Context: an optimization exercise on an open-source flow, tuned for small area. The choices shown serve that exercise and are no tape-out recipe. At most, simulation tests tie the RTL to the original design; equivalence was not proved. Not every run is shown, and edits may drop behaviour that the tests do not exercise. Only the layout flow was run in runs 5 and 6; the RTL was not checked for function there. Power is estimated from default activity; no workload was simulated.

`flow/run.sh`:
```
#!/bin/bash
# synth_recipe.tcl (not shown) runs the flow's synth.tcl, then flattens the netlist and writes it again
# the make line also repeats each setting of config.mk as NAME=value (left out here)
make -C /OpenROAD-flow-scripts/flow DESIGN_CONFIG=/design/flow/config.mk WORK_HOME=/design/flow/orfs CLKGATE_MAP_FILE= SYNTH_SCRIPT=/design/flow/synth_recipe.tcl finish
```
`flow/constraint.sdc`:
```
create_clock -name core_clock -period 6.5 [get_ports {clk}]
set_input_delay 1.3000 -clock core_clock [delete_from_list [all_inputs] [get_ports {clk}]]
set_output_delay 1.3000 -clock core_clock [all_outputs]
set_load 0.01 [all_outputs]
```
`flow/config.mk`:
```
export PLATFORM = sky130hd
export DESIGN_NAME = mnemonic_device
export DESIGN_NICKNAME = mnemonic_device
export VERILOG_FILES = /design/flow/design.v
export SDC_FILE = /design/flow/constraint.sdc
export NUM_CORES = 4
export LEC_CHECK = 0
export CAP_MARGIN = 20
export CORE_MARGIN = 2
export CORE_UTILIZATION = 40
export PLACE_DENSITY = 0.6
export SLEW_MARGIN = 20
```
`flow/design.v`:
```
`timescale 1ns / 1ps
module mnemonic_device(
    input wire clk,
    input wire reset,
    input wire switch,
    input wire change_but,
    output wire sequence_o,
    output wire sequence_oe
    );
    parameter WIDTH = 16;  
    reg [WIDTH-1:0] count_clks;  
    reg [5:0] count_regs;  
    reg [WIDTH-1:0] sequence_reg[31:0];  
    reg previous_state;  
    reg [31:0] sequence_count;
    reg send_sequence;
    reg sequence_holder;
    integer i;
    always @(posedge clk) begin
        if (reset == 1) begin
            previous_state <= 0;
            count_clks <= 0;
            count_regs <= 0;
            sequence_count <= 0;
            sequence_holder <= 0;
            send_sequence <= 0;
            for(i = 0; i < 32; i = i + 1) begin
                sequence_reg[i] <= {WIDTH{1'b0}};
            end
        end
        else begin
            if (switch == 1) begin  
                send_sequence <= 0;
                if (previous_state != change_but) begin  
                    previous_state <= change_but;  
                    if (count_regs < 32) begin  
                        sequence_reg[count_regs[4:0]] <= count_clks;  
                        count_regs <= count_regs + 1;
                    end
                    count_clks <= 1;  
                end else begin
                    count_clks <= count_clks + 1;
                end
             end else begin  
                if (sequence_count < count_regs) begin
                    if (sequence_reg[sequence_count[4:0]] > 0 && sequence_count == 0) begin
                        sequence_reg[sequence_count[4:0]] <= sequence_reg[sequence_count[4:0]] - 1;
                    end
                    else if (sequence_reg[sequence_count[4:0]] > 1 && sequence_count > 0) begin
                        sequence_reg[sequence_count[4:0]] <= sequence_reg[sequence_count[4:0]] - 1;
                    end
                    else begin
                        sequence_count <= sequence_count + 1;
                        sequence_holder <= ~sequence_holder;
                    end
                    if (sequence_reg[0] != 0) begin
                        send_sequence <= 1;
                    end
                end
                else begin
                    send_sequence <= 0;
                    count_regs <= 0;
                    sequence_count <= 0;
                end
             end
        end
    end
    assign sequence_o = (send_sequence == 1) ? sequence_holder : 1'b0;
    assign sequence_oe = send_sequence;
endmodule
```
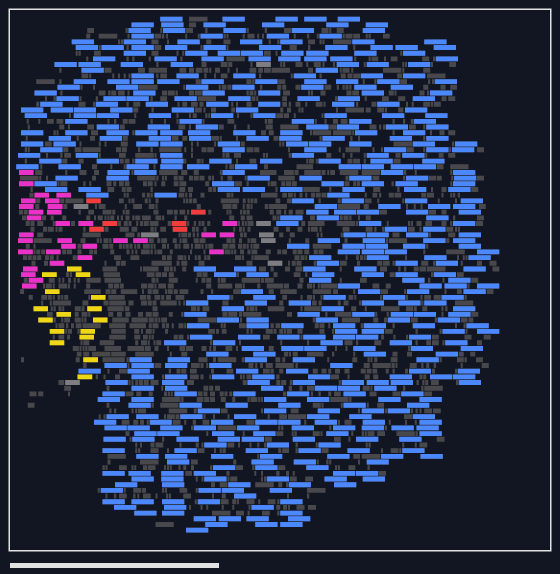
Figure 1: run 1, sequential cells grouped by signal name.
Scale bar: 100 um. Other sequential cells in the stronger grey, the rest of the logic in the fainter grey.
legend:
  `count_regs`:
    colour: red
    placed_flops: 6
    where: west
  `count_clks`:
    colour: yellow
    placed_flops: 16
    where: west
  `sequence_count`:
    colour: magenta
    placed_flops: 32
  `sequence_reg`:
    colour: blue
    placed_flops: 512
not coloured: 8
fraction of area in registers: 56.56%
fin util: 45.66%
Seq power: 4.16 mW

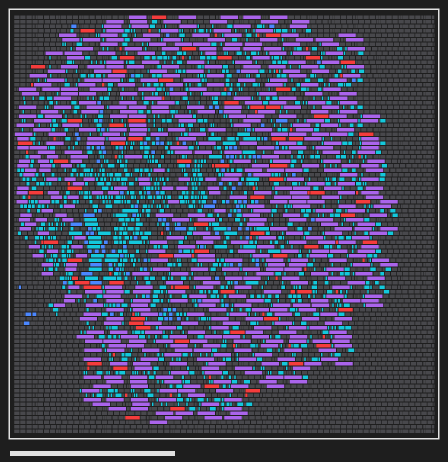
Figure 2: run 1, cells coloured by class.
Scale bar: 100 um. Fill, decap, tap and diode cells in grey.
legend:
  registers:
    colour: purple
    cells: 574
  clock drivers and dummy loads:
    colour: red
    cells: 115
  remaining buffers and delay cells:
    colour: blue
    cells: 126
  remaining logic cells:
    colour: cyan
    cells: 1382
core area: 64350 um^2
Site Rows: 93
fin area: 29380 um^2

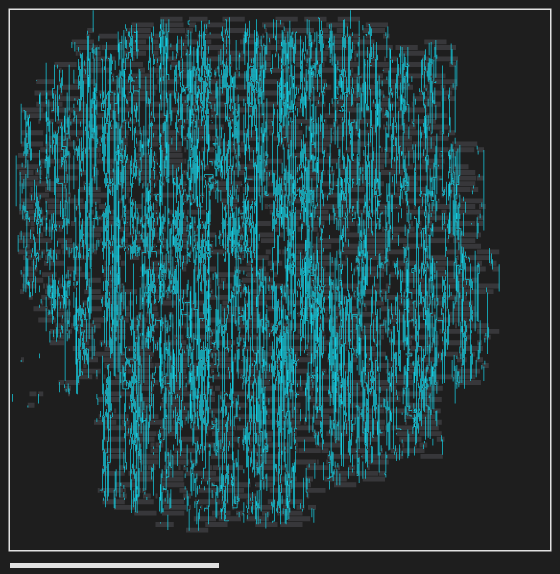
Figure 3: run 1, the metal 2 layer.
Scale bar: 100 um.
share of all routed wire: 45%
main direction: vertical
met2 usage: 33.56%
Vias: 17220

==> flow_summary_export.csv, run 1 <==
group,metric,value,unit
flow_run,cap_viol_max_count,0,
final_layout,final_cell_mix,"573 x nor2_1, 512 x edfxtp_1, 193 x mux2i_1, 113 x buf_4, 71 x a22oi_1",
worst_setup_path,startpoint_type,"flop",
synthesis,avgSynthCellArea,12.25,um^2
synthesis,yosys.area.top_type,"edfxtp_1",
power,cellPowerDensity,265.7,nW/um^2
status,status,"timing/DRC/antenna clean",
worst_setup_path,required,6.86,ns
placement,dp_cells,2937,
final_layout,fill_cells,5765,
final_layout,largest_register_ff_count,512,
placement,gp_congestion,0.9228,
clock_tree,post_cts.repair.setup_buffers,0,
final_layout,multi_input_area,8696,um^2
timing,setup-violations-final,0,
clock_tree,clkSinkCount,574,
route,via_per_inst,5.641,
clock_tree,holdBufCountCts,0,
synthesis,synth-seq-cells,574,
placement,dp_hpwl,46920,um
route,ant_nets,0,
worst_setup_path,cp.arrival,5.93,ns
worst_setup_path,cp_common_cell,"buf_4",
global_routing,grt_max_degree,57,
final_layout,fin_cells,3052,
timing,whs,0.4611,ns
synthesis,synth_cells,2119,
route,drc,0,
floorplan,die_w,258.7,um
timing,worst_pin_slew,1.120,ns
final_layout,layout.area.seq,16620,um^2
global_routing,grt_pass1_wl,109600,um
final_layout,finalNetCount,2161,
floorplan,io_pins,6,
clock_tree,cts.clk_slew.worst_paths,0.06,ns
floorplan,fp.dieArea,66930,um^2
synthesis,ys_types,58,
timing,hold_violations,0,
synthesis,synth_warnings,1,
clock_tree,clk_path_buf_depth,3,
timing,rsz0062_at_grt,"no",
-- run 1: worst paths after layout --
kind,endpoint,slack (ns),cells past startpoint
hold reg to reg,sequence_count[28],0.46,1
setup / recovery,sequence_reg[18][4],0.93,17
setup reg to reg,sequence_reg[18][4],0.93,17
hold / removal,sequence_count[28],0.46,1
-- run 1: per-stage QoR --
| step | total power [mW] | util (%) | setup WS (ns) |
|---|---|---|---|
| floorplan | 4.411 | - | 1.543 |
| global placement | 4.561 | 42.74 | 1.121 |
| detailed placement | 4.570 | 42.74 | 0.9917 |
| CTS | 7.856 | 45.66 | 0.9842 |
| global route | 8.029 | 45.66 | 0.6487 |
| finish | 7.807 | 45.66 | 0.9313 |
-- run 1: cell type report --
type | count | area share [%]
tap | 855 | 3.641
clock buffer | 79 | 5.570
clock inverter | 36 | 0.8261
multi-input combinational | 1365 | 29.60
inverter | 17 | 0.2172
sequential | 574 | 56.56
timing repair buffer | 126 | 3.586
-- run 1: routing by layer --
metal | up-vias | global-route usage [%] | share of wire, % | routed length (um)
met4 | 2 | 8.590 | 3.9 | 2823
li1 | 7702 | - | - | -
met3 | 135 | 3.531 | 7.6 | 5575
met1 | 8666 | 31.15 | 43 | 31740
met5 | - | 0 | 0.022 | 16
met2 | 710 | 33.56 | 45 | 33120
-- run 1: cell families after synthesis --
group | count (synthesis) | share of synthesized area (%)
compound gates | 229 | 6.071
simple gates | 824 | 13.66
buf+inv | 180 | 3.264
flops | 574 | 64.03
xor+xnor | 36 | 1.215
fa+ha+maj | 12 | 0.5786
mux | 264 | 11.18
-- run 1: power breakdown --
part	switching (mW)	internal, mW	total (mW)
Sequential	0.0384	4.12	4.16
Combinational	0.239	0.0983	0.338
Clock	1.43	1.88	3.31
-- run 1: cell usage after synthesis (20+ instances only) --
cell type and count:
a22oi_1 71, a21oi_1 47, a211oi_1 24, nand2_1 57
nand2b_1 37, o22ai_1 29, nor4_1 20, nand3_1 23
buf_2 80, dfxtp_1 62, nor2_1 576, mux2i_1 200
edfxtp_1 512, mux2_2 27, clkbuf_1 63, and2_1 25
nor3_1 39
-- run 1: worst register-to-register path: cells and delay by family (launching register included) --
| kind | cells | cell delay [ns] |
|---|---|---|
| buffers and inverters | 4 | 1.20 |
| DFF | 1 | 0.73 |
| adders and majority gates | 1 | 0.17 |
| and+or+nand+nor | 7 | 2.13 |
| muxes | 1 | 0.29 |
| AOI/OAI and AO/OA | 4 | 0.80 |
==> run 2, diff against run 1 <==
==> flow/design.v (replaced) <==
module mnemonic_device(
    input wire clk,
    input wire reset,
    input wire switch,
    input wire change_but,
    output wire sequence_o,
    output wire sequence_oe
    );
    parameter WIDTH = 16;
    reg [WIDTH-1:0] count_clks;
    reg [5:0] count_regs;
    reg [5:0] sequence_count;    
    reg previous_state;
    reg send_sequence;
    reg sequence_holder;
    wire transition = previous_state != change_but;
    wire playing = sequence_count != count_regs;    
    wire seq_zero = sequence_count == 6'd0;
    wire [4:0] addr = switch ? count_regs[4:0] : sequence_count[4:0];
    wire [31:0] sel = 32'd1 << addr;
    wire [WIDTH-1:0] mem_q [0:31];
    reg  [WIDTH-1:0] rd;
    integer j;
    always @(*) begin
        rd = {WIDTH{1'b0}};
        for (j = 0; j < 32; j = j + 1)
            rd = rd | (mem_q[j] & {WIDTH{sel[j]}});
    end
    wire rd_nz  = |rd;
    wire rd_gt1 = |rd[WIDTH-1:1];
    wire dec = rd_gt1 | (seq_zero & rd[0]);
    wire [WIDTH-1:0] wdata = switch ? count_clks : rd - 1'b1;
    wire wen = switch ? (transition & ~count_regs[5]) : (playing & dec);
    genvar k;
    generate
        for (k = 0; k < 32; k = k + 1) begin : entry
            reg [WIDTH-1:0] q;
            always @(posedge clk)
                if (wen & sel[k]) q <= wdata;
            assign mem_q[k] = q;
        end
    endgenerate
    always @(posedge clk) begin
        if (reset) begin
            previous_state <= 1'b0;
            count_clks <= {WIDTH{1'b0}};
            count_regs <= 6'd0;
            sequence_count <= 6'd0;
            sequence_holder <= 1'b0;
            send_sequence <= 1'b0;
        end else if (switch) begin
            send_sequence <= 1'b0;
            if (transition) begin
                previous_state <= change_but;
                if (~count_regs[5])
                    count_regs <= count_regs + 1'b1;
                count_clks <= {{(WIDTH-1){1'b0}}, 1'b1};
            end else begin
                count_clks <= count_clks + 1'b1;
            end
        end else if (playing) begin
            if (~dec) begin
                sequence_count <= sequence_count + 1'b1;
                sequence_holder <= ~sequence_holder;
            end
            if (seq_zero & rd_nz)
                send_sequence <= 1'b1;
        end else begin
            send_sequence <= 1'b0;
            count_regs <= 6'd0;
            sequence_count <= 6'd0;
        end
    end
    assign sequence_o = send_sequence & sequence_holder;
    assign sequence_oe = send_sequence;
endmodule
--- a/flow/config.mk
+++ b/flow/config.mk
@@ -5,8 +5,10 @@
 export SDC_FILE = /design/flow/constraint.sdc
 export NUM_CORES = 4
 export LEC_CHECK = 0
-export CAP_MARGIN = 20
+export CAP_MARGIN = 0
 export CORE_MARGIN = 2
 export CORE_UTILIZATION = 40
+export CTS_BUF_LIST = sky130_fd_sc_hd__clkbuf_4
+export GPL_TIMING_DRIVEN = 0
 export PLACE_DENSITY = 0.6
-export SLEW_MARGIN = 20
+export SLEW_MARGIN = 0
==> run 2 against run 1 <==
Against the previous run:
- now fails the layout checks on capacitance limit, slew limit, setup timing
- power is 1.5% lower
- hold slack better by 0.034 ns
- via count is 6.0% lower
- clock-buffer cell count is 130 higher
- register-to-register slack worse by 0.64 ns
- sequential power is 5.8% lower
- global-route usage is 6.3 points higher
- clock power is 2% lower
- sequential share of layout area is 3.6 points higher
- setup slack worse by 1.0 ns
- maximum frequency is 16% lower
==> flow_summary_export.csv, run 2 <==
group,metric,value,unit
synthesis,yosys-top-cells-count,"512 x edfxtp_1, 76 x nor2_1, 72 x nand2_1",
placement,gp_congestion,0.9099,
synthesis,synth_warnings,1,
route,drc,0,
synthesis,avgSynthCellArea,14.93,um^2
placement,dp_hpwl,54930,um
timing,fin_ws,-0.09603,ns
clock_tree,clk_path_buf_depth,3,
power,finalPower,7.693,mW
final_layout,finalNetCount,1725,
status,violatedChecks,"capacitance limit, slew limit, setup timing",
floorplan,die_w,239.7,um
floorplan,fp.dieArea,57460,um^2
route,dr_total_vias,16180,
clock_tree,holdBufCountCts,0,
power,cellPowerDensity,289.4,nW/um^2
worst_setup_path,reg2reg_to,"entry[2].q[10]",
timing,worst_pin_slew,1.635,ns
final_layout,fill_cells,4745,
final_layout,fin_area,26580,um^2
placement,dp_cells,2317,
synthesis,synth-seq-cells,543,
final_layout,largest_register_ff_count,512,
placement,dp_worst_setup_slack,-1.547,ns
power,sw_frac_of_total,23.29,%
timing,setup-violations-final,59,
power,switchingPower,1.792,mW
worst_setup_path,cp_common_cell,"buf_6",
worst_setup_path,reg2reg_depth,18,
flow_run,cap_viol_max_count,1,
status,status,"finished with violations",
power,p_comb_share,6.7,%
timing,slew_violations,8,
route,via_per_inst,6.324,
synthesis,synth_cells,1489,
clock_tree,cts.clk_slew.worst_paths,0.06,ns
## run 2: changes by cell type after synthesis, moves of 23 or more
cell and change:
nor2_1 -500, nand3_1 +23, mux2i_1 -162, a222oi_1 +28
nand2b_1 -33, o21ai_0 +55, buf_2 -52, mux2_2 -23
dfxtp_1 -31
## run 2: power groups by stage
| stage | Clock, mW | Combinational (mW) | Sequential [mW] |
|---|---|---|---|
| 2_1_floorplan | 0 | 0.248 | 4.00 |
| 3_3_place_gp | 0 | 0.417 | 4.01 |
| 3_5_place_dp | 0 | 0.483 | 3.99 |
| 4_1_cts | 3.26 | 0.485 | 3.92 |
| 5_1_grt | 3.46 | 0.530 | 3.91 |
| 6_report | 3.26 | 0.516 | 3.92 |
## run 2: area by class of cell
class	count	area (um^2)	area share (%)
Multi-Input combinational cell	828	6086	22.90
Clock buffer	209	1569	5.903
Sequential cell	543	16000	60.18
Timing Repair Buffer	84	1041	3.917
Buffer	98	506.7	1.907
Inverter	19	71.32	0.2683
Antenna cell	4	10.01	0.03766
Clock inverter	25	362.8	1.365
Tap cell	748	935.9	3.521
## run 2: what timing repair did
action	in CTS	in global routing
pin swaps	0	2
setup endpoints to repair	744	466
cloned	0	0
buffers inserted	0	3
gates resized for setup	10	37
## run 2: worst min path at each step
stage,start,end,depth (start not counted)
2_1_floorplan,count_clks[11],count_clks[11],2
3_3_place_gp,send_sequence,send_sequence,1
3_5_place_dp,send_sequence,send_sequence,1
4_1_cts,count_clks[9],count_clks[9],2
5_1_grt,count_clks[9],count_clks[9],2
6_report,send_sequence,send_sequence,1
## run 2: logic make-up (layout without fill, tap and decap cells)
logic type               Yosys count  count (layout)  synth area share [%]
AO/OA/AOI/OAI                    376             376                 12.53
XOR/XNOR                          32              32                 1.261
adder cells (fa/ha/maj)            6               6                0.3378
buffers and inverters            118             435                 2.539
flip-flops                       543             543                 71.97
multiplexers                      45              45                 2.083
other                              0               4                     0
AND/OR/NAND/NOR                  369             369                 9.278
## run 2: routing by layer
metal / global-route usage [%] / up-vias / part of all wire [%]
met5: 0 / - / 0.011
met4: 16.57 / 2 / 5.9
met3: 9.093 / 271 / 14
met2: 41.25 / 1344 / 44
met1: 36.76 / 7989 / 36
li1: - / 6572 / -
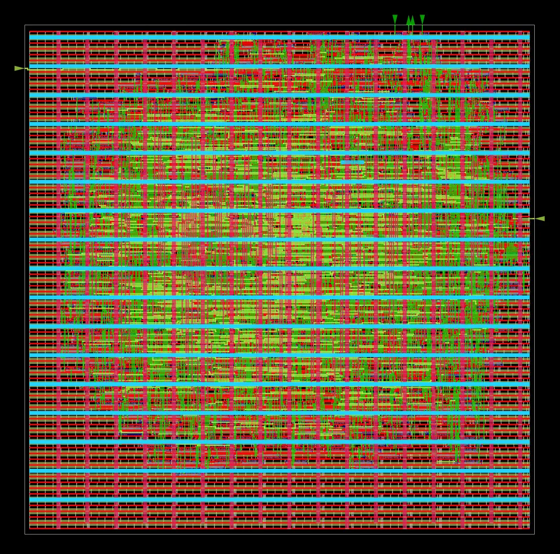
Figure 4: run 2, the whole layout, all layers.
Post-Layout Cell Count: 2558
IO Pins: 6
Site Rows: 86

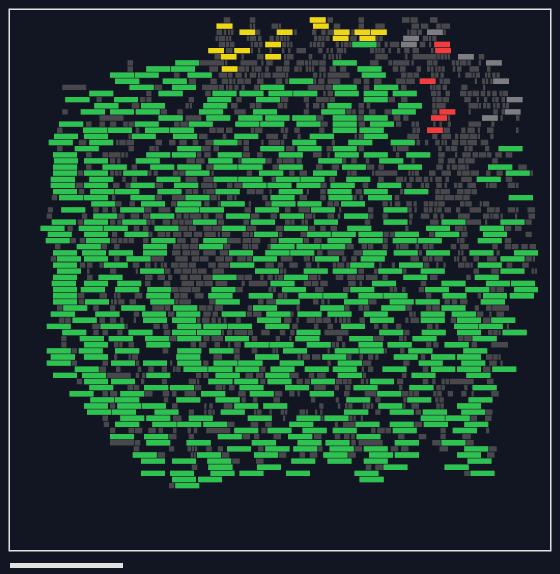
Figure 5: run 2, sequential cells grouped by signal name.
Scale bar: 50 um. Other sequential cells in the stronger grey, the rest of the logic in the fainter grey.
legend:
  `count_clks`:
    colour: yellow
    placed_flops: 16
    where: north
  `count_regs`:
    colour: red
    placed_flops: 6
    where: north-east
  `entry.q`:
    colour: green
    placed_flops: 512
not coloured: 9
Seq power: 3.92 mW
fin util: 48.34%
fraction of area in registers: 60.18%

==> run 3, diff against run 2 <==
==> flow/config.mk (replaced) <==
export PLATFORM = sky130hd
export DESIGN_NAME = mnemonic_device
export DESIGN_NICKNAME = mnemonic_device
export VERILOG_FILES = /design/flow/design.v
export SDC_FILE = /design/flow/constraint.sdc
export NUM_CORES = 4
export LEC_CHECK = 0
export CAP_MARGIN = 20
export CORE_MARGIN = 2
export CORE_UTILIZATION = 40
export PLACE_DENSITY = 0.6
export SLEW_MARGIN = 20
==> run 3 against run 2 <==
Against the previous run:
- clock power shrank 3%
- sequential share of layout area is essentially flat
- area after synthesis is the same
- combinational power grew 11%
- critical path type unchanged
- global-route usage shrank 0.71 points
- now clean on timing, DRC and antenna
- hold slack gained 0.0050 ns
- clock-buffer cell count shrank 143
- critical endpoint is now entry[8].q[14]
- die area is the same
- register-to-register slack gained 1.0 ns
- via count shrank 4.3%
==> flow_summary_export.csv, run 3 <==
group,metric,value,unit
flow_run,cap_viol_max_count,0,
final_layout,fin_cells,2433,
worst_hold_path,holdPathStages,2,
synthesis,synth_compound_area_share,12.53,%
clock_tree,post_cts.repair.setup_buffers,0,
worst_setup_path,reg2reg_to,"entry[8].q[14]",
synthesis,synthMuxAreaShare,2.083,%
global_routing,use_met1,36.25,%
synthesis,yosys-top-cells-count,"512 x edfxtp_1, 76 x nor2_1, 72 x nand2_1",
placement,dp_worst_setup_slack,0.4998,ns
clock_tree,holdBufCountCts,0,
timing,slew_violations,0,
final_layout,fill_cells,4651,
power,sw_frac_of_total,23.05,%
clock_tree,cts_buffers,55,
global_routing,top_usage_layer,"met2",
timing,setup-violations-final,0,
final_layout,multi_input_area,5907,um^2
placement,gp_congestion,0.9762,
synthesis,synth_cells,1489,
route,drc,0,
worst_setup_path,reg2reg_depth,14,
floorplan,fp.dieArea,57460,um^2
route,via_per_inst,6.366,
route,dr_total_vias,15490,
floorplan,die_w,239.7,um
clock_tree,post_cts_resized,0,
clock_tree,clk_path_buf_depth,3,
worst_hold_path,min_to,"count_clks[9]",
power,cellPowerDensity,287.4,nW/um^2
global_routing,grt_use_total,27.50,%
synthesis,synthAdderAreaFrac,0.3378,%
final_layout,diodes,0,
floorplan,io_pins,6,
synthesis,synth_warnings,1,
synthesis,synth-simple-area-share,9.278,%
synthesis,ys_seq_area_share,71.97,%
final_layout,finalNetCount,1652,
power,p_comb_share,7.5,%
placement,dp_cells,2333,
final_layout,largest_register_ff_count,512,
placement,dp_hpwl,53940,um
timing,fin_ws,0.9099,ns
worst_hold_path,min-delay-start,"count_clks[9]",
clock_tree,cts.clk_slew.worst_paths,0.06,ns
status,status,"timing/DRC/antenna clean",
timing,worst_pin_slew,1.137,ns
synthesis,synth-seq-cells,543,
synthesis,synthXorXnorAreaFrac,1.261,%
power,switchingPower,1.762,mW
## run 3: critical path, delay by kind of cell
kind	cells	cell delay [ns]
AND/OR/NAND/NOR	7	2.28
AO/OA/AOI/OAI	2	1.01
buffers and inverters	3	0.62
multiplexers	1	0.30
adder cells (fa/ha/maj)	1	0.26
XOR/XNOR	1	0.08
## run 3: power groups by stage
| stage | clock [mW] | sequential [mW] | combinational, mW |
|---|---|---|---|
| floorplan | 0 | 4.00 | 0.248 |
| global placement | 0 | 3.99 | 0.555 |
| detailed placement | 0 | 3.99 | 0.562 |
| CTS | 3.18 | 3.92 | 0.563 |
| global route | 3.30 | 3.92 | 0.589 |
| finish | 3.15 | 3.92 | 0.571 |
## run 3: worst max path at each step
stage | startpoint | endpoint | slack, ns | depth (start not counted)
after floorplan | switch | entry[0].q[10] | 0.75 | 16
after detailed placement | switch | entry[3].q[3] | 0.50 | 13
after global placement | switch | entry[0].q[10] | 0.44 | 14
after CTS | switch | entry[3].q[5] | 1.12 | 13
after global routing | switch | entry[2].q[12] | 0.78 | 15
final | switch | entry[8].q[14] | 0.91 | 15
## run 3: layout make-up
class | count | share of cell area (%)
multi-input cells | 828 | 22.21
well taps | 748 | 3.519
flip-flops and latches | 543 | 60.14
clock inverters | 34 | 1.190
repair buffers | 195 | 7.179
inverters | 19 | 0.2682
clock buffers | 66 | 5.490
## run 3: logic make-up (layout without fill, tap and decap cells)
logic type	count (synthesis)	in the layout
multiplexers	45	45
AND/OR/NAND/NOR	369	369
flip-flops	543	543
buffers and inverters	118	314
XOR/XNOR	32	32
AO/OA/AOI/OAI	376	376
adder cells (fa/ha/maj)	6	6
## run 3: routing by layer
layer  share of wire (%)  wire [um]
met1                  37      29060
met2                  45      35190
met3                  12       9416
met4                 6.7       5263
met5                   0          0
## run 3: metrics by stage
stage	area, um^2	hold slack [ns]
3_3_place_gp	24810	0.4803
3_5_place_dp	24820	0.4968
5_1_grt	26600	0.5137
2_1_floorplan	22230	0.4668
6_report	26600	0.5006
4_1_cts	26600	0.5025
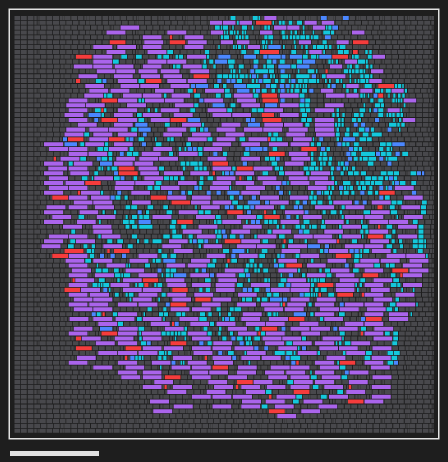
Figure 6: run 3, cells coloured by class.
Scale bar: 50 um. Fill, decap, tap and diode cells in grey.
legend:
  remaining logic cells:
    colour: cyan
    cells: 847
  clock drivers and dummy loads:
    colour: red
    cells: 100
  remaining buffers and delay cells:
    colour: blue
    cells: 195
  registers:
    colour: purple
    cells: 543
fin area: 26600 um^2
fin util: 48.37%
core area: 54990 um^2
fraction of area in registers: 60.14%

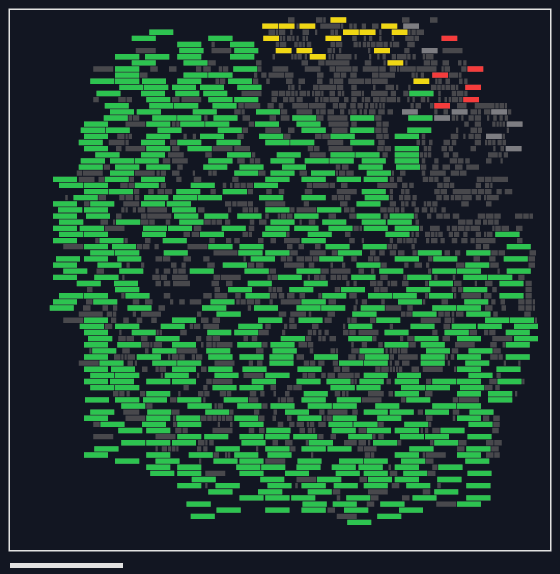
Figure 7: run 3, sequential cells grouped by signal name.
Scale bar: 50 um. Other sequential cells in the stronger grey, the rest of the logic in the fainter grey.
legend:
  `count_clks`:
    colour: yellow
    placed_flops: 16
    where: north
  `count_regs`:
    colour: red
    placed_flops: 6
    where: north-east
  `entry.q`:
    colour: green
    placed_flops: 512
    where: all over the die
register area: 16000 um^2

==> run 4, diff against run 3 <==
--- a/flow/design.v
+++ b/flow/design.v
@@ -19,13 +19,9 @@
     wire [4:0] addr = switch ? count_regs[4:0] : sequence_count[4:0];
     wire [31:0] sel = 32'd1 << addr;
     wire [WIDTH-1:0] mem_q [0:31];
-    reg  [WIDTH-1:0] rd;
-    integer j;
-    always @(*) begin
-        rd = {WIDTH{1'b0}};
-        for (j = 0; j < 32; j = j + 1)
-            rd = rd | (mem_q[j] & {WIDTH{sel[j]}});
-    end
+    wire [32*WIDTH-1:0] mem_flat;
+    wire [WIDTH-1:0] rd;
+    md_rdmux #(.WIDTH(WIDTH)) u_rd (.m(mem_flat), .sel(sel), .y(rd));
     wire rd_nz  = |rd;
     wire rd_gt1 = |rd[WIDTH-1:1];
     wire dec = rd_gt1 | (seq_zero & rd[0]);
@@ -38,6 +34,7 @@
             always @(posedge clk)
                 if (wen & sel[k]) q <= wdata;
             assign mem_q[k] = q;
+            assign mem_flat[k*WIDTH +: WIDTH] = q;
         end
     endgenerate
     always @(posedge clk) begin
@@ -74,3 +71,15 @@
     assign sequence_o = send_sequence & sequence_holder;
     assign sequence_oe = send_sequence;
 endmodule
+module md_rdmux #(parameter WIDTH = 16) (
+    input wire [32*WIDTH-1:0] m,
+    input wire [31:0] sel,
+    output reg [WIDTH-1:0] y
+    );
+    integer j;
+    always @(*) begin
+        y = {WIDTH{1'b0}};
+        for (j = 0; j < 32; j = j + 1)
+            y = y | (m[j*WIDTH +: WIDTH] & {WIDTH{sel[j]}});
+    end
+endmodule
--- a/flow/config.mk
+++ b/flow/config.mk
@@ -10,3 +10,4 @@
 export CORE_UTILIZATION = 40
 export PLACE_DENSITY = 0.6
 export SLEW_MARGIN = 20
+export SYNTH_HIERARCHICAL = 1
==> run 4 against run 3 <==
Against the previous run:
- still clean on timing, DRC and antenna
- clock-buffer cell count fell by 2
- global-route usage fell by 8.1 points
- setup slack got worse by 0.37 ns
- sequential share of layout area rose by 7.5 points
- wire length fell by 34%
- core utilization fell by 2.4 points
- largest cell class unchanged
- largest power group unchanged
==> flow_summary_export.csv, run 4 <==
group,metric,value,unit
global_routing,grt_pass1_wl,76840,um
synthesis,synth-seq-cells,543,
route,postRouteWirelength,52210,um
route,routedLengthMet1,22740,um
floorplan,coreArea,51410,um^2
clock_tree,post_cts.repair.setup_buffers,0,
final_layout,fin_cells,2086,
route,routed-wl-met2,23720,um
worst_setup_path,reg2reg_to,"entry[26].q[7]",
global_routing,grt_use_total,19.38,%
clock_tree,clk_path_buf_depth,3,
worst_setup_path,critPathBufInv,3,
clock_tree,cts.clk_slew.worst_paths,0.06,ns
placement,dp_worst_setup_slack,0.1367,ns
power,p_comb_share,4.2,%
timing,fin_ws,0.5355,ns
placement,dp_cells,1986,
status,status,"timing/DRC/antenna clean",
worst_setup_path,worst-path-stages,15,
worst_setup_path,reg2reg_depth,15,
synthesis,synth_cells,1285,
placement,gp_congestion,0.9730,
floorplan,die_w,232.1,um
worst_setup_path,startpoint,"switch",
placement,placed_area,21960,um^2
power,switchingPower,1.530,mW
worst_setup_path,critPathTopFamily,"simple AND/OR/NAND/NOR gates",
worst_setup_path,setup.worst_path.end,"entry[26].q[7]",
timing,slew_violations,0,
route,dr_total_vias,12000,
route,wl_met3,3901,um
power,cellPowerDensity,302.8,nW/um^2
final_layout,fill_cells,4389,
synthesis,synth_edf_count,512,
synthesis,synth_warnings,8,
route,top_layer_used,"met4",
route,drc,0,
floorplan,fp.dieArea,53850,um^2
clock_tree,holdBufCountCts,0,
route,via_per_inst,5.753,
timing,finClkSkew,0.03278,ns
final_layout,largest_register_ff_count,512,
timing,worst_pin_slew,1.132,ns
placement,dp_hpwl,33700,um
floorplan,io_pins,6,
power,sw_frac_of_total,21.37,%
synthesis,yosys-top-cells-count,"512 x edfxtp_1, 256 x a22oi_1, 98 x nor2_1",
timing,setup-violations-final,0,
clock_tree,cts_buffers,54,
synthesis,synth_async_sr_flop_share,0,%
flow_run,cap_viol_max_count,0,
clock_tree,post_cts_resized,0,
synthesis,ys_seq_area_share,76.88,%
final_layout,finalNetCount,1371,
## run 4: cell types whose count changed after synthesis, sizes merged, moves of 21 or more
cell | previous run | this run
mux2i | 38 | 1
a222oi | 28 | 0
nor3 | 51 | 7
nand4 | 15 | 75
nand2 | 72 | 43
nand3 | 47 | 24
a22oi | 60 | 257
o22ai | 36 | 0
o21ai | 64 | 19
nor2 | 77 | 98
a22o | 22 | 0
clkbuf | 51 | 30
a21oi | 39 | 15
## run 4: cells by family after synthesis
family                   Yosys count  synth area share [%]
AO/OA/AOI/OAI                    307                 10.79
buffers and inverters             97                 3.043
XOR/XNOR                          36                 1.516
adder cells (fa/ha/maj)            5                0.3007
AND/OR/NAND/NOR                  294                 7.313
multiplexers                       3                0.1564
flip-flops                       543                 76.88
## run 4: power groups by stage
stage / combinational, mW / sequential (mW) / clock [mW]
after floorplan: 0.142 / 3.98 / 0
after global placement: 0.289 / 3.97 / 0
after detailed placement: 0.296 / 3.97 / 0
after CTS: 0.296 / 3.90 / 3.01
after global routing: 0.319 / 3.90 / 3.15
final: 0.298 / 3.90 / 2.96
## run 4: worst register-to-register path, delay by kind of cell, from the launching register on
family	cells	cell delay, ns
flip-flops	1	0.57
AO/OA/AOI/OAI	3	1.23
buffers and inverters	4	0.93
AND/OR/NAND/NOR	7	2.28
XOR/XNOR	1	0.19
## run 4: metrics by stage
step | hold slack, ns | util, %
global route | 0.5635 | 45.98
floorplan | 0.4536 | -
CTS | 0.4970 | 45.96
finish | 0.5052 | 45.99
detailed placement | 0.4859 | 42.71
global placement | 0.4770 | 42.71
## run 4: layout make-up
class	instances	area [um^2]	area share, %
multi-input combinational	645	4242	17.94
antenna	2	5.005	0.02117
sequential	543	16000	67.66
clock inverter	34	259.0	1.096
clock buffer	64	1410	5.965
tap	680	850.8	3.599
inverter	14	52.55	0.2223
timing repair buffer	104	825.8	3.493
## run 4: how the worst min path moves through the flow
stage | from | to | slack [ns] | depth (start not counted)
2_1_floorplan | sequence_holder | sequence_holder | 0.45 | 2
3_3_place_gp | sequence_holder | sequence_holder | 0.48 | 2
3_5_place_dp | sequence_holder | sequence_holder | 0.49 | 2
4_1_cts | sequence_holder | sequence_holder | 0.50 | 2
5_1_grt | previous_state | previous_state | 0.56 | 2
6_report | sequence_holder | sequence_holder | 0.51 | 2
## run 4: layer usage
metal	up-vias	GRT usage (%)
li1	5366	-
met1	6072	27.44
met2	464	29.64
met3	98	3.806
met4	0	7.332
met5	-	0
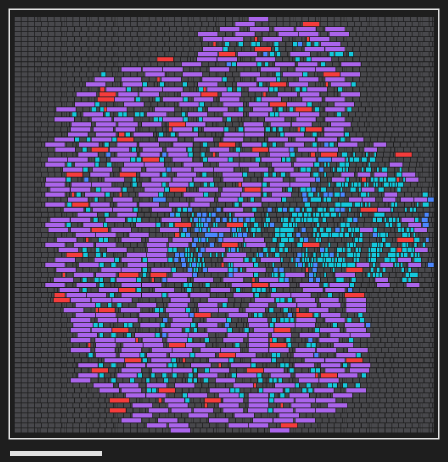
Figure 8: run 4, cells coloured by class.
Scale bar: 50 um. Fill, decap, tap and diode cells in grey.
legend:
  remaining logic cells:
    colour: cyan
    cells: 659
  clock drivers and dummy loads:
    colour: red
    cells: 98
  registers:
    colour: purple
    cells: 543
  remaining buffers and delay cells:
    colour: blue
    cells: 104
fin area: 23640 um^2
Site Rows: 83

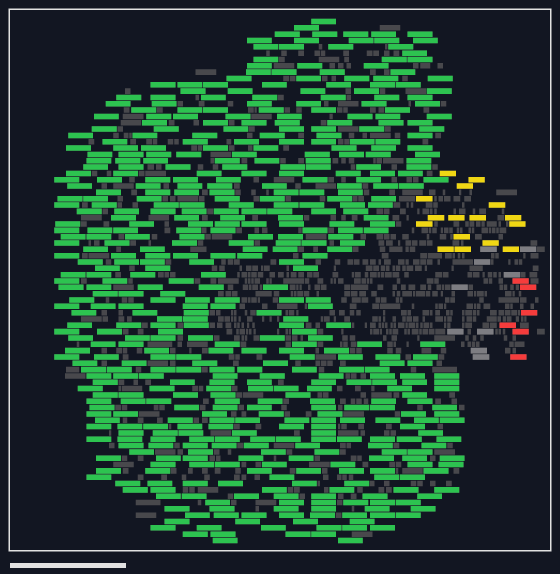
Figure 9: run 4, sequential cells grouped by signal name.
Scale bar: 50 um. Other sequential cells in the stronger grey, the rest of the logic in the fainter grey.
legend:
  `count_clks`:
    colour: yellow
    placed_flops: 16
    where: east
  `count_regs`:
    colour: red
    placed_flops: 6
    where: east
  `entry.q`:
    colour: green
    placed_flops: 512
Seq power: 3.90 mW
fraction of area in registers: 67.66%
fin util: 45.99%

==> run 5, diff against run 4 <==
--- a/flow/design.v
+++ b/flow/design.v
@@ -13,6 +13,14 @@
     reg previous_state;
     reg send_sequence;
     reg sequence_holder;
+    function [WIDTH-1:0] cnt_inc;
+        input [WIDTH-1:0] s;
+        cnt_inc = {s[14:0], s[15] ^ s[13] ^ s[12] ^ s[10] ^ ~|s[14:0]};
+    endfunction
+    function [WIDTH-1:0] cnt_dec;
+        input [WIDTH-1:0] t;
+        cnt_dec = {t[0] ^ t[14] ^ t[13] ^ t[11] ^ ~|t[15:1], t[15:1]};
+    endfunction
     wire transition = previous_state != change_but;
     wire playing = sequence_count != count_regs;    
     wire seq_zero = sequence_count == 6'd0;
@@ -25,7 +33,7 @@
     wire rd_nz  = |rd;
     wire rd_gt1 = |rd[WIDTH-1:1];
     wire dec = rd_gt1 | (seq_zero & rd[0]);
-    wire [WIDTH-1:0] wdata = switch ? count_clks : rd - 1'b1;
+    wire [WIDTH-1:0] wdata = switch ? count_clks : cnt_dec(rd);
     wire wen = switch ? (transition & ~count_regs[5]) : (playing & dec);
     genvar k;
     generate
@@ -53,7 +61,7 @@
                     count_regs <= count_regs + 1'b1;
                 count_clks <= {{(WIDTH-1){1'b0}}, 1'b1};
             end else begin
-                count_clks <= count_clks + 1'b1;
+                count_clks <= cnt_inc(count_clks);
             end
         end else if (playing) begin
             if (~dec) begin
==> flow/flow/run.sh (new file) <==
#!/bin/bash
# Own flow: the standard layout, with clock tree synthesis told not to add
# dummy loads and to use smaller clock buffers.
set -o pipefail
export CTS_ARGS="-sink_clustering_enable -repair_clock_nets -dont_use_dummy_load -buf_list {sky130_fd_sc_hd__clkbuf_16} -sink_clustering_size 30 -sink_clustering_max_diameter 60"
bash standard.sh > standard.log 2>&1
==> flow/standard.sh (new file) <==
#!/bin/bash
# synth_recipe.tcl (not shown) runs the flow's synth.tcl, then flattens the netlist and writes it again
# the make line also repeats each setting of config.mk as NAME=value (left out here)
make -C /OpenROAD-flow-scripts/flow DESIGN_CONFIG=/design/flow/config.mk WORK_HOME=/design/flow/orfs CLKGATE_MAP_FILE= SYNTH_SCRIPT=/design/flow/synth_recipe.tcl "${@:-finish}"
--- a/flow/config.mk
+++ b/flow/config.mk
@@ -7,7 +7,7 @@
 export LEC_CHECK = 0
 export CAP_MARGIN = 20
 export CORE_MARGIN = 2
-export CORE_UTILIZATION = 40
-export PLACE_DENSITY = 0.6
+export CORE_UTILIZATION = 65
+export PLACE_DENSITY = 0.75
 export SLEW_MARGIN = 20
 export SYNTH_HIERARCHICAL = 1
removed: flow/run.sh
==> run 5 against run 4 <==
Against the previous run:
- still clean
- sequential cell count did not move
- synthesized cell count fell by 5.4%
- cell area fell by 7.5%
- clock power fell by 34%
- combinational power fell by about 10%
- wire length fell by 0.56%
- critical path depth rose by 1
- area after synthesis fell by 1.0%
- die area fell by 38%
- hold slack improved by 0.019 ns
- critical endpoint is now entry[20].q[15]
- largest cell class unchanged
==> flow_summary_export.csv, run 5 <==
group,metric,value,unit
placement,dp_cells,1589,
status,status,"timing/DRC/antenna clean",
timing,finClkSkew,0.05934,ns
route,via_per_inst,7.371,
clock_tree,cts_buffers,34,
clock_tree,cts.clk_slew.worst_paths,0.07,ns
timing,whs,0.5244,ns
final_layout,fill_cells,1984,
timing,slew_violations,0,
placement,dp_worst_setup_slack,-0.4203,ns
floorplan,num_rows,65,
route,drc,0,
worst_setup_path,reg2reg_depth,14,
global_routing,grt_use_total,31.80,%
flow_run,cap_viol_max_count,0,
placement,gp_congestion,1.065,
clock_tree,post_cts_resized,0,
final_layout,fin_area,21870,um^2
final_layout,final_common_cell,"edfxtp_1",
synthesis,synth_top_flop_cell,"edfxtp_1",
route,postRouteWirelength,51910,um
synthesis,synth_edf_count,512,
floorplan,io_pins,6,
worst_hold_path,holdPathStages,2,
placement,dp_hpwl,33590,um
final_layout,finalNetCount,1230,
route,dr_total_vias,11970,
synthesis,syn-num-nets,1222,
timing,worst_pin_slew,1.089,ns
route,ant_nets,0,
timing,hold_violations,0,
power,cellPowerDensity,278.3,nW/um^2
worst_hold_path,min-delay-start,"previous_state",
clock_tree,htreeDepth,2,
synthesis,ys_seq_area_share,77.68,%
synthesis,yosys-top-cells-count,"512 x edfxtp_1, 270 x a22oi_1, 89 x nor2_1",
synthesis,synth-seq-cells,543,
worst_setup_path,critPathBufInv,5,
synthesis,synth_warnings,8,
worst_setup_path,reg2reg_to,"entry[20].q[15]",
final_layout,largest_register_ff_count,512,
clock_tree,cts_tree,"done",
worst_setup_path,critPathTopFamily,"simple AND/OR/NAND/NOR gates",
final_layout,fin_cells,1624,
timing,setup-violations-final,0,
placement,placed_area,20990,um^2
clock_tree,holdBufCountCts,0,
synthesis,synth_async_sr_flop_share,0,%
floorplan,die_w,182.0,um
synthesis,synth_cells,1215,
clock_tree,post_cts.repair.setup_buffers,0,
global_routing,grt_pass1_wl,75310,um
worst_hold_path,min_to,"previous_state",
floorplan,coreArea,31390,um^2
synthesis,synth_top_area_share,74.66,%
synthesis,syn_area,20590,um^2
floorplan,fp.dieArea,33120,um^2
-- run 5: cell count changes after synthesis, moves of 14 or more --
cell     previous run  this run
a22oi_1           256       270
mux2_2              2        16
nand2_1            42        25
nand3_1            23         8
xor2_1             22         8
o21ai_0            19         4
-- run 5: power by group --
group,internal (mW),switching (mW)
logic,0.0601,0.208
registers,3.87,0.00711
clock network,0.932,1.01
-- run 5: logic make-up (layout without fill, tap and decap cells) --
group	after synthesis	after routing	synth area share, %
muxes	17	17	0.9236
xor gates and xnor gates	16	16	0.6805
and+or+nand+nor	240	240	6.210
DFF	543	543	77.68
AOI/OAI and AO/OA	305	305	11.20
buffers and inverters	91	97	3.129
other	0	1	0
adders and majority gates	3	3	0.1823
-- run 5: how the worst max path moves through the flow --
stage	from	endpoint	slack, ns	cells past startpoint
after floorplan	switch	entry[0].q[15]	0.87	13
after global placement	switch	entry[17].q[11]	-0.48	15
after detailed placement	switch	entry[6].q[11]	-0.42	15
after CTS	switch	entry[6].q[8]	0.09	15
after global routing	switch	entry[20].q[15]	0.11	16
final	switch	entry[20].q[15]	0.33	16
-- run 5: tightest hold or removal path, delay by kind of cell (launching register included) --
family / cells / cell delay (ns)
mux: 1 / 0.07
simple gates: 1 / 0.07
flops: 1 / 0.35
-- run 5: final cells by class --
cell class	count	area (um^2)	share of cell area [%]
tap	402	503.0	2.300
antenna	1	2.502	0.01144
inverter	7	26.28	0.1202
multi-input combinational	581	4019	18.38
clock buffer	34	850.8	3.891
sequential	543	16000	73.15
timing repair buffer	56	470.5	2.151
-- run 5: metal layers --
metal | vias up | GRT usage [%] | wire (um)
li1 | 4957 | - | -
met1 | 5940 | 47.85 | 19610
met2 | 923 | 46.24 | 22880
met3 | 150 | 8.063 | 7259
met4 | 0 | 10.87 | 2163
met5 | - | 0 | 0
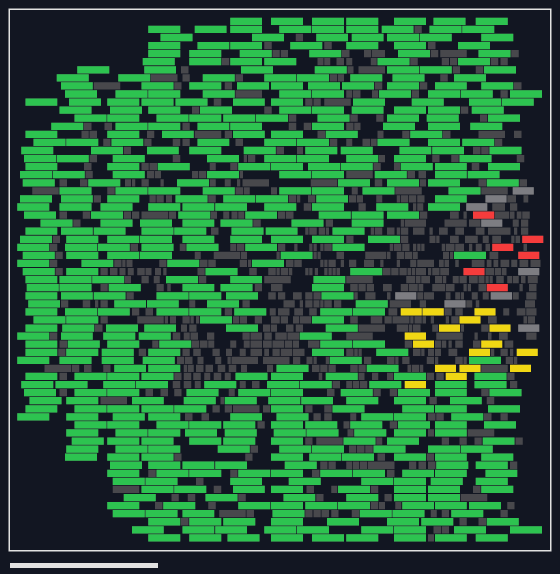
Figure 10: run 5, sequential cells grouped by signal name.
Scale bar: 50 um. Other sequential cells in the stronger grey, the rest of the logic in the fainter grey.
legend:
  `count_regs`:
    colour: red
    placed_flops: 6
    where: east
  `count_clks`:
    colour: yellow
    placed_flops: 16
  `entry.q`:
    colour: green
    placed_flops: 512
    where: all over the die
not coloured: 9
Seq power: 3.88 mW
fin util: 69.66%

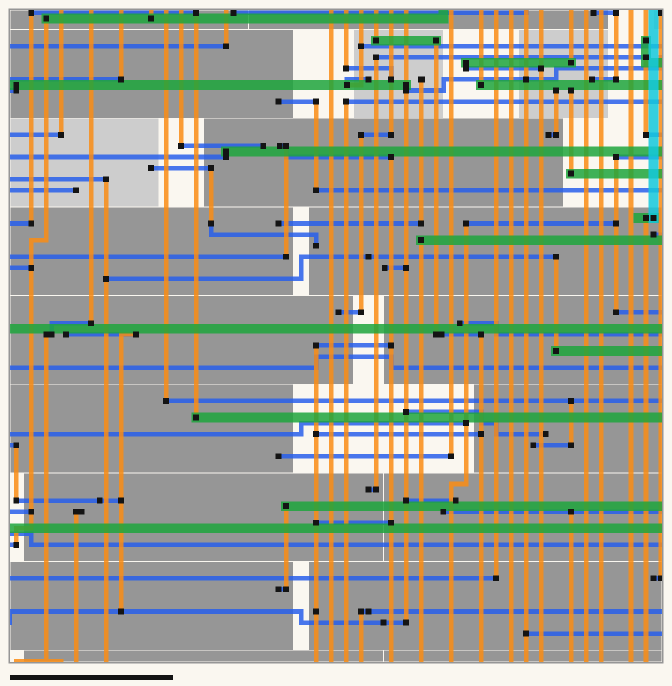
Figure 11: run 5, a small window of the routed layout.
Scale bar: 5 um. Region (35, 35) to (55, 55) um. Cells in grey, sequential cells in the stronger grey; small squares are vias.
legend:
  M1:
    colour: blue
  M4:
    colour: cyan
  M3:
    colour: green
  M2:
    colour: orange
sequential cells in the window: 12
cells with their middle in the window: 14
netlist names of flops here include: `entry.q` (12)
most frequent: edfxtp_1 (12), a22oi_1 (2)

==> run 6, diff against run 5 <==
==> flow/flow/run.sh (replaced) <==
#!/bin/bash
# Own flow: the standard layout, with clock tree synthesis told not to add
# dummy loads and to use smaller clock buffers.
set -o pipefail
export CTS_ARGS="-sink_clustering_enable -repair_clock_nets -dont_use_dummy_load -buf_list {sky130_fd_sc_hd__clkbuf_8} -sink_clustering_size 20 -sink_clustering_max_diameter 50"
bash standard.sh > standard.log 2>&1
==> run 6 against run 5 <==
Against the previous run:
- clock-buffer cell count rose by 8
- critical path type unchanged
- power fell by 6.1%
- setup slack improved by 0.091 ns
- non-clock buffer count rose by 1
- clock power fell by about 20%
- highest routed layer unchanged
- sequential power barely moved
- die area did not move
- area after synthesis did not move
- sequential share of layout area rose by 0.90 points
==> flow_summary_export.csv, run 6 <==
group,metric,value,unit
timing,setup-violations-final,0,
power,cellPowerDensity,264.4,nW/um^2
global_routing,grt_use_total,31.60,%
clock_tree,cts.clk_slew.worst_paths,0.10,ns
route,drc,0,
worst_hold_path,min-delay-start,"previous_state",
synthesis,syn-num-nets,1222,
timing,finClkSkew,0.07590,ns
clock_tree,htreeDepth,2,
timing,worst_pin_slew,1.051,ns
flow_run,cap_viol_max_count,0,
final_layout,fin_area,21600,um^2
power,clockPowerShare,27.4,%
floorplan,num_rows,65,
power,p_comb_share,4.7,%
final_layout,largest_register_ff_count,512,
global_routing,grt_pass1_wl,74740,um
clock_tree,cts_buffers,42,
power,switchingPower,1.198,mW
route,via_per_inst,7.427,
power,sw_frac_of_total,20.97,%
status,status,"timing/DRC/antenna clean",
synthesis,synth_async_sr_flop_share,0,%
timing,slew_violations,0,
synthesis,synth_edf_count,512,
synthesis,synth_top_area_share,74.66,%
floorplan,io_pins,6,
placement,gp_congestion,1.065,
power,p_int,4.514,mW
synthesis,ys_seq_area_share,77.68,%
synthesis,syn_area,20590,um^2
power,power_frac_seq,67.9,%
final_layout,final_common_cell,"edfxtp_1",
placement,dp_hpwl,33590,um
clock_tree,cts_tree,"done",
synthesis,synth-seq-cells,543,
synthesis,yosys-top-cells-count,"512 x edfxtp_1, 270 x a22oi_1, 89 x nor2_1",
clock_tree,holdBufCountCts,0,
placement,placed_area,20990,um^2
worst_setup_path,startpoint,"switch",
synthesis,synth_cells,1215,
route,ant_nets,0,
floorplan,coreArea,31390,um^2
synthesis,synth_warnings,8,
final_layout,finalNetCount,1239,
==> run 6: cell type report <==
type	count	area [um^2]
flip-flops and latches	543	16000
fillers	1998	9791
multi-input cells	581	4019
clock buffers	42	578.1
well taps	402	503.0
repair buffers	57	478.0
inverters	7	26.28
diodes	1	2.502
==> run 6: final timing paths <==
kind	slack (ns)	cells after the start	to
setup / recovery	0.42	16	entry[20].q[3]
hold / removal	0.53	2	previous_state
setup reg to reg	1.07	14	entry[20].q[3]
hold reg to reg	0.53	2	previous_state
==> run 6: cell families (layout without fill, tap and decap cells) <==
group	after synthesis	after routing	synth area share (%)
flops	543	543	77.68
compound gates	305	305	11.20
simple gates	240	240	6.210
buf+inv	91	106	3.129
mux	17	17	0.9236
xor+xnor	16	16	0.6805
fa+ha+maj	3	3	0.1823
other cells	0	1	0
==> run 6: power groups by stage <==
stage	clock network, mW	registers [mW]	logic [mW]
after CTS	1.57	3.88	0.260
after floorplan	0	3.96	0.132
after global routing	1.69	3.88	0.277
final	1.56	3.88	0.267
after global placement	0	3.96	0.252
after detailed placement	0	3.96	0.260
==> run 6: worst max-delay path, delay by kind of cell <==
| family | cells | cell delay (ns) |
|---|---|---|
| buffers and inverters | 5 | 1.36 |
| AO/OA/AOI/OAI | 3 | 1.13 |
| AND/OR/NAND/NOR | 8 | 2.55 |
==> run 6: timing repair <==
item	in CTS	in global routing
buffers inserted	0	0
endpoints found under the setup margin	0	12
resized for setup	0	1
==> run 6: through the flow <==
stage	hold WS [ns]	worst slack, ns	instances	TNS, ns
6_report	0.5328	0.4216	1633	0
4_1_cts	0.5399	0.1321	1631	0
2_1_floorplan	0.4819	0.8709	1215	0
3_5_place_dp	0.5155	-0.4203	1589	-47.24
3_3_place_gp	0.4962	-0.4776	1589	-109.34
5_1_grt	0.5810	0.1614	1632	0
==> run 6: routing by layer <==
layer  share of wire (%)  vias to the layer above  GRT usage [%]
met5                   0                        -              0
met2                  43                      998          44.81
met3                  15                      169          8.584
li1                    -                     4958              -
met4                 4.4                        0          12.16
met1                  37                     6004          47.63
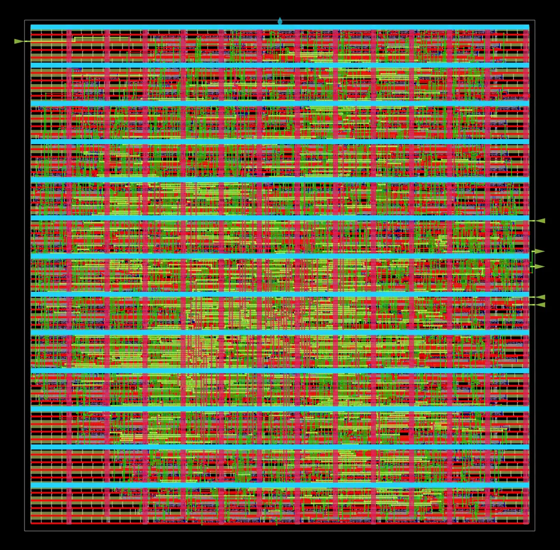
Figure 12: run 6, the whole layout, all layers.
drt total wl: 51820 um
Die Area: 33120 um^2

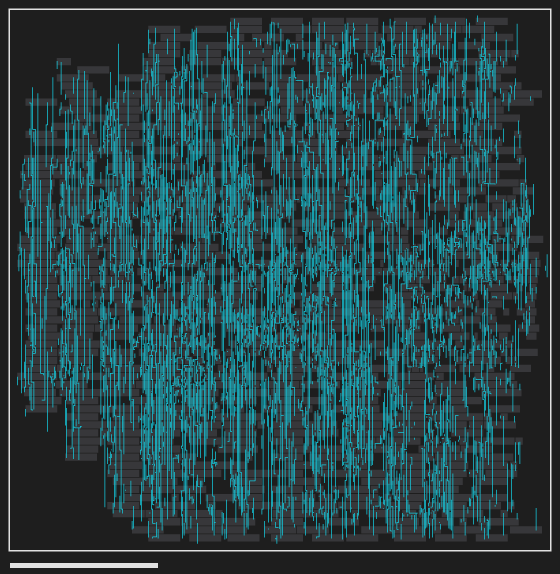
Figure 13: run 6, the metal 2 layer.
Scale bar: 50 um.
wire length on this layer: 22.5 mm
nets with wire on the layer: 1111
share of all routed wire: 43%
longest straight run: 90.3 um
main direction: vertical
met2 usage: 44.81%
Vias: 12130

==> run 7, diff against run 6 <==
--- a/flow/design.v
+++ b/flow/design.v
@@ -25,7 +25,6 @@
     wire playing = sequence_count != count_regs;    
     wire seq_zero = sequence_count == 6'd0;
     wire [4:0] addr = switch ? count_regs[4:0] : sequence_count[4:0];
-    wire [31:0] sel = 32'd1 << addr;
     wire [WIDTH-1:0] mem_q [0:31];
     wire [32*WIDTH-1:0] mem_flat;
     wire [WIDTH-1:0] rd;
@@ -34,13 +33,14 @@
     wire rd_gt1 = |rd[WIDTH-1:1];
     wire dec = rd_gt1 | (seq_zero & rd[0]);
     wire [WIDTH-1:0] wdata = switch ? count_clks : cnt_dec(rd);
-    wire wen = switch ? (transition & ~count_regs[5]) : (playing & dec);
+    wire wen = ~(switch & count_regs[5]);
+    wire [31:0] sel = {31'd0, wen} << addr;
     genvar k;
     generate
         for (k = 0; k < 32; k = k + 1) begin : entry
             reg [WIDTH-1:0] q;
             always @(posedge clk)
-                if (wen & sel[k]) q <= wdata;
+                if (sel[k]) q <= wdata;
             assign mem_q[k] = q;
             assign mem_flat[k*WIDTH +: WIDTH] = q;
         end
@@ -82,12 +82,40 @@
 module md_rdmux #(parameter WIDTH = 16) (
     input wire [32*WIDTH-1:0] m,
     input wire [31:0] sel,
-    output reg [WIDTH-1:0] y
+    output wire [WIDTH-1:0] y
     );
-    integer j;
-    always @(*) begin
-        y = {WIDTH{1'b0}};
-        for (j = 0; j < 32; j = j + 1)
-            y = y | (m[j*WIDTH +: WIDTH] & {WIDTH{sel[j]}});
-    end
+    genvar b, g;
+    generate
+        for (b = 0; b < WIDTH; b = b + 1) begin : col
+            wire [10:0] t;       
+            for (g = 0; g < 10; g = g + 1) begin : grp
+                md_aoi222 u (.a0(m[(3*g)*WIDTH+b]), .s0(sel[3*g]),
+                             .a1(m[(3*g+1)*WIDTH+b]), .s1(sel[3*g+1]),
+                             .a2(m[(3*g+2)*WIDTH+b]), .s2(sel[3*g+2]),
+                             .y(t[g]));
+            end
+            md_aoi22 u_last (.a0(m[30*WIDTH+b]), .s0(sel[30]),
+                             .a1(m[31*WIDTH+b]), .s1(sel[31]), .y(t[10]));
+            wire [2:0] p;
+            md_nand4 u_n0 (.a(t[0]), .b(t[1]), .c(t[2]), .d(t[3]), .y(p[0]));
+            md_nand4 u_n1 (.a(t[4]), .b(t[5]), .c(t[6]), .d(t[7]), .y(p[1]));
+            md_nand3 u_n2 (.a(t[8]), .b(t[9]), .c(t[10]), .y(p[2]));
+            md_or3 u_o (.a(p[0]), .b(p[1]), .c(p[2]), .y(y[b]));
+        end
+    endgenerate
 endmodule
+module md_aoi222 (input wire a0, s0, a1, s1, a2, s2, output wire y);
+    assign y = ~((a0 & s0) | (a1 & s1) | (a2 & s2));
+endmodule
+module md_aoi22 (input wire a0, s0, a1, s1, output wire y);
+    assign y = ~((a0 & s0) | (a1 & s1));
+endmodule
+module md_nand4 (input wire a, b, c, d, output wire y);
+    assign y = ~(a & b & c & d);
+endmodule
+module md_nand3 (input wire a, b, c, output wire y);
+    assign y = ~(a & b & c);
+endmodule
+module md_or3 (input wire a, b, c, output wire y);
+    assign y = a | b | c;
+endmodule
==> flow/flow/run.sh (replaced) <==
#!/bin/bash
# Own flow: the standard layout (standard.sh, unchanged synthesis), with
# clock tree synthesis set to insert no dummy loads and to cluster more
# flip-flops on each clock buffer. ORFS writes each step's full log under
# orfs/logs/; make's own output goes to standard.log.
set -o pipefail
export CTS_ARGS="-sink_clustering_enable -repair_clock_nets -dont_use_dummy_load -buf_list {sky130_fd_sc_hd__clkbuf_8} -sink_clustering_size 18 -sink_clustering_max_diameter 45"
bash standard.sh > standard.log 2>&1
==> run 7 against run 6 <==
Against the previous run:
- still clean
- wire length decreased by 22%
- critical path depth decreased by 2
- clock-buffer cell count increased by 2
- sequential cell count unchanged
- first-iteration DRC count decreased by 20%
==> flow_summary_export.csv, run 7 <==
group,metric,value,unit
timing,finClkSkew,0.05238,ns
placement,gp_congestion,0.8806,
timing,whs,0.5225,ns
final_layout,finalNetCount,1117,
synthesis,syn_area,19670,um^2
floorplan,coreArea,29720,um^2
floorplan,fp.dieArea,31670,um^2
placement,dp_hpwl,23700,um
clock_tree,cts.clk_slew.worst_paths,0.08,ns
clock_tree,holdBufCountCts,0,
timing,setup-violations-final,0,
timing,slew_violations,0,
timing,fin_ws,1.251,ns
synthesis,synth_async_sr_flop_share,0,%
synthesis,syn-num-nets,1033,
synthesis,synth-seq-cells,543,
route,dr_total_vias,10800,
flow_run,cap_viol_max_count,0,
final_layout,final_common_cell,"edfxtp_1",
final_layout,fill_cells,1770,
final_layout,largest_register_ff_count,512,
status,status,"timing/DRC/antenna clean",
synthesis,ys_seq_area_share,81.31,%
synthesis,synth_edf_count,512,
timing,worst_pin_slew,0.9929,ns
clock_tree,cts_buffers,44,
synthesis,yosys-top-cells-count,"512 x edfxtp_1, 160 x a222oi_1, 57 x nor2_1",
timing,timing.setup.tns,0,ns
synthesis,synth_top_area_share,78.16,%
route,via_per_inst,7.207,
power,cellPowerDensity,264.5,nW/um^2
floorplan,num_rows,63,
global_routing,grt_pass1_wl,61250,um
clock_tree,htreeDepth,2,
placement,dp_worst_setup_slack,0.5882,ns
==> run 7: changes by cell type after synthesis, moves of 15 or more <==
cell	change
a22oi_1	-252
a222oi_1	+160
nand4_1	-33
nor2_1	-32
buf_6	-29
buf_2	-18
or3_1	+18
a22oi_2	+15
nand3_1	+15
or4_1	-15
==> run 7: worst max-delay path, delay by kind of cell <==
kind	cells	cell delay (ns)
and+or+nand+nor	6	1.93
AOI/OAI and AO/OA	3	1.07
buffers and inverters	4	1.04
xor gates and xnor gates	1	0.16
==> run 7: report_power, final <==
part / internal [mW] / total (mW) / switching [mW]
sequential: 3.88 / 3.89 / 0.00907
clock: 0.607 / 1.56 / 0.955
combinational: 0.0522 / 0.212 / 0.160
==> run 7: stage by stage <==
step           instances  instance area [um^2]
2_1_floorplan       1026                 19670
3_3_place_gp        1454                 20800
3_5_place_dp        1454                 20800
4_1_cts             1498                 21410
5_1_grt             1498                 21420
6_report            1498                 21420
==> run 7: Yosys stat by module (local to each module, per instance), a selection <==
module,flip-flops and latches,area (um^2),cells inside,copies in the design
md_or3,0,6.256,1,16
md_aoi222,0,10.01,1,160
md_aoi22,0,12.51,1,16
md_nand4,0,6.256,1,32
mnemonic_device,543,17490,786,1
md_nand3,0,5.005,1,16
==> run 7: kinds of logic (layout without fill, tap and decap cells) <==
group           after synthesis  count (layout)  share of synthesized area, %
compound gates              235             235                         11.21
simple gates                183             183                         4.802
flops                       543             543                         81.31
xor+xnor                     14              14                        0.6233
mux                          18              18                         1.018
fa+ha+maj                     3               3                        0.1908
buf+inv                      30             112                        0.8395
==> run 7: layout make-up <==
class	instances	area (um^2)	share of cell area, %
clock buffers	44	605.6	2.828
repair buffers	59	675.6	3.155
well taps	390	488.0	2.279
multi-input cells	453	3617	16.89
flip-flops and latches	543	16000	74.69
inverters	9	33.78	0.1577
==> run 7: path summary, 6_finish.rpt <==
kind                                         to  cells past startpoint               from  slack (ns)
worst max-delay path            entry[25].q[15]                     14             switch        1.25
worst min-delay path             previous_state                      2     previous_state        0.52
worst max register to register  entry[25].q[15]                     12  sequence_count[3]        1.91
worst min register to register   previous_state                      2     previous_state        0.52
==> run 7: layer usage <==
layer  global-route usage (%)  vias up  wire length, um
li1                         -     4687                -
met1                    37.87     5482            16690
met2                    40.15      548            18830
met3                    4.584       79             3508
met4                    9.392        0             1274
met5                        0        -                0
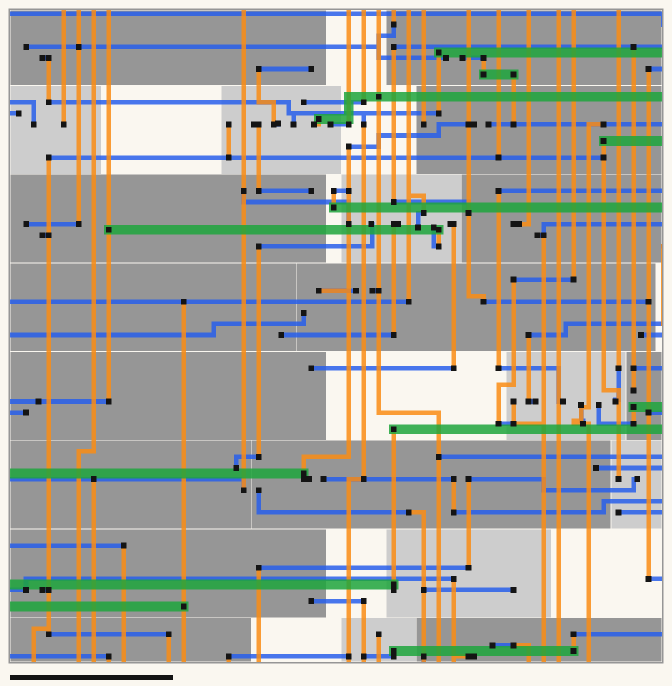
Figure 14: run 7, a small window of the routed layout.
Scale bar: 5 um. Region (34, 34) to (54, 54) um. Cells in grey, sequential cells in the stronger grey; small squares are vias.
legend:
  M2:
    colour: orange
  M1:
    colour: blue
  M3:
    colour: green
sequential cells in the window: 13
cells with their middle in the window: 19
netlist names of flops here include: `entry.q` (13)
most frequent: edfxtp_1 (13), a222oi_1 (3)

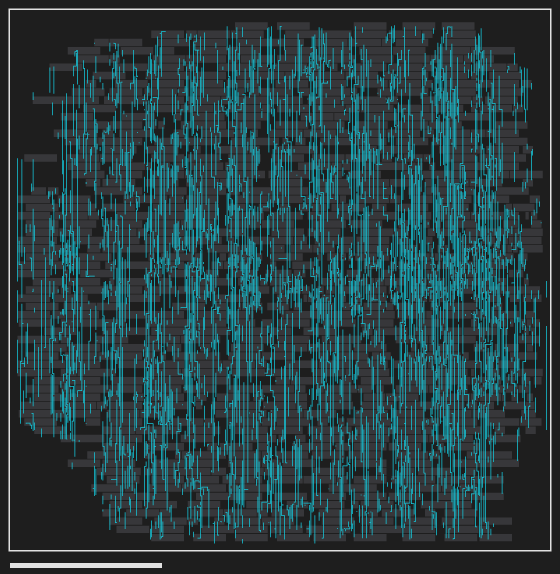
Figure 15: run 7, the metal 2 layer.
Scale bar: 50 um.
wire length on this layer: 18800 um
nets with wire on the layer: 988
longest straight run: 71.7 um
main direction: vertical
share of all routed wire: 47%
drt total wl: 40300 um
met2 usage: 40.15%

==> run 8, diff against run 7 <==
--- a/flow/config.mk
+++ b/flow/config.mk
@@ -8,6 +8,7 @@
 export CAP_MARGIN = 20
 export CORE_MARGIN = 2
 export CORE_UTILIZATION = 65
+export GPL_TIMING_DRIVEN = 0
 export PLACE_DENSITY = 0.75
 export SLEW_MARGIN = 20
 export SYNTH_HIERARCHICAL = 1
==> run 8 against run 7 <==
Against the previous run:
- area after synthesis stayed put
- setup slack worse by 0.99 ns
- clock-buffer cell count stayed put
- core utilization is 1.8 points higher
- non-clock buffer count is 2 higher
- maximum frequency is 16% lower
- hold slack better by 0.0070 ns
- combinational power is 18% higher
- final cell count is 0.13% higher
==> flow_summary_export.csv, run 8 <==
group,metric,value,unit
synthesis,synth_async_sr_flop_share,0,%
final_layout,layout.area.seq,16000,um^2
floorplan,num_rows,63,
synthesis,synth_edf_count,512,
route,via_per_inst,7.340,
final_layout,finalNetCount,1119,
synthesis,synth_top_area_share,78.16,%
power,cellPowerDensity,259.5,nW/um^2
clock_tree,cts.clk_slew.worst_paths,0.07,ns
synthesis,yosys-top-cells-count,"512 x edfxtp_1, 160 x a222oi_1, 57 x nor2_1",
clock_tree,cts-root-buf,"clkbuf_8",
synthesis,ys_seq_area_share,81.31,%
global_routing,grt.overflow.total,0,
synthesis,syn-num-nets,1033,
placement,dp_hpwl,25910,um
synthesis,synth_top_flop_cell,"edfxtp_1",
power,sw_frac_of_total,20.21,%
final_layout,fill_cells,1658,
synthesis,syn_area,19670,um^2
synthesis,synth-seq-cells,543,
timing,worst_pin_slew,1.151,ns
floorplan,coreArea,29720,um^2
power,p_int,4.547,mW
power,power_frac_seq,68.2,%
timing,slew_violations,0,
flow_run,cap_viol_max_count,0,
power,clockPowerShare,27.4,%
final_layout,final_common_cell,"edfxtp_1",
global_routing,grt_pass1_wl,64020,um
timing,setup-violations-final,0,
placement,gp_congestion,0.9025,
placement,dp_cells,1452,
status,status,"timing/DRC/antenna clean",
power,p_leak,6.840,nW
final_layout,largest_register_ff_count,512,
power,p_comb_share,4.4,%
clock_tree,cts_buffers,44,
final_layout,fin_cells,1500,
final_layout,final_cell_mix,"512 x edfxtp_1, 160 x a222oi_1, 44 x clkbuf_8, 35 x nand4_1, 32 x nor2_4",
worst_setup_path,cp_max_fo,32,
power,switchingPower,1.152,mW
run 8: cell counts after synthesis:
No cell type changed its count.
run 8: critical path, cell delays in order:
cell             delay [ns]
clkdlybuf4s50_1        0.57
buf_2                  0.32
nor3_1                 0.12
a31oi_2                0.90
nor2_4                 0.21
buf_16                 0.25
a222oi_1               0.32
nand4_1                0.29
or3_1                  0.51
nor4_1                 0.41
and4_1                 0.26
buf_6                  0.14
xor2_1                 0.11
o21ai_4                0.73
run 8: power by group through the flow:
stage	clock, mW	sequential, mW	combinational [mW]
3_5_place_dp	0	3.97	0.241
6_report	1.56	3.89	0.251
5_1_grt	1.71	3.89	0.265
4_1_cts	1.59	3.89	0.241
3_3_place_gp	0	3.97	0.212
2_1_floorplan	0	3.96	0.133
run 8: cell type report:
class	instances	share of cell area, %
repair buffers	40	4.159
multi-input cells	453	17.27
plain buffers	21	0.5982
well taps	390	2.222
inverters	9	0.1538
clock buffers	44	2.758
flip-flops and latches	543	72.83
run 8: per-module statistics from Yosys (local to each module, per instance), a selection:
module | flip-flops and latches | cell area, um^2 | cells
md_aoi22 | 0 | 12.51 | 1
md_aoi222 | 0 | 10.01 | 1
md_nand4 | 0 | 6.256 | 1
md_or3 | 0 | 6.256 | 1
mnemonic_device | 543 | 17490 | 786
md_nand3 | 0 | 5.005 | 1
run 8: stage by stage:
stage | hold WS, ns | setup slack (ns) | instance area (um^2) | util [%] | TNS, ns
6_report | 0.5296 | 0.2569 | 21960 | 73.90 | 0
4_1_cts | 0.5046 | 0.3396 | 21920 | 73.77 | 0
3_5_place_dp | 0.5163 | -0.2019 | 21320 | 71.73 | -6.407
3_3_place_gp | 0.4994 | -2.907 | 20200 | 67.97 | -119.60
2_1_floorplan | 0.4820 | 0.2263 | 19670 | - | 0
5_1_grt | 0.5537 | 0.03406 | 21960 | 73.90 | 0
run 8: path summary, 6_finish.rpt:
kind | end | from | depth (start not counted)
worst max-delay path | entry[24].q[15] | switch | 14
worst min-delay path | previous_state | previous_state | 2
worst max register to register | entry[24].q[15] | count_regs[0] | 13
worst min register to register | previous_state | previous_state | 2
run 8: logic make-up (layout without fill, tap and decap cells):
family                   Yosys count  after routing  share of synthesized area (%)
buffers and inverters             30            114                         0.8395
multiplexers                      18             18                          1.018
adder cells (fa/ha/maj)            3              3                         0.1908
AND/OR/NAND/NOR                  183            183                          4.802
AO/OA/AOI/OAI                    235            235                          11.21
flip-flops                       543            543                          81.31
XOR/XNOR                          14             14                         0.6233
run 8: per-layer routing:
layer	global-route usage (%)	vias up	part of all wire, %
li1	-	4703	-
met1	40.63	5601	41
met2	41.44	602	47
met3	3.963	102	8.4
met4	11.03	2	4.0
met5	0	-	0.026
run 8: repair_timing:
action,4_1_cts,5_1_grt
hold endpoints to repair,0,0
endpoints found under the setup margin,0,8
hold buffers,0,0
setup buffers,0,4
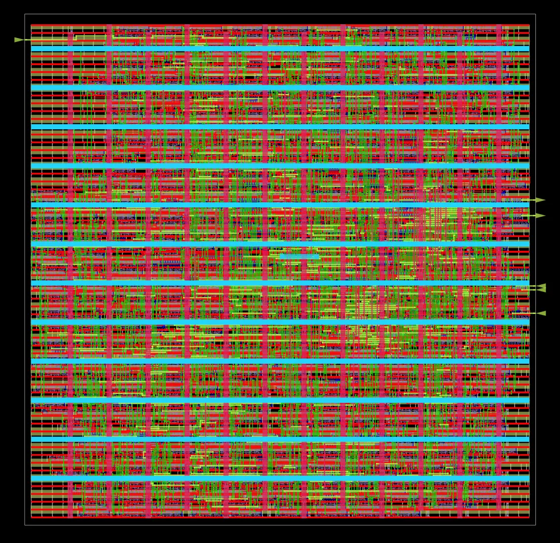
Figure 16: run 8, the whole layout, all layers.
Die Area: 31670 um^2
drt total wl: 42070 um
fin util: 73.90%
fin area: 21960 um^2

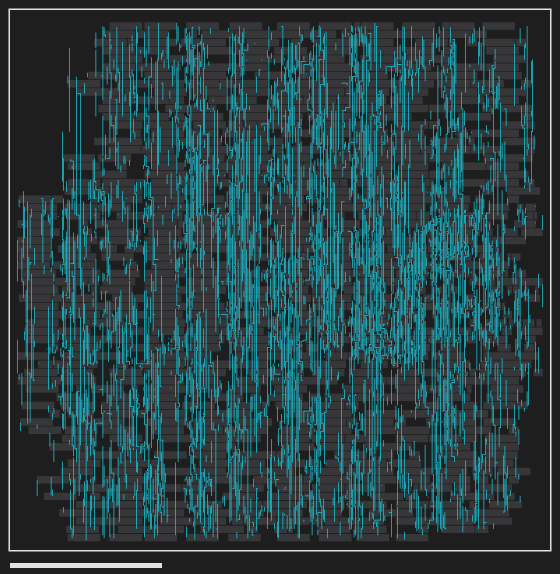
Figure 17: run 8, the metal 2 layer.
Scale bar: 50 um.
wire length on this layer: 19700 um
nets with wire on the layer: 998
main direction: vertical
share of all routed wire: 47%
met2 usage: 41.44%
Vias: 11010

==> run 9, diff against run 8 <==
--- a/flow/config.mk
+++ b/flow/config.mk
@@ -5,10 +5,10 @@
 export SDC_FILE = /design/flow/constraint.sdc
 export NUM_CORES = 4
 export LEC_CHECK = 0
-export CAP_MARGIN = 20
+export CAP_MARGIN = 10
 export CORE_MARGIN = 2
 export CORE_UTILIZATION = 65
 export GPL_TIMING_DRIVEN = 0
 export PLACE_DENSITY = 0.75
-export SLEW_MARGIN = 20
+export SLEW_MARGIN = 10
 export SYNTH_HIERARCHICAL = 1
==> run 9 against run 8 <==
Against the previous run:
- synthesized cell count is the same
- first-iteration DRC count is 9.2% lower
- clock power hardly changed
- register-to-register slack better by 0.04 ns
- hold slack about the same
- clock skew down 0.017 ns
==> flow_summary_export.csv, run 9 <==
group,metric,value,unit
status,status,"timing/DRC/antenna clean",
route,drc,0,
floorplan,fp.dieArea,31670,um^2
floorplan,coreArea,29720,um^2
placement,dp_cells,1451,
synthesis,synth_edf_count,512,
final_layout,fill_cells,1705,
timing,setup-violations-final,0,
placement,dp_hpwl,25360,um
timing,slew_violations,0,
route,first_iter_violations,1834,
final_layout,final_common_cell,"edfxtp_1",
clock_tree,htreeDepth,2,
route,via_per_inst,7.316,
global_routing,grt_pass1_wl,63590,um
clock_tree,cts_buffers,44,
worst_setup_path,cp_max_fo,20,
placement,gp_congestion,0.9025,
global_routing,grt_max_degree,33,
synthesis,syn_area,19670,um^2
power,p_leak,6.789,nW
final_layout,final_cell_mix,"512 x edfxtp_1, 160 x a222oi_1, 44 x clkbuf_8, 35 x nand4_1, 32 x nor2_4",
synthesis,synth_async_sr_flop_share,0,%
floorplan,num_rows,63,
final_layout,finalNetCount,1114,
clock_tree,cts-root-buf,"clkbuf_8",
clock_tree,cts.clk_slew.worst_paths,0.08,ns
final_layout,layout.area.seq,16000,um^2
synthesis,synth_top_area_share,78.16,%
clock_tree,post_cts.repair.setup_buffers,0,
final_layout,largest_register_ff_count,512,
clock_tree,holdBufCountCts,0,
global_routing,grt.overflow.total,0,
clock_tree,clk_path_buf_depth,3,
timing,rsz0062_at_grt,"no",
flow_run,cap_viol_max_count,0,
synthesis,synth-seq-cells,543,
synthesis,synth_top_flop_cell,"edfxtp_1",
synthesis,syn-num-nets,1033,
synthesis,yosys-top-cells-count,"512 x edfxtp_1, 160 x a222oi_1, 57 x nor2_1",
power,cellPowerDensity,260.7,nW/um^2
power,ir_worst_vdd,171.6,uV
synthesis,ys_seq_area_share,81.31,%
final_layout,fin_cells,1496,
## run 9: cell counts after synthesis
Identical to the previous run, type by type.
## run 9: layout make-up
cell class                      count  area share, %
Antenna cell                        1        0.01145
Tap cell                          390          2.234
Sequential cell                   543          73.21
Buffer                             21         0.6013
Timing Repair Buffer               35          3.723
Inverter                            9         0.1546
Clock buffer                       44          2.772
Multi-Input combinational cell    453          17.29
## run 9: modules after synthesis (local to each module, per instance), a selection
module / cell area, um^2 / copies in the design
md_aoi22: 12.51 / 16
md_aoi222: 10.01 / 160
md_nand3: 5.005 / 16
md_nand4: 6.256 / 32
md_or3: 6.256 / 16
mnemonic_device: 17490 / 1
## run 9: where the power goes
| group | internal, mW | total (mW) | leakage [nW] | switching, mW |
|---|---|---|---|---|
| Combinational | 0.0621 | 0.246 | 1.48 | 0.184 |
| Sequential | 3.88 | 3.89 | 4.99 | 0.00674 |
| Clock | 0.607 | 1.56 | 0.316 | 0.955 |
## run 9: final timing paths
| kind | start | endpoint | slack, ns | depth (start not counted) |
|---|---|---|---|---|
| setup / recovery | switch | entry[27].q[15] | 0.26 | 15 |
| hold reg to reg | previous_state | previous_state | 0.53 | 2 |
| hold / removal | previous_state | previous_state | 0.53 | 2 |
| setup reg to reg | sequence_count[0] | entry[27].q[15] | 1.33 | 14 |
## run 9: cell families (layout without fill, tap and decap cells)
kind of cell,after synthesis,count (layout),share of synthesized area (%)
AO/OA/AOI/OAI,235,235,11.21
XOR/XNOR,14,14,0.6233
adder cells (fa/ha/maj),3,3,0.1908
buffers and inverters,30,109,0.8395
flip-flops,543,543,81.31
multiplexers,18,18,1.018
other,0,1,0
AND/OR/NAND/NOR,183,183,4.802
## run 9: routing by layer
layer	track usage [%]	routed length (um)	up-vias
met5	0	0	-
met4	9.495	1157	0
met3	3.513	3485	77
met2	41.73	19720	612
met1	40.63	17150	5563
li1	-	-	4693
## run 9: critical path, stage by stage
cell             delay (ns)
clkdlybuf4s50_1        0.56
buf_2                  0.31
nor3_1                 0.11
a31oi_2                0.98
nor2_4                 0.31
buf_16                 0.28
a222oi_1               0.35
nand4_1                0.22
or3_1                  0.49
nor4_1                 0.44
and4_1                 0.28
buf_6                  0.14
xor2_1                 0.08
o21ai_2                0.50
buf_8                  0.25
## run 9: stage by stage
stage / util, % / TNS [ns] / hold WS (ns) / instance area (um^2) / setup WS, ns
floorplan: - / 0 / 0.4820 / 19670 / 0.2263
global placement: 67.97 / -119.60 / 0.4994 / 20200 / -2.907
detailed placement: 71.47 / -4.894 / 0.5181 / 21240 / -0.2033
CTS: 73.51 / 0 / 0.5333 / 21840 / 0.3749
global route: 73.51 / 0 / 0.5459 / 21840 / 0.09724
finish: 73.52 / 0 / 0.5296 / 21850 / 0.2593
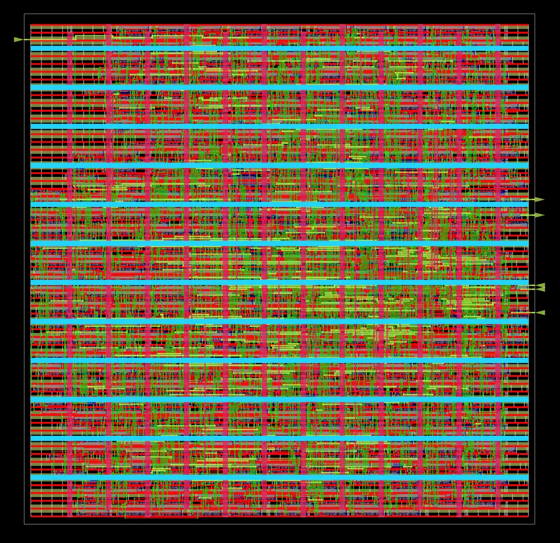
Figure 18: run 9, the whole layout, all layers.
die height: 178.0 um
drt total wl: 41500 um

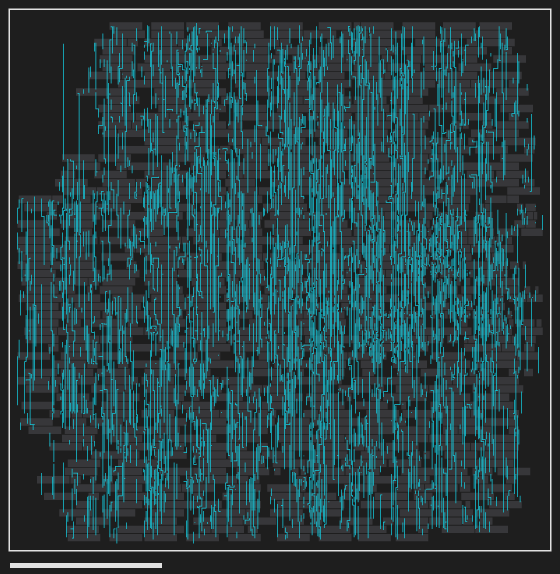
Figure 19: run 9, the metal 2 layer.
Scale bar: 50 um.
main direction: vertical
share of all routed wire: 48%
wire length on this layer: 19700 um
Vias: 10950
met2 usage: 41.73%

==> run 10, diff against run 9 <==
==> flow/flow/run.sh (replaced) <==
#!/bin/bash
# Own flow: the standard layout (standard.sh, unchanged synthesis), with
# clock tree synthesis set to insert no dummy loads and to cluster more
# flip-flops on each clock buffer. ORFS writes each step's full log under
# orfs/logs/; make's own output goes to standard.log.
set -o pipefail
export CTS_ARGS="-sink_clustering_enable -repair_clock_nets -dont_use_dummy_load -buf_list {sky130_fd_sc_hd__clkbuf_16} -sink_clustering_size 30 -sink_clustering_max_diameter 60"
bash standard.sh > standard.log 2>&1
--- a/flow/config.mk
+++ b/flow/config.mk
@@ -5,10 +5,9 @@
 export SDC_FILE = /design/flow/constraint.sdc
 export NUM_CORES = 4
 export LEC_CHECK = 0
-export CAP_MARGIN = 10
+export CAP_MARGIN = 20
 export CORE_MARGIN = 2
 export CORE_UTILIZATION = 65
-export GPL_TIMING_DRIVEN = 0
 export PLACE_DENSITY = 0.75
-export SLEW_MARGIN = 10
+export SLEW_MARGIN = 20
 export SYNTH_HIERARCHICAL = 1
==> run 10 against run 9 <==
Against the previous run:
- critical endpoint is now entry[28].q[15]
- core utilization fell by 1.0 points
- still clean
- sequential share of layout area grew 1.1 points
- register-to-register slack gained 0.64 ns
- synthesized cell count did not move
==> flow_summary_export.csv, run 10 <==
group,metric,value,unit
worst_setup_path,cp_common_cell,"buf_4",
power,clockPowerShare,29.9,%
synthesis,ys_seq_area_share,81.31,%
flow_run,cap_viol_max_count,0,
floorplan,fp.dieArea,31670,um^2
synthesis,syn-num-nets,1033,
worst_setup_path,cp_max_fo,32,
final_layout,largest_register_ff_count,512,
worst_setup_path,cp_slowest_cell,"o21ai_4",
timing,timing.setup.tns,0,ns
synthesis,synth_top_area_share,78.16,%
worst_setup_path,cp_cell_sequence,"buf_2, buf_4, nor2_1, a22oi_1, buf_4, nor2_2, buf_4, buf_4, a222oi_1, nand4_1, or3_1, nor4_1, and4_1, xor2_1, o21ai_4",
clock_tree,clk_path_buf_depth,3,
global_routing,grt_max_degree,35,
clock_tree,cts-root-buf,"clkbuf_16",
worst_setup_path,reg2reg_depth,12,
synthesis,synth_async_sr_flop_share,0,%
power,switchingPower,1.132,mW
floorplan,coreArea,29720,um^2
clock_tree,holdBufCountCts,0,
worst_setup_path,reg2reg_to,"entry[28].q[15]",
final_layout,final_cell_mix,"512 x edfxtp_1, 160 x a222oi_1, 36 x buf_4, 35 x nand4_1, 31 x dfxtp_1",
placement,gp_congestion,0.8806,
final_layout,fin_area,21540,um^2
worst_setup_path,r2r_slack,1.97,ns
worst_hold_path,min_to,"previous_state",
route,drc,0,
timing,rsz0062_at_grt,"no",
worst_setup_path,r2r-start,"sequence_count[3]",
power,p_leak,6.763,nW
power,ir_worst_vdd,212.0,uV
power,cellPowerDensity,271.8,nW/um^2
clock_tree,htreeDepth,1,
status,status,"timing/DRC/antenna clean",
floorplan,die_y,178.0,um
synthesis,synth_edf_count,512,
final_layout,finalNetCount,1102,
global_routing,grt_pass1_wl,61530,um
clock_tree,post_cts.repair.setup_buffers,0,
route,via_per_inst,7.337,
synthesis,synth-seq-cells,543,
timing,setup-violations-final,0,
worst_setup_path,max_stage_delay,0.57,ns
placement,dp_hpwl,23700,um
timing,slew_violations,0,
floorplan,num_rows,63,
synthesis,syn_area,19670,um^2
power,power_frac_seq,66.4,%
[run 10: cell counts after synthesis]
No cell type changed its count.
[run 10: how the worst max path moves through the flow]
| stage | slack [ns] | start | endpoint | depth (start not counted) |
|---|---|---|---|---|
| after floorplan | 0.23 | switch | entry[0].q[15] | 12 |
| after CTS | 1.15 | switch | entry[12].q[15] | 15 |
| final | 1.27 | switch | entry[28].q[15] | 15 |
| after global placement | 0.71 | switch | entry[18].q[15] | 14 |
| after global routing | 1.09 | switch | entry[12].q[15] | 15 |
| after detailed placement | 0.59 | switch | entry[20].q[15] | 14 |
[run 10: per-module statistics from Yosys (local to each module, per instance), a selection]
module,flops+latches,times used
md_aoi22,0,16
md_nand3,0,16
md_nand4,0,32
md_aoi222,0,160
md_or3,0,16
mnemonic_device,543,1
[run 10: power by group through the flow]
stage | sequential (mW) | combinational [mW] | clock [mW]
after floorplan | 3.96 | 0.133 | 0
after global placement | 3.97 | 0.201 | 0
after detailed placement | 3.97 | 0.208 | 0
final | 3.89 | 0.213 | 1.75
after CTS | 3.89 | 0.208 | 1.78
after global routing | 3.89 | 0.229 | 1.89
[run 10: through the flow]
step,hold slack [ns],cells,setup WS [ns]
after global placement,0.4961,1454,0.7142
after detailed placement,0.5081,1454,0.5882
after global routing,0.5461,1483,1.088
after floorplan,0.4820,1026,0.2263
after CTS,0.5286,1483,1.148
final,0.5220,1483,1.266
[run 10: cells by family (layout without fill, tap and decap cells)]
logic type	count (synthesis)	in the layout	synth area share, %
AND/OR/NAND/NOR	183	183	4.802
AO/OA/AOI/OAI	235	235	11.21
buffers and inverters	30	97	0.8395
XOR/XNOR	14	14	0.6233
flip-flops	543	543	81.31
adder cells (fa/ha/maj)	3	3	0.1908
multiplexers	18	18	1.018
[run 10: layout make-up]
cell class / instances / area [um^2]
multi-input cells: 453 / 3617
well taps: 390 / 488.0
inverters: 9 / 33.78
clock buffers: 29 / 725.7
fillers: 1763 / 8182
flip-flops and latches: 543 / 16000
repair buffers: 59 / 675.6
[run 10: per-layer routing]
layer | part of all wire [%] | global-route usage [%] | wire length, um
met1 | 41 | 37.89 | 16430
met4 | 3.2 | 8.402 | 1285
met3 | 9.1 | 4.434 | 3663
met2 | 47 | 40.91 | 19070
met5 | 0 | 0 | 0
[run 10: critical path, delay by kind of cell]
kind / cells / cell delay, ns
and+or+nand+nor: 6 / 1.63
buffers and inverters: 5 / 1.24
AOI/OAI and AO/OA: 3 / 1.12
xor gates and xnor gates: 1 / 0.16
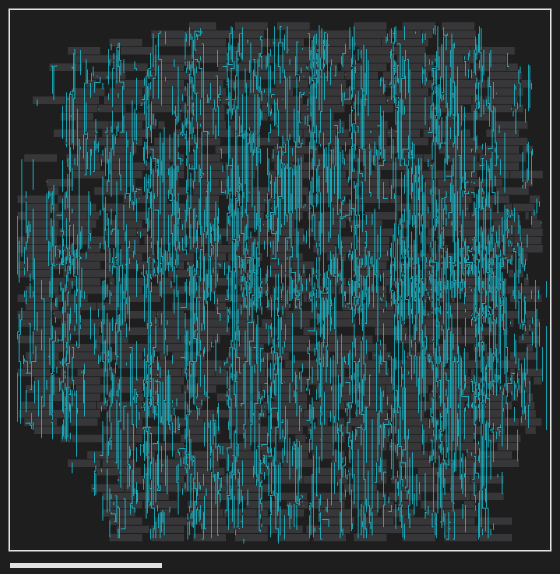
Figure 20: run 10, the metal 2 layer.
Scale bar: 50 um.
share of all routed wire: 47%
nets with wire on the layer: 967
wire length on this layer: 19100 um
main direction: vertical
longest straight run: 74.5 um
Vias: 10880
met2 usage: 40.91%
drt total wl: 40440 um

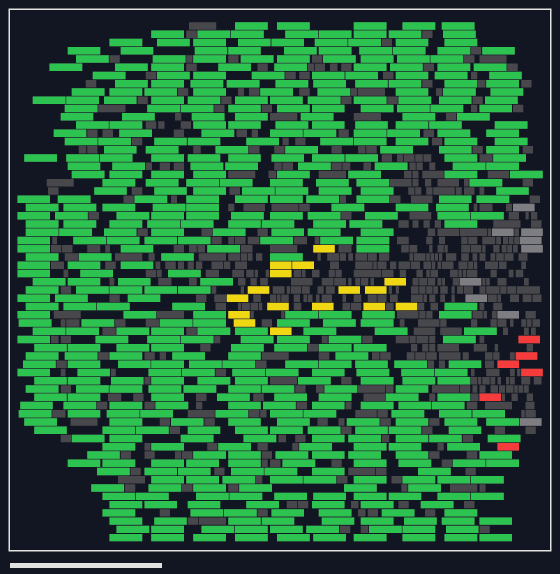
Figure 21: run 10, sequential cells grouped by signal name.
Scale bar: 50 um. Other sequential cells in the stronger grey, the rest of the logic in the fainter grey.
legend:
  `count_regs`:
    colour: red
    placed_flops: 6
  `entry.q`:
    colour: green
    placed_flops: 512
    where: all over the die
  `count_clks`:
    colour: yellow
    placed_flops: 16
    where: centre
not coloured: 9
Seq power: 3.89 mW
fraction of area in registers: 74.27%
fin util: 72.47%

## Run 11: files that changed since run 10, shown whole
==> flow/flow/run.sh <==
#!/bin/bash
# Own flow: the standard layout (standard.sh, unchanged synthesis), with
#  - synthesis buffers removed before global placement (remove_buffers.tcl);
#  - ports buffered with the smallest buffer, sized later like other cells;
#  - clock tree synthesis set to insert no dummy loads and to cluster more
#    flip-flops on each clock buffer.
# ORFS writes each step's full log under orfs/logs/; make's output goes to
# standard.log.
set -o pipefail
here=$(cd "$(dirname "$0")" && pwd)
export PRE_GLOBAL_PLACE_TCL="$here/remove_buffers.tcl"
export BUFFER_PORTS_ARGS="-buffer_cell sky130_fd_sc_hd__buf_1"
export PRE_RESIZE_TCL="$here/size.tcl"
export CTS_ARGS="-sink_clustering_enable -repair_clock_nets -dont_use_dummy_load -buf_list {sky130_fd_sc_hd__clkbuf_8} -sink_clustering_size 18 -sink_clustering_max_diameter 45"
bash standard.sh > standard.log 2>&1
==> flow/flow/cells.tcl <==
# Generated from the sky130hd liberty: cell footprint, area, max capacitance of the output
set ::cellinfo {
  a2111o_1 {a2111o 11.2608 0.17579}
  a2111o_2 {a2111o 12.5120 0.32411}
  a2111o_4 {a2111o 21.2704 0.53559}
  a2111oi_0 {a2111oi 8.7584 0.02107}
  a2111oi_1 {a2111oi 10.0096 0.03114}
  a2111oi_2 {a2111oi 15.0144 0.05677}
  a2111oi_4 {a2111oi 27.5264 0.10530}
  a211o_1 {a211o 8.7584 0.17671}
  a211o_2 {a211o 10.0096 0.32502}
  a211o_4 {a211o 17.5168 0.55940}
  a211oi_1 {a211oi 7.5072 0.04762}
  a211oi_2 {a211oi 12.5120 0.08882}
  a211oi_4 {a211oi 20.0192 0.14192}
  a21bo_1 {a21bo 10.0096 0.18311}
  a21bo_2 {a21bo 10.0096 0.28840}
  a21bo_4 {a21bo 16.2656 0.47517}
  a21boi_0 {a21boi 7.5072 0.04853}
  a21boi_1 {a21boi 7.5072 0.07600}
  a21boi_2 {a21boi 11.2608 0.12910}
  a21boi_4 {a21boi 18.7680 0.21516}
  a21o_1 {a21o 7.5072 0.17762}
  a21o_2 {a21o 8.7584 0.30946}
  a21o_4 {a21o 15.0144 0.56855}
  a21oi_1 {a21oi 5.0048 0.07417}
  a21oi_2 {a21oi 8.7584 0.12818}
  a21oi_4 {a21oi 16.2656 0.22157}
  a221o_1 {a221o 10.0096 0.15840}
  a221o_2 {a221o 11.2608 0.29939}
  a221o_4 {a221o 21.2704 0.53742}
  a221oi_1 {a221oi 8.7584 0.05494}
  a221oi_2 {a221oi 15.0144 0.09614}
  a221oi_4 {a221oi 26.2752 0.16664}
  a222oi_1 {a222oi 10.0096 0.06593}
  a22o_1 {a22o 8.7584 0.15931}
  a22o_2 {a22o 10.0096 0.30122}
  a22o_4 {a22o 17.5168 0.55665}
  a22oi_1 {a22oi 7.5072 0.08882}
  a22oi_2 {a22oi 12.5120 0.17030}
  a22oi_4 {a22oi 21.2704 0.29389}
  a2bb2o_1 {a2bb2o 10.0096 0.15840}
  a2bb2o_2 {a2bb2o 11.2608 0.30030}
  a2bb2o_4 {a2bb2o 20.0192 0.50263}
  a2bb2oi_1 {a2bb2oi 8.7584 0.06959}
  a2bb2oi_2 {a2bb2oi 15.0144 0.13001}
  a2bb2oi_4 {a2bb2oi 26.2752 0.22615}
  a311o_1 {a311o 10.0096 0.14283}
  a311o_2 {a311o 11.2608 0.29847}
  a311o_4 {a311o 20.0192 0.45320}
  a311oi_1 {a311oi 8.7584 0.04396}
  a311oi_2 {a311oi 15.0144 0.08424}
  a311oi_4 {a311oi 26.2752 0.13368}
  a31o_1 {a31o 8.7584 0.16023}
  a31o_2 {a31o 8.7584 0.27192}
  a31o_4 {a31o 17.5168 0.49897}
  a31oi_1 {a31oi 6.2560 0.06593}
  a31oi_2 {a31oi 12.5120 0.11811}
  a31oi_4 {a31oi 21.2704 0.21150}
  a32o_1 {a32o 10.0096 0.15107}
  a32o_2 {a32o 11.2608 0.26460}
  a32o_4 {a32o 21.2704 0.53651}
  a32oi_1 {a32oi 8.7584 0.08515}
  a32oi_2 {a32oi 16.2656 0.15565}
  a32oi_4 {a32oi 27.5264 0.25178}
  a41o_1 {a41o 10.0096 0.16572}
  a41o_2 {a41o 11.2608 0.32502}
  a41o_4 {a41o 21.2704 0.56031}
  a41oi_1 {a41oi 8.7584 0.06593}
  a41oi_2 {a41oi 16.2656 0.12452}
  a41oi_4 {a41oi 27.5264 0.19410}
  and2_0 {and2 6.2560 0.10896}
  and2_1 {and2 6.2560 0.15840}
  and2_2 {and2 7.5072 0.30305}
  and2_4 {and2 8.7584 0.53926}
  and2b_1 {and2b 7.5072 0.16938}
  and2b_2 {and2b 8.7584 0.31037}
  and2b_4 {and2b 10.0096 0.46876}
  and3_1 {and3 6.2560 0.15748}
  and3_2 {and3 7.5072 0.30946}
  and3_4 {and3 11.2608 0.53285}
  and3b_1 {and3b 8.7584 0.15748}
  and3b_2 {and3b 10.0096 0.30946}
  and3b_4 {and3b 12.5120 0.46052}
  and4_1 {and4 8.7584 0.16114}
  and4_2 {and4 10.0096 0.30030}
  and4_4 {and4 11.2608 0.53193}
  and4b_1 {and4b 10.0096 0.15565}
  and4b_2 {and4b 11.2608 0.29756}
  and4b_4 {and4b 13.7632 0.46327}
  and4bb_1 {and4bb 12.5120 0.15657}
  and4bb_2 {and4bb 12.5120 0.27009}
  and4bb_4 {and4bb 16.2656 0.46144}
  buf_1 {buf 3.7536 0.13001}
  buf_12 {buf 20.0192 5.00000}
  buf_16 {buf 27.5264 5.00000}
  buf_2 {buf 5.0048 0.31587}
  buf_4 {buf 7.5072 0.56123}
  buf_6 {buf 11.2608 0.78553}
  buf_8 {buf 15.0144 5.00000}
  bufbuf_16 {buf 32.5312 1.49415}
  bufbuf_8 {buf 18.7680 0.94117}
  bufinv_16 {inv 30.0288 1.50971}
  bufinv_8 {inv 17.5168 0.94209}
  clkbuf_1 {clkbuf 3.7536 0.13001}
  clkbuf_16 {clkbuf 25.0240 1.53169}
  clkbuf_2 {clkbuf 5.0048 0.28108}
  clkbuf_4 {clkbuf 7.5072 0.51728}
  clkbuf_8 {clkbuf 13.7632 0.90913}
  clkdlybuf4s15_1 {buf 10.0096 0.16023}
  clkdlybuf4s15_2 {buf 11.2608 0.28016}
  clkdlybuf4s18_1 {buf 10.0096 0.16023}
  clkdlybuf4s18_2 {buf 10.0096 0.29756}
  clkdlybuf4s25_1 {buf 10.0096 0.15199}
  clkdlybuf4s25_2 {buf 10.0096 0.29847}
  clkdlybuf4s50_1 {buf 10.0096 0.15657}
  clkdlybuf4s50_2 {buf 11.2608 0.29298}
  clkinv_1 {clkinv 3.7536 0.19044}
  clkinv_16 {clkinv 30.0288 2.34834}
  clkinv_2 {clkinv 5.0048 0.39552}
  clkinv_4 {clkinv 8.7584 0.78279}
  clkinv_8 {clkinv 16.2656 1.38154}
  clkinvlp_2 {inv 5.0048 0.15473}
  clkinvlp_4 {inv 7.5072 0.32136}
  dlygate4sd1_1 {buf 8.7584 0.15931}
  dlygate4sd2_1 {buf 8.7584 0.15931}
  dlygate4sd3_1 {buf 10.0096 0.15473}
  dlymetal6s2s_1 {delay 12.5120 0.15748}
  dlymetal6s4s_1 {delay 12.5120 0.15657}
  dlymetal6s6s_1 {delay 12.5120 0.16023}
  inv_1 {inv 3.7536 0.18128}
  inv_12 {inv 16.2656 1.41725}
  inv_16 {inv 20.0192 1.68183}
  inv_2 {inv 3.7536 0.33143}
  inv_4 {inv 6.2560 0.56306}
  inv_6 {inv 8.7584 0.78279}
  inv_8 {inv 11.2608 1.03547}
  maj3_1 {maj3 10.0096 0.15565}
  maj3_2 {maj3 11.2608 0.30488}
  maj3_4 {maj3 13.7632 0.53468}
  mux2_1 {mux2 11.2608 0.17305}
  mux2_2 {mux2 11.2608 0.29756}
  mux2_4 {mux2 15.0144 0.53651}
  mux2_8 {mux2 26.2752 0.93110}
  mux2i_1 {mux2i 10.0096 0.06867}
  mux2i_2 {mux2i 13.7632 0.10804}
  mux2i_4 {mux2i 22.5216 0.19044}
  mux4_1 {mux4 26.2752 0.16114}
  mux4_2 {mux4 22.5216 0.30122}
  mux4_4 {mux4 25.0240 0.54841}
  nand2_1 {nand2 3.7536 0.16664}
  nand2_2 {nand2 6.2560 0.29573}
  nand2_4 {nand2 11.2608 0.53010}
  nand2_8 {nand2 20.0192 0.93385}
  nand2b_1 {nand2b 6.2560 0.15016}
  nand2b_2 {nand2b 8.7584 0.28565}
  nand2b_4 {nand2b 13.7632 0.52186}
  nand3_1 {nand3 5.0048 0.14649}
  nand3_2 {nand3 10.0096 0.26002}
  nand3_4 {nand3 17.5168 0.46968}
  nand3b_1 {nand3b 7.5072 0.14375}
  nand3b_2 {nand3b 11.2608 0.26368}
  nand3b_4 {nand3b 20.0192 0.47975}
  nand4_1 {nand4 6.2560 0.12452}
  nand4_2 {nand4 12.5120 0.20051}
  nand4_4 {nand4 21.2704 0.35798}
  nand4b_1 {nand4b 8.7584 0.12452}
  nand4b_2 {nand4b 15.0144 0.20051}
  nand4b_4 {nand4b 23.7728 0.36439}
  nand4bb_1 {nand4bb 11.2608 0.12361}
  nand4bb_2 {nand4bb 16.2656 0.20051}
  nand4bb_4 {nand4bb 27.5264 0.35615}
  nor2_1 {nor2 3.7536 0.08607}
  nor2_2 {nor2 6.2560 0.14192}
  nor2_4 {nor2 11.2608 0.25178}
  nor2_8 {nor2 20.0192 0.43305}
  nor2b_1 {nor2b 6.2560 0.08241}
  nor2b_2 {nor2b 8.7584 0.14283}
  nor2b_4 {nor2b 13.7632 0.25453}
  nor3_1 {nor3 5.0048 0.05219}
  nor3_2 {nor3 10.0096 0.09248}
  nor3_4 {nor3 16.2656 0.15382}
  nor3b_1 {nor3b 7.5072 0.04945}
  nor3b_2 {nor3b 12.5120 0.09339}
  nor3b_4 {nor3b 18.7680 0.14649}
  nor4_1 {nor4 6.2560 0.03663}
  nor4_2 {nor4 12.5120 0.06410}
  nor4_4 {nor4 21.2704 0.11262}
  nor4b_1 {nor4b 8.7584 0.03388}
  nor4b_2 {nor4b 15.0144 0.06501}
  nor4b_4 {nor4b 23.7728 0.11353}
  nor4bb_1 {nor4bb 10.0096 0.03663}
  nor4bb_2 {nor4bb 16.2656 0.06044}
  nor4bb_4 {nor4bb 25.0240 0.11170}
  o2111a_1 {o2111a 11.2608 0.16114}
  o2111a_2 {o2111a 12.5120 0.29939}
  o2111a_4 {o2111a 20.0192 0.55116}
  o2111ai_1 {o2111ai 8.7584 0.07142}
  o2111ai_2 {o2111ai 15.0144 0.12910}
  o2111ai_4 {o2111ai 26.2752 0.21516}
  o211a_1 {o211a 10.0096 0.18311}
  o211a_2 {o211a 10.0096 0.26826}
  o211a_4 {o211a 17.5168 0.50904}
  o211ai_1 {o211ai 7.5072 0.07417}
  o211ai_2 {o211ai 12.5120 0.13368}
  o211ai_4 {o211ai 21.2704 0.21516}
  o21a_1 {o21a 7.5072 0.16297}
  o21a_2 {o21a 8.7584 0.29481}
  o21a_4 {o21a 15.0144 0.50996}
  o21ai_0 {o21ai 5.0048 0.05036}
  o21ai_1 {o21ai 5.0048 0.08058}
  o21ai_2 {o21ai 8.7584 0.13917}
  o21ai_4 {o21ai 16.2656 0.22431}
  o21ba_1 {o21ba 10.0096 0.15657}
  o21ba_2 {o21ba 10.0096 0.26460}
  o21ba_4 {o21ba 16.2656 0.45228}
  o21bai_1 {o21bai 7.5072 0.07783}
  o21bai_2 {o21bai 11.2608 0.14009}
  o21bai_4 {o21bai 18.7680 0.24537}
  o221a_1 {o221a 11.2608 0.15290}
  o221a_2 {o221a 11.2608 0.28108}
  o221a_4 {o221a 20.0192 0.48799}
  o221ai_1 {o221ai 8.7584 0.07051}
  o221ai_2 {o221ai 15.0144 0.12818}
  o221ai_4 {o221ai 26.2752 0.21607}
  o22a_1 {o22a 8.7584 0.16206}
  o22a_2 {o22a 10.0096 0.30488}
  o22a_4 {o22a 17.5168 0.53010}
  o22ai_1 {o22ai 6.2560 0.07325}
  o22ai_2 {o22ai 12.5120 0.13734}
  o22ai_4 {o22ai 20.0192 0.21699}
  o2bb2a_1 {o2bb2a 10.0096 0.15657}
  o2bb2a_2 {o2bb2a 11.2608 0.29481}
  o2bb2a_4 {o2bb2a 20.0192 0.49714}
  o2bb2ai_1 {o2bb2ai 8.7584 0.07600}
  o2bb2ai_2 {o2bb2ai 15.0144 0.13459}
  o2bb2ai_4 {o2bb2ai 27.5264 0.24629}
  o311a_1 {o311a 10.0096 0.15565}
  o311a_2 {o311a 11.2608 0.29389}
  o311a_4 {o311a 21.2704 0.53926}
  o311ai_0 {o311ai 8.7584 0.02931}
  o311ai_1 {o311ai 8.7584 0.04579}
  o311ai_2 {o311ai 16.2656 0.08241}
  o311ai_4 {o311ai 26.2752 0.14283}
  o31a_1 {o31a 8.7584 0.14924}
  o31a_2 {o31a 10.0096 0.28565}
  o31a_4 {o31a 17.5168 0.54475}
  o31ai_1 {o31ai 7.5072 0.04762}
  o31ai_2 {o31ai 12.5120 0.08058}
  o31ai_4 {o31ai 21.2704 0.14466}
  o32a_1 {o32a 10.0096 0.15016}
  o32a_2 {o32a 11.2608 0.30030}
  o32a_4 {o32a 22.5216 0.55665}
  o32ai_1 {o32ai 8.7584 0.04670}
  o32ai_2 {o32ai 16.2656 0.08882}
  o32ai_4 {o32ai 27.5264 0.15382}
  o41a_1 {o41a 11.2608 0.14741}
  o41a_2 {o41a 12.5120 0.30580}
  o41a_4 {o41a 21.2704 0.54475}
  o41ai_1 {o41ai 8.7584 0.03388}
  o41ai_2 {o41ai 16.2656 0.06227}
  o41ai_4 {o41ai 27.5264 0.10896}
  or2_0 {or2 6.2560 0.10072}
  or2_1 {or2 6.2560 0.16481}
  or2_2 {or2 6.2560 0.29939}
  or2_4 {or2 8.7584 0.51454}
  or2b_1 {or2b 7.5072 0.16938}
  or2b_2 {or2b 8.7584 0.31221}
  or2b_4 {or2b 11.2608 0.51545}
  or3_1 {or3 6.2560 0.16755}
  or3_2 {or3 7.5072 0.31037}
  or3_4 {or3 11.2608 0.53193}
  or3b_1 {or3b 8.7584 0.16755}
  or3b_2 {or3b 8.7584 0.26917}
  or3b_4 {or3b 11.2608 0.46968}
  or4_1 {or4 7.5072 0.16755}
  or4_2 {or4 8.7584 0.31037}
  or4_4 {or4 11.2608 0.53468}
  or4b_1 {or4b 10.0096 0.16755}
  or4b_2 {or4b 10.0096 0.26551}
  or4b_4 {or4b 13.7632 0.53376}
  or4bb_1 {or4bb 11.2608 0.16755}
  or4bb_2 {or4bb 12.5120 0.31221}
  or4bb_4 {or4bb 15.0144 0.53285}
  xnor2_1 {xnor2 8.7584 0.06959}
  xnor2_2 {xnor2 16.2656 0.12177}
  xnor2_4 {xnor2 27.5264 0.21150}
  xnor3_1 {xnor3 22.5216 0.15473}
  xnor3_2 {xnor3 23.7728 0.30122}
  xnor3_4 {xnor3 26.2752 0.55482}
  xor2_1 {xor2 8.7584 0.07691}
  xor2_2 {xor2 16.2656 0.13001}
  xor2_4 {xor2 27.5264 0.21974}
  xor3_1 {xor3 23.7728 0.15107}
  xor3_2 {xor3 25.0240 0.28565}
  xor3_4 {xor3 27.5264 0.50630}
}
==> flow/flow/remove_buffers.tcl <==
# Before global placement: take out the buffers synthesis inserted (ORFS does
# the same when timing-driven placement is on); the port buffers are added
# after this.
remove_buffers
==> flow/flow/size.tcl <==
source [file join [file dirname [info script]] cells.tcl]

set margin 0.75
set by_fp [dict create]
dict for {c info} $::cellinfo {
  lassign $info fp area mc
  dict lappend by_fp $fp [list $c $area $mc]
}
estimate_parasitics -placement
set scene [sta::cmd_scene]
set up 0
set down 0
set delta 0.0
foreach net [get_nets *] {
  set drv ""
  foreach p [get_pins -quiet -of_objects $net] {
    if {[get_property $p direction] eq "output"} { set drv $p }
  }
  if {$drv eq ""} continue
  set inst [$drv instance]
  set ref [get_property $inst ref_name]
  if {![regexp {^sky130_fd_sc_hd__(.+)$} $ref -> short]} continue
  if {![dict exists $::cellinfo $short]} continue
  lassign [dict get $::cellinfo $short] fp area mc
  set load [expr {1e12 * ([$net wire_capacitance $scene max] + [$net pin_capacitance $scene max])}]
  set best ""
  foreach cand [lsort -real -index 1 [dict get $by_fp $fp]] {
    lassign $cand c a m
    if {[lsearch -exact $::env(DONT_USE_CELLS) "sky130_fd_sc_hd__$c"] >= 0} continue
    if {$m * $margin >= $load} {
      if {$best eq "" || $a < [lindex $best 1] || ($a == [lindex $best 1] && $m > [lindex $best 2])} {
        set best [list $c $a $m]
      }
    }
  }
  if {$best eq "" || [lindex $best 0] eq $short} continue
  replace_cell [get_full_name $inst] sky130_fd_sc_hd__[lindex $best 0]
  set delta [expr {$delta + [lindex $best 1] - $area}]
  if {[lindex $best 1] > $area} { incr up } else { incr down }
}
puts [format "size.tcl: %d cells sized up, %d down, area change %.1f um2" $up $down $delta]
==> flow/config.mk <==
export PLATFORM = sky130hd
export DESIGN_NAME = mnemonic_device
export DESIGN_NICKNAME = mnemonic_device
export VERILOG_FILES = /design/flow/design.v
export SDC_FILE = /design/flow/constraint.sdc
export NUM_CORES = 4
export LEC_CHECK = 0
export CAP_MARGIN = 20
export CORE_MARGIN = 2
export CORE_UTILIZATION = 65
export GPL_TIMING_DRIVEN = 0
export PLACE_DENSITY = 0.75
export SLEW_MARGIN = 20
export SYNTH_HIERARCHICAL = 1
==> run 11 against run 10 <==
Against the previous run:
- register-to-register slack lost 0.25 ns
- non-clock buffer count shrank 50
- still clean
- die area is the same
- hold slack gained 0.0019 ns
- setup slack lost 0.86 ns
- final cell count shrank 2.4%
- critical endpoint is now entry[8].q[15]
- largest power group unchanged
==> flow_summary_export.csv, run 11 <==
group,metric,value,unit
status,status,"timing/DRC/antenna clean",
clock_tree,htreeDepth,2,
floorplan,fp.dieArea,31670,um^2
worst_setup_path,r2r-start,"sequence_count[0]",
synthesis,syn-num-nets,1033,
final_layout,largest_register_ff_count,512,
power,clockPowerShare,27.6,%
route,via_per_inst,7.285,
placement,dp_worst_setup_slack,-0.5071,ns
worst_setup_path,reg2reg_to,"entry[8].q[15]",
timing,timing.setup.tns,0,ns
power,switchingPower,1.124,mW
worst_setup_path,worst-path-stages,13,
timing,slew_violations,0,
worst_setup_path,cp_slowest_cell,"buf_2",
flow_run,cap_viol_max_count,0,
worst_setup_path,cp_max_fo,50,
final_layout,finalNetCount,1067,
clock_tree,clk_path_buf_depth,3,
synthesis,synth-seq-cells,543,
worst_setup_path,critPathBufInv,3,
worst_setup_path,max_stage_delay,0.78,ns
route,postRouteWirelength,37640,um
worst_setup_path,critPathTopFamily,"simple AND/OR/NAND/NOR gates",
timing,fin_ws,0.4075,ns
synthesis,synth_top_area_share,78.16,%
power,cellPowerDensity,270.9,nW/um^2
timing,whs,0.5240,ns
worst_setup_path,reg2reg_depth,11,
synthesis,syn_area,19670,um^2
route,dr_total_vias,10550,
route,drc,0,
power,p_leak,6.450,nW
clock_tree,cts-root-buf,"clkbuf_8",
power,power_frac_seq,68.7,%
timing,setup-violations-final,0,
timing,rsz0062_at_grt,"no",
worst_setup_path,r2r_slack,1.72,ns
global_routing,grt_max_degree,51,
placement,gp_congestion,0.8578,
power,sw_frac_of_total,19.86,%
power,ir_worst_vdd,159.3,uV
synthesis,ys_seq_area_share,81.31,%
final_layout,diodes,0,
floorplan,io_pins,6,
final_layout,fill_cells,1785,
final_layout,final_cell_mix,"512 x edfxtp_1, 160 x a222oi_1, 44 x clkbuf_8, 35 x nand4_1, 32 x a22oi_1",
worst_hold_path,min_to,"sequence_count[5]",
synthesis,synth_edf_count,512,
run 11: cell counts after synthesis:
No cell type changed its count.
run 11: stage by stage:
stage	power (mW)	instances	util, %
6_report	5.659	1448	70.30
5_1_grt	5.819	1448	70.30
4_1_cts	5.682	1448	70.26
3_5_place_dp	4.176	1404	68.22
3_3_place_gp	4.161	1400	67.46
2_1_floorplan	4.097	1026	-
run 11: routing by layer:
layer / wire length [um] / global-route usage (%) / up-vias
met3: 2573 / 3.385 / 74
li1: - / - / 4585
met1: 16100 / 35.86 / 5434
met2: 17760 / 37.44 / 453
met5: 13 / 0 / -
met4: 1180 / 8.607 / 2
run 11: per-module statistics from Yosys (local to each module, per instance), excerpt:
module / copies in the design / area (um^2) / flip-flops and latches / cells
md_nand4: 32 / 6.256 / 0 / 1
mnemonic_device: 1 / 17490 / 543 / 786
md_aoi22: 16 / 12.51 / 0 / 1
md_or3: 16 / 6.256 / 0 / 1
md_aoi222: 160 / 10.01 / 0 / 1
md_nand3: 16 / 5.005 / 0 / 1
run 11: how the worst max path moves through the flow:
stage / end / startpoint
5_1_grt: entry[8].q[15] / switch
6_report: entry[8].q[15] / switch
4_1_cts: entry[7].q[15] / switch
3_3_place_gp: entry[21].q[15] / switch
3_5_place_dp: entry[22].q[15] / switch
2_1_floorplan: entry[0].q[15] / switch
run 11: final cells by class:
class / count / area [um^2] / share of cell area (%)
clock buffer: 44 / 605.6 / 2.899
multi-input combinational: 453 / 3694 / 17.68
sequential: 543 / 16000 / 76.57
tap: 390 / 488.0 / 2.336
inverter: 9 / 37.54 / 0.1797
timing repair buffer: 9 / 70.07 / 0.3354
run 11: logic make-up (layout without fill, tap and decap cells):
kind of cell	Yosys count	in the layout	synth area share, %
XOR/XNOR	14	14	0.6233
AND/OR/NAND/NOR	183	183	4.802
AO/OA/AOI/OAI	235	235	11.21
flip-flops	543	543	81.31
multiplexers	18	18	1.018
adder cells (fa/ha/maj)	3	3	0.1908
buffers and inverters	30	62	0.8395
run 11: worst reg2reg max path: cells and delay by family (launching register included):
kind	cells	cell delay (ns)
xor gates and xnor gates	1	0.16
buffers and inverters	1	0.25
DFF	1	0.52
AOI/OAI and AO/OA	3	1.58
and+or+nand+nor	6	1.95
run 11: timing repair:
action | CTS | global route
hold endpoints to repair | 0 | 0
hold buffers | 0 | 0
setup buffers | 0 | 0
setup endpoints to repair | 0 | 32
gates resized for setup | 0 | 1
run 11: power groups by stage:
stage | logic (mW) | registers, mW | clock network (mW)
2_1_floorplan | 0.133 | 3.96 | 0
3_3_place_gp | 0.191 | 3.97 | 0
3_5_place_dp | 0.207 | 3.97 | 0
4_1_cts | 0.208 | 3.89 | 1.58
5_1_grt | 0.229 | 3.89 | 1.70
6_report | 0.210 | 3.89 | 1.56
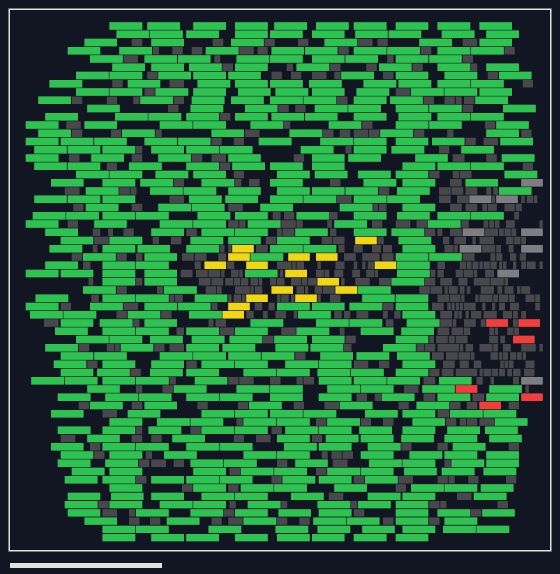
Figure 22: run 11, sequential cells grouped by signal name.
Scale bar: 50 um. Other sequential cells in the stronger grey, the rest of the logic in the fainter grey.
legend:
  `entry.q`:
    colour: green
    placed_flops: 512
    where: all over the die
  `count_clks`:
    colour: yellow
    placed_flops: 16
    where: centre
  `count_regs`:
    colour: red
    placed_flops: 6
not coloured: 9
fin util: 70.30%
fraction of area in registers: 76.57%

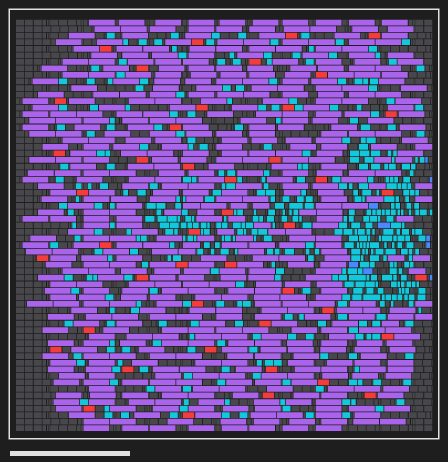
Figure 23: run 11, cells coloured by class.
Scale bar: 50 um. Fill, decap, tap and diode cells in grey.
legend:
  remaining logic cells:
    colour: cyan
    cells: 462
  registers:
    colour: purple
    cells: 543
  clock-net drivers:
    colour: red
    cells: 44
  remaining buffers and delay cells:
    colour: blue
    cells: 9
core area: 29720 um^2
Site Rows: 63
fin area: 20890 um^2

==> run 12, diff against run 11 <==
--- a/flow/flow/run.sh
+++ b/flow/flow/run.sh
@@ -11,5 +11,5 @@
 export PRE_GLOBAL_PLACE_TCL="$here/remove_buffers.tcl"
 export BUFFER_PORTS_ARGS="-buffer_cell sky130_fd_sc_hd__buf_1"
 export PRE_RESIZE_TCL="$here/size.tcl"
-export CTS_ARGS="-sink_clustering_enable -repair_clock_nets -dont_use_dummy_load -buf_list {sky130_fd_sc_hd__clkbuf_8} -sink_clustering_size 18 -sink_clustering_max_diameter 45"
+export CTS_ARGS="-sink_clustering_enable -repair_clock_nets -dont_use_dummy_load -buf_list {sky130_fd_sc_hd__clkbuf_4} -sink_clustering_size 10 -sink_clustering_max_diameter 35"
 bash standard.sh > standard.log 2>&1
==> run 12 against run 11 <==
Against the previous run:
- maximum frequency fell by 0.93%
- core utilization fell by 0.12 points
- synthesized cell count did not move
- register-to-register slack got worse by 0.04 ns
- clock skew rose by 0.038 ns
- critical path depth did not move
- global-route usage rose by 0.46 points
- setup slack got worse by 0.057 ns
- hold slack improved by 0.0014 ns
- still clean on timing, DRC and antenna
- combinational power barely moved
- critical path type unchanged
- first-iteration DRC count barely moved
==> flow_summary_export.csv, run 12 <==
group,metric,value,unit
route,routedLengthMet1,15900,um
route,postRouteWirelength,37860,um
floorplan,num_rows,63,
synthesis,synth-simple-area-share,4.802,%
synthesis,synth_top_family_by_area,"compound AO/OA/AOI/OAI gates",
worst_setup_path,cp_max_fo,50,
timing,timing.setup.tns,0,ns
synthesis,synth_edf_count,512,
route,wl_met3,2549,um
worst_hold_path,min_to,"sequence_count[5]",
route,drc,0,
synthesis,syn_area,19670,um^2
timing,rsz0062_at_grt,"no",
synthesis,synth_compound_area_share,11.21,%
worst_setup_path,reg2reg_depth,11,
timing,slew_violations,0,
placement,gp_congestion,0.8578,
clock_tree,htreeDepth,3,
worst_setup_path,reg2reg_to,"entry[10].q[15]",
route,routed-wl-met2,18000,um
final_layout,fill_cells,1831,
floorplan,coreArea,29720,um^2
final_layout,largest_register_ff_count,512,
synthesis,synthXorXnorAreaFrac,0.6233,%
power,ir_worst_vdd,129.9,uV
route,via_per_inst,7.178,
power,p_leak,6.485,nW
timing,whs,0.5254,ns
synthesis,synth_top_area_share,78.16,%
synthesis,synthMuxAreaShare,1.018,%
status,status,"timing/DRC/antenna clean",
clock_tree,post_cts_resized,0,
clock_tree,cts-root-buf,"clkbuf_4",
synthesis,synth-seq-cells,543,
route,top_layer_used,"met5",
worst_setup_path,r2r_slack,1.68,ns
floorplan,fp.dieArea,31670,um^2
final_layout,finalNetCount,1099,
synthesis,synthAdderAreaFrac,0.1908,%
clock_tree,clk_path_buf_depth,3,
global_routing,grt_max_degree,51,
synthesis,syn-num-nets,1033,
synthesis,ys_seq_area_share,81.31,%
run 12: cell counts after synthesis:
Identical to the previous run, type by type.
run 12: worst max-delay path by stage:
stage / to / slack [ns] / cells after the start
floorplan: entry[0].q[15] / 0.23 / 12
global placement: entry[21].q[15] / -4.82 / 12
detailed placement: entry[22].q[15] / -0.51 / 13
CTS: entry[10].q[15] / 0.20 / 13
global route: entry[0].q[15] / 0.06 / 13
finish: entry[10].q[15] / 0.35 / 13
run 12: stage by stage:
| stage | util [%] | std cells | power (mW) |
|---|---|---|---|
| 3_5_place_dp | 68.22 | 1404 | 4.176 |
| 3_3_place_gp | 67.46 | 1400 | 4.161 |
| 6_report | 70.17 | 1481 | 5.614 |
| 4_1_cts | 70.14 | 1480 | 5.660 |
| 2_1_floorplan | - | 1026 | 4.097 |
| 5_1_grt | 70.17 | 1481 | 5.813 |
run 12: report_power, final:
part	switching, mW	total, mW	internal (mW)	leakage (nW)
registers	0.00887	3.89	3.88	4.99
logic	0.162	0.210	0.0482	1.15
clock network	0.976	1.51	0.538	0.350
run 12: metal layers:
| layer | vias up | track usage (%) |
|---|---|---|
| li1 | 4693 | - |
| met1 | 5356 | 35.83 |
| met2 | 478 | 37.40 |
| met3 | 102 | 3.899 |
| met4 | 2 | 11.24 |
| met5 | - | 0 |
run 12: cell families (layout without fill, tap and decap cells):
kind of cell	after synthesis	in the layout
AO/OA/AOI/OAI	235	235
XOR/XNOR	14	14
adder cells (fa/ha/maj)	3	3
buffers and inverters	30	94
flip-flops	543	543
multiplexers	18	18
other	0	1
AND/OR/NAND/NOR	183	183
run 12: layout make-up:
class	instances	share of cell area (%)
tap	390	2.340
antenna	1	0.01200
inverter	9	0.1620
sequential	543	76.70
multi-input combinational	453	17.71
timing repair buffer	9	0.3360
clock buffer	76	2.736
run 12: critical path, stage by stage:
cell and delay [ns]:
buf_2 0.76, clkinv_1 0.82, nor2_1 0.39, a22oi_2 0.22, buf_6 0.21, nor2_4 0.75
a222oi_1 0.28, nand4_1 0.26, or3_1 0.22, nor4_1 0.07, and4_1 0.29, xor2_1 0.23
o21ai_4 0.61
run 12: Yosys stat by module (local to each module, per instance), a selection:
module           copies in the design  flops+latches
md_aoi222                         160              0
md_or3                             16              0
md_nand3                           16              0
md_aoi22                           16              0
mnemonic_device                     1            543
md_nand4                           32              0
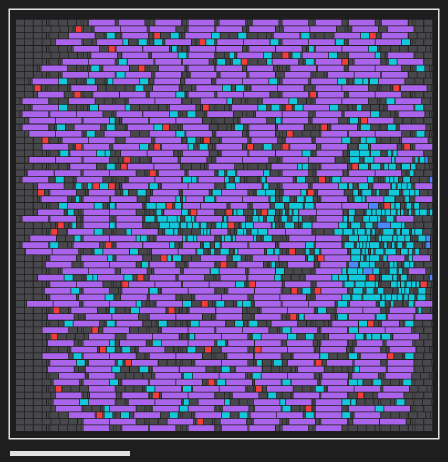
Figure 24: run 12, cells coloured by class.
Scale bar: 50 um. Fill, decap, tap and diode cells in grey.
legend:
  registers:
    colour: purple
    cells: 543
  remaining logic cells:
    colour: cyan
    cells: 462
  clock-net drivers:
    colour: red
    cells: 76
  remaining buffers and delay cells:
    colour: blue
    cells: 9
fin util: 70.17%
fin area: 20850 um^2
fraction of area in registers: 76.70%

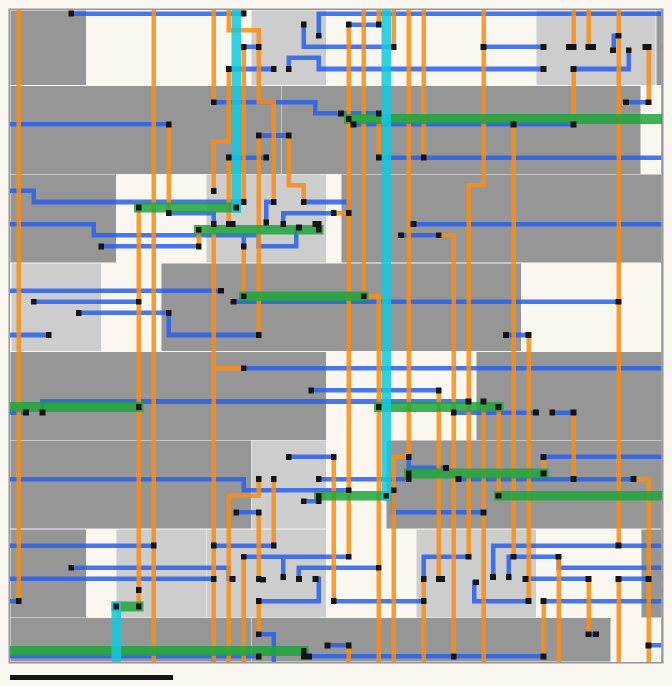
Figure 25: run 12, a small window of the routed layout.
Scale bar: 5 um. Region (34, 34) to (54, 54) um. Cells in grey, sequential cells in the stronger grey; small squares are vias.
legend:
  M1:
    colour: blue
  M2:
    colour: orange
  M4:
    colour: cyan
  M3:
    colour: green
sequential cells in the window: 10
netlist names of flops here include: `entry.q` (10)
most frequent: edfxtp_1 (10), a222oi_1 (4)
cells with their middle in the window: 18

==> run 13, diff against run 12 <==
--- a/flow/design.v
+++ b/flow/design.v
@@ -21,28 +21,39 @@
         input [WIDTH-1:0] t;
         cnt_dec = {t[0] ^ t[14] ^ t[13] ^ t[11] ^ ~|t[15:1], t[15:1]};
     endfunction
+    function [5:0] ptr_inc;
+        input [5:0] p;
+        ptr_inc = {p[4:0] == 5'b10000, p[3:0], p[4] ^ p[2] ^ ~|p[3:0]};
+    endfunction
     wire transition = previous_state != change_but;
     wire playing = sequence_count != count_regs;    
     wire seq_zero = sequence_count == 6'd0;
     wire [4:0] addr = switch ? count_regs[4:0] : sequence_count[4:0];
-    wire [WIDTH-1:0] mem_q [0:31];
+    wire wen;
+    wire [31:0] sel;
     wire [32*WIDTH-1:0] mem_flat;
-    wire [WIDTH-1:0] rd;
+    wire [WIDTH-1:0] rd;         
     md_rdmux #(.WIDTH(WIDTH)) u_rd (.m(mem_flat), .sel(sel), .y(rd));
     wire rd_nz  = |rd;
     wire rd_gt1 = |rd[WIDTH-1:1];
     wire dec = rd_gt1 | (seq_zero & rd[0]);
-    wire [WIDTH-1:0] wdata = switch ? count_clks : cnt_dec(rd);
-    wire wen = ~(switch & count_regs[5]);
-    wire [31:0] sel = {31'd0, wen} << addr;
+    wire [WIDTH-1:0] wdata_n = ~(switch ? count_clks : cnt_dec(rd));
+    assign wen = ~(switch & count_regs[5]);
+    wire [3:0] sel_lo = {3'd0, wen} << addr[1:0];
+    wire [7:0] sel_hi = 8'd1 << addr[4:2];
+    genvar d;
+    generate
+        for (d = 0; d < 32; d = d + 1) begin : dec_sel
+            md_and2 u (.a(sel_lo[d % 4]), .b(sel_hi[d / 4]), .y(sel[d]));
+        end
+    endgenerate
     genvar k;
     generate
         for (k = 0; k < 32; k = k + 1) begin : entry
-            reg [WIDTH-1:0] q;
+            reg [WIDTH-1:0] q_n;
             always @(posedge clk)
-                if (sel[k]) q <= wdata;
-            assign mem_q[k] = q;
-            assign mem_flat[k*WIDTH +: WIDTH] = q;
+                if (sel[k]) q_n <= wdata_n;
+            assign mem_flat[k*WIDTH +: WIDTH] = q_n;
         end
     endgenerate
     always @(posedge clk) begin
@@ -58,14 +69,14 @@
             if (transition) begin
                 previous_state <= change_but;
                 if (~count_regs[5])
-                    count_regs <= count_regs + 1'b1;
+                    count_regs <= ptr_inc(count_regs);
                 count_clks <= {{(WIDTH-1){1'b0}}, 1'b1};
             end else begin
                 count_clks <= cnt_inc(count_clks);
             end
         end else if (playing) begin
             if (~dec) begin
-                sequence_count <= sequence_count + 1'b1;
+                sequence_count <= ptr_inc(sequence_count);
                 sequence_holder <= ~sequence_holder;
             end
             if (seq_zero & rd_nz)
@@ -100,7 +111,7 @@
             md_nand4 u_n0 (.a(t[0]), .b(t[1]), .c(t[2]), .d(t[3]), .y(p[0]));
             md_nand4 u_n1 (.a(t[4]), .b(t[5]), .c(t[6]), .d(t[7]), .y(p[1]));
             md_nand3 u_n2 (.a(t[8]), .b(t[9]), .c(t[10]), .y(p[2]));
-            md_or3 u_o (.a(p[0]), .b(p[1]), .c(p[2]), .y(y[b]));
+            md_nor3 u_o (.a(p[0]), .b(p[1]), .c(p[2]), .y(y[b]));
         end
     endgenerate
 endmodule
@@ -116,6 +127,9 @@
 module md_nand3 (input wire a, b, c, output wire y);
     assign y = ~(a & b & c);
 endmodule
-module md_or3 (input wire a, b, c, output wire y);
-    assign y = a | b | c;
+module md_and2 (input wire a, b, output wire y);
+    assign y = a & b;
 endmodule
+module md_nor3 (input wire a, b, c, output wire y);
+    assign y = ~(a | b | c);
+endmodule
--- a/flow/flow/size.tcl
+++ b/flow/flow/size.tcl
@@ -24,15 +24,22 @@
   lassign [dict get $::cellinfo $short] fp area mc
   set load [expr {1e12 * ([$net wire_capacitance $scene max] + [$net pin_capacitance $scene max])}]
   set best ""
+  set strongest ""
   foreach cand [lsort -real -index 1 [dict get $by_fp $fp]] {
     lassign $cand c a m
     if {[lsearch -exact $::env(DONT_USE_CELLS) "sky130_fd_sc_hd__$c"] >= 0} continue
+    if {$strongest eq "" || $m > [lindex $strongest 2]} {
+      set strongest [list $c $a $m]
+    }
     if {$m * $margin >= $load} {
       if {$best eq "" || $a < [lindex $best 1] || ($a == [lindex $best 1] && $m > [lindex $best 2])} {
         set best [list $c $a $m]
       }
     }
   }
+  # no cell of the footprint is strong enough: take the strongest, and leave
+  # the rest to repair_design
+  if {$best eq ""} { set best $strongest }
   if {$best eq "" || [lindex $best 0] eq $short} continue
   replace_cell [get_full_name $inst] sky130_fd_sc_hd__[lindex $best 0]
   set delta [expr {$delta + [lindex $best 1] - $area}]
--- a/flow/config.mk
+++ b/flow/config.mk
@@ -7,8 +7,8 @@
 export LEC_CHECK = 0
 export CAP_MARGIN = 20
 export CORE_MARGIN = 2
-export CORE_UTILIZATION = 65
+export CORE_UTILIZATION = 75
 export GPL_TIMING_DRIVEN = 0
-export PLACE_DENSITY = 0.75
+export PLACE_DENSITY = 0.85
 export SLEW_MARGIN = 20
 export SYNTH_HIERARCHICAL = 1
==> run 13 against run 12 <==
Against the previous run:
- still clean on timing, DRC and antenna
- cell area is 0.79% lower
- synthesized cell count is 0.19% lower
- non-clock buffer count shrank 4
- global-route usage increased by 4.7 points
- setup slack got worse by 0.022 ns
- sequential cell count is the same
- sequential power hardly changed
- core utilization rose by 9.4 points
==> flow_summary_export.csv, run 13 <==
group,metric,value,unit
status,status,"timing/DRC/antenna clean",
timing,rsz0062_at_grt,"no",
floorplan,num_rows,59,
synthesis,ys_types,57,
floorplan,coreArea,25980,um^2
worst_setup_path,critPathBufInv,1,
synthesis,synth_edf_count,512,
timing,slew_headroom,30.25,%
synthesis,syn-num-nets,1028,
power,clockPowerShare,26.4,%
worst_setup_path,cp_max_fo,43,
timing,setup-violations-final,0,
route,drc,0,
worst_setup_path,cp_common_cell,"nand4_1",
power,switchingPower,1.163,mW
timing,timing.setup.tns,0,ns
power,p_comb_share,4.1,%
timing,fin_ws,0.3282,ns
power,p_int,4.455,mW
route,via_per_inst,7.710,
route,dr.pass1.iters,11,
timing,max_freq,0.1620,GHz
synthesis,synth_top_area_share,77.62,%
worst_setup_path,max_stage_delay,0.93,ns
power,power_frac_seq,69.4,%
power,p_leak,6.153,nW
worst_setup_path,cp_slowest_cell,"and2_2",
clock_tree,clk_path_buf_depth,3,
timing,slew_violations,0,
worst_setup_path,critPathTopFamily,"simple AND/OR/NAND/NOR gates",
global_routing,grt_max_degree,44,
clock_tree,htreeDepth,3,
final_layout,largest_register_ff_count,512,
synthesis,syn_area,19810,um^2
clock_tree,post_cts_resized,0,
placement,gp_congestion,0.8982,
final_layout,fin_util,79.62,%
placement,dp_worst_setup_slack,-0.4317,ns
clock_tree,cts-root-buf,"clkbuf_4",
power,ir_worst_vdd,167.3,uV
run 13: kinds of logic (layout without fill, tap and decap cells):
logic type	after synthesis	count (layout)	share of synthesized area (%)
AND/OR/NAND/NOR	186	186	5.565
XOR/XNOR	14	14	0.7707
AO/OA/AOI/OAI	238	238	11.40
other	0	1	0
buffers and inverters	25	87	0.5748
flip-flops	543	543	80.75
multiplexers	18	18	0.9348
run 13: modules after synthesis, one instance, submodules excluded, excerpt:
module	times used	flip-flops and latches	cells inside	area (um^2)
mnemonic_device	1	543	752	17370
md_aoi22	16	0	1	12.51
md_nor3	16	0	1	10.01
md_and2	32	0	1	6.256
md_nand4	32	0	1	6.256
md_nand3	16	0	1	5.005
run 13: final cells by class:
cell class                 instances  area (um^2)
sequential                       543        16000
fill                            1327         5296
multi-input combinational        456         3670
tap                              335        419.2
timing repair buffer               5        23.77
antenna                            1        2.502
clock buffer                      72        540.5
inverter                          10        37.54
run 13: power groups by stage:
stage	clock network [mW]	registers [mW]	logic (mW)
2_1_floorplan	0	3.98	0.133
3_3_place_gp	0	3.99	0.201
3_5_place_dp	0	3.98	0.229
4_1_cts	1.51	3.90	0.229
5_1_grt	1.64	3.90	0.247
6_report	1.48	3.90	0.232
run 13: worst paths after layout:
kind                  from               end  slack (ns)  depth (start not counted)
min reg2reg  count_clks[9]    count_clks[10]        0.49                          2
min          count_clks[9]    count_clks[10]        0.49                          2
max                 switch  entry[8].q_n[15]        0.33                         11
max reg2reg  count_regs[5]  entry[8].q_n[15]        1.23                         10
run 13: tightest hold or removal path, stage by stage (launching register included):
cell     delay [ns]
dfxtp_1        0.36
nand2_1        0.07
a21oi_1        0.05
run 13: per-layer routing:
metal  part of all wire (%)  track usage [%]  up-vias  routed length (um)
met2                     47            44.38      735               19220
met1                     38            42.43     5453               15560
met3                     11            6.559      101                4470
met4                    4.0            12.97        0                1619
li1                       -                -     4675                   -
met5                      0                0        -                   0
run 13: per-stage QoR:
step | hold slack (ns) | cells | area (um^2) | power [mW]
5_1_grt | 0.5065 | 1422 | 20690 | 5.789
6_report | 0.4871 | 1422 | 20690 | 5.618
2_1_floorplan | 0.4572 | 1024 | 19810 | 4.113
3_3_place_gp | 0.4658 | 1349 | 20170 | 4.190
3_5_place_dp | 0.4833 | 1349 | 20130 | 4.209
4_1_cts | 0.4806 | 1421 | 20670 | 5.637
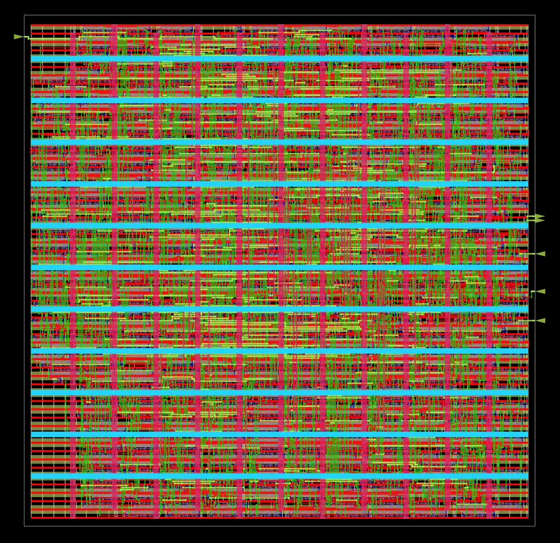
Figure 26: run 13, the whole layout, all layers.
die height: 166.5 um
drt total wl: 40870 um
fin area: 20690 um^2

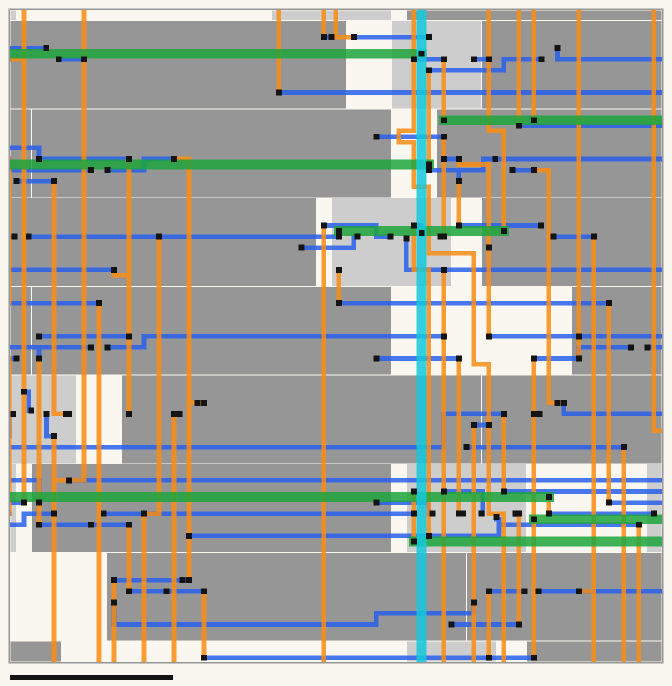
Figure 27: run 13, a small window of the routed layout.
Scale bar: 5 um. Region (32, 32) to (52, 52) um. Cells in grey, sequential cells in the stronger grey; small squares are vias.
legend:
  M4:
    colour: cyan
  M3:
    colour: green
  M1:
    colour: blue
  M2:
    colour: orange
most frequent: edfxtp_1 (12), a222oi_1 (3), clkbuf_4 (1)
netlist names of flops here include: `entry.q_n` (12)
cells with their middle in the window: 16
sequential cells in the window: 12

-- port drivers added, routing unchanged --
No port has a modelled driver above. Below, the same layouts with a new extraction and two added sets of constraints.
Step 1: set_driving_cell puts a clkbuf_16 on clk and a buf_2 on each other input, an assumption about the parent block.
Step 2 times the ports against the registers' clock, not the clock port: input delays grow and output delays shrink by t, the midpoint of the rising clock arrivals with the driver on.
a / b / c = ideal ports / drivers / drivers and shift; a / b = the first two.
run | t (ns) | slack for setup (ns) | worst register clock-pin slew, ns
run 1 | 0.679 | 0.931 / 0.931 / 0.931 | 0.07 / 0.07
run 2 | 1.053 | -0.096 / -0.070 / -1.123 | 0.07 / 0.07
run 3 | 0.669 | 0.910 / 0.945 / 0.276 | 0.07 / 0.07
run 4 | 0.649 | 0.535 / 0.573 / -0.076 | 0.07 / 0.07
run 5 | 0.559 | 0.331 / 0.357 / -0.202 | 0.10 / 0.10
run 6 | 0.614 | 0.422 / 0.449 / -0.165 | 0.12 / 0.12
run 7 | 0.599 | 1.251 / 1.268 / 0.670 | 0.10 / 0.10
run 8 | 0.621 | 0.257 / 0.284 / -0.337 | 0.11 / 0.11
run 9 | 0.609 | 0.259 / 0.281 / -0.328 | 0.11 / 0.11
run 10 | 0.613 | 1.266 / 1.287 / 0.675 | 0.11 / 0.11
run 11 | 0.605 | 0.407 / 0.428 / -0.177 | 0.11 / 0.11
run 12 | 0.711 | 0.350 / 0.368 / -0.342 | 0.10 / 0.10
run 13 | 0.727 | 0.328 / 0.348 / -0.378 | 0.11 / 0.11
Met with ideal ports but missed after step 2: setup timing in 8 of these runs. The setup slack of run 2, which loses most, moves by +0.026 ns with the drivers and by -1.027 ns with both steps.
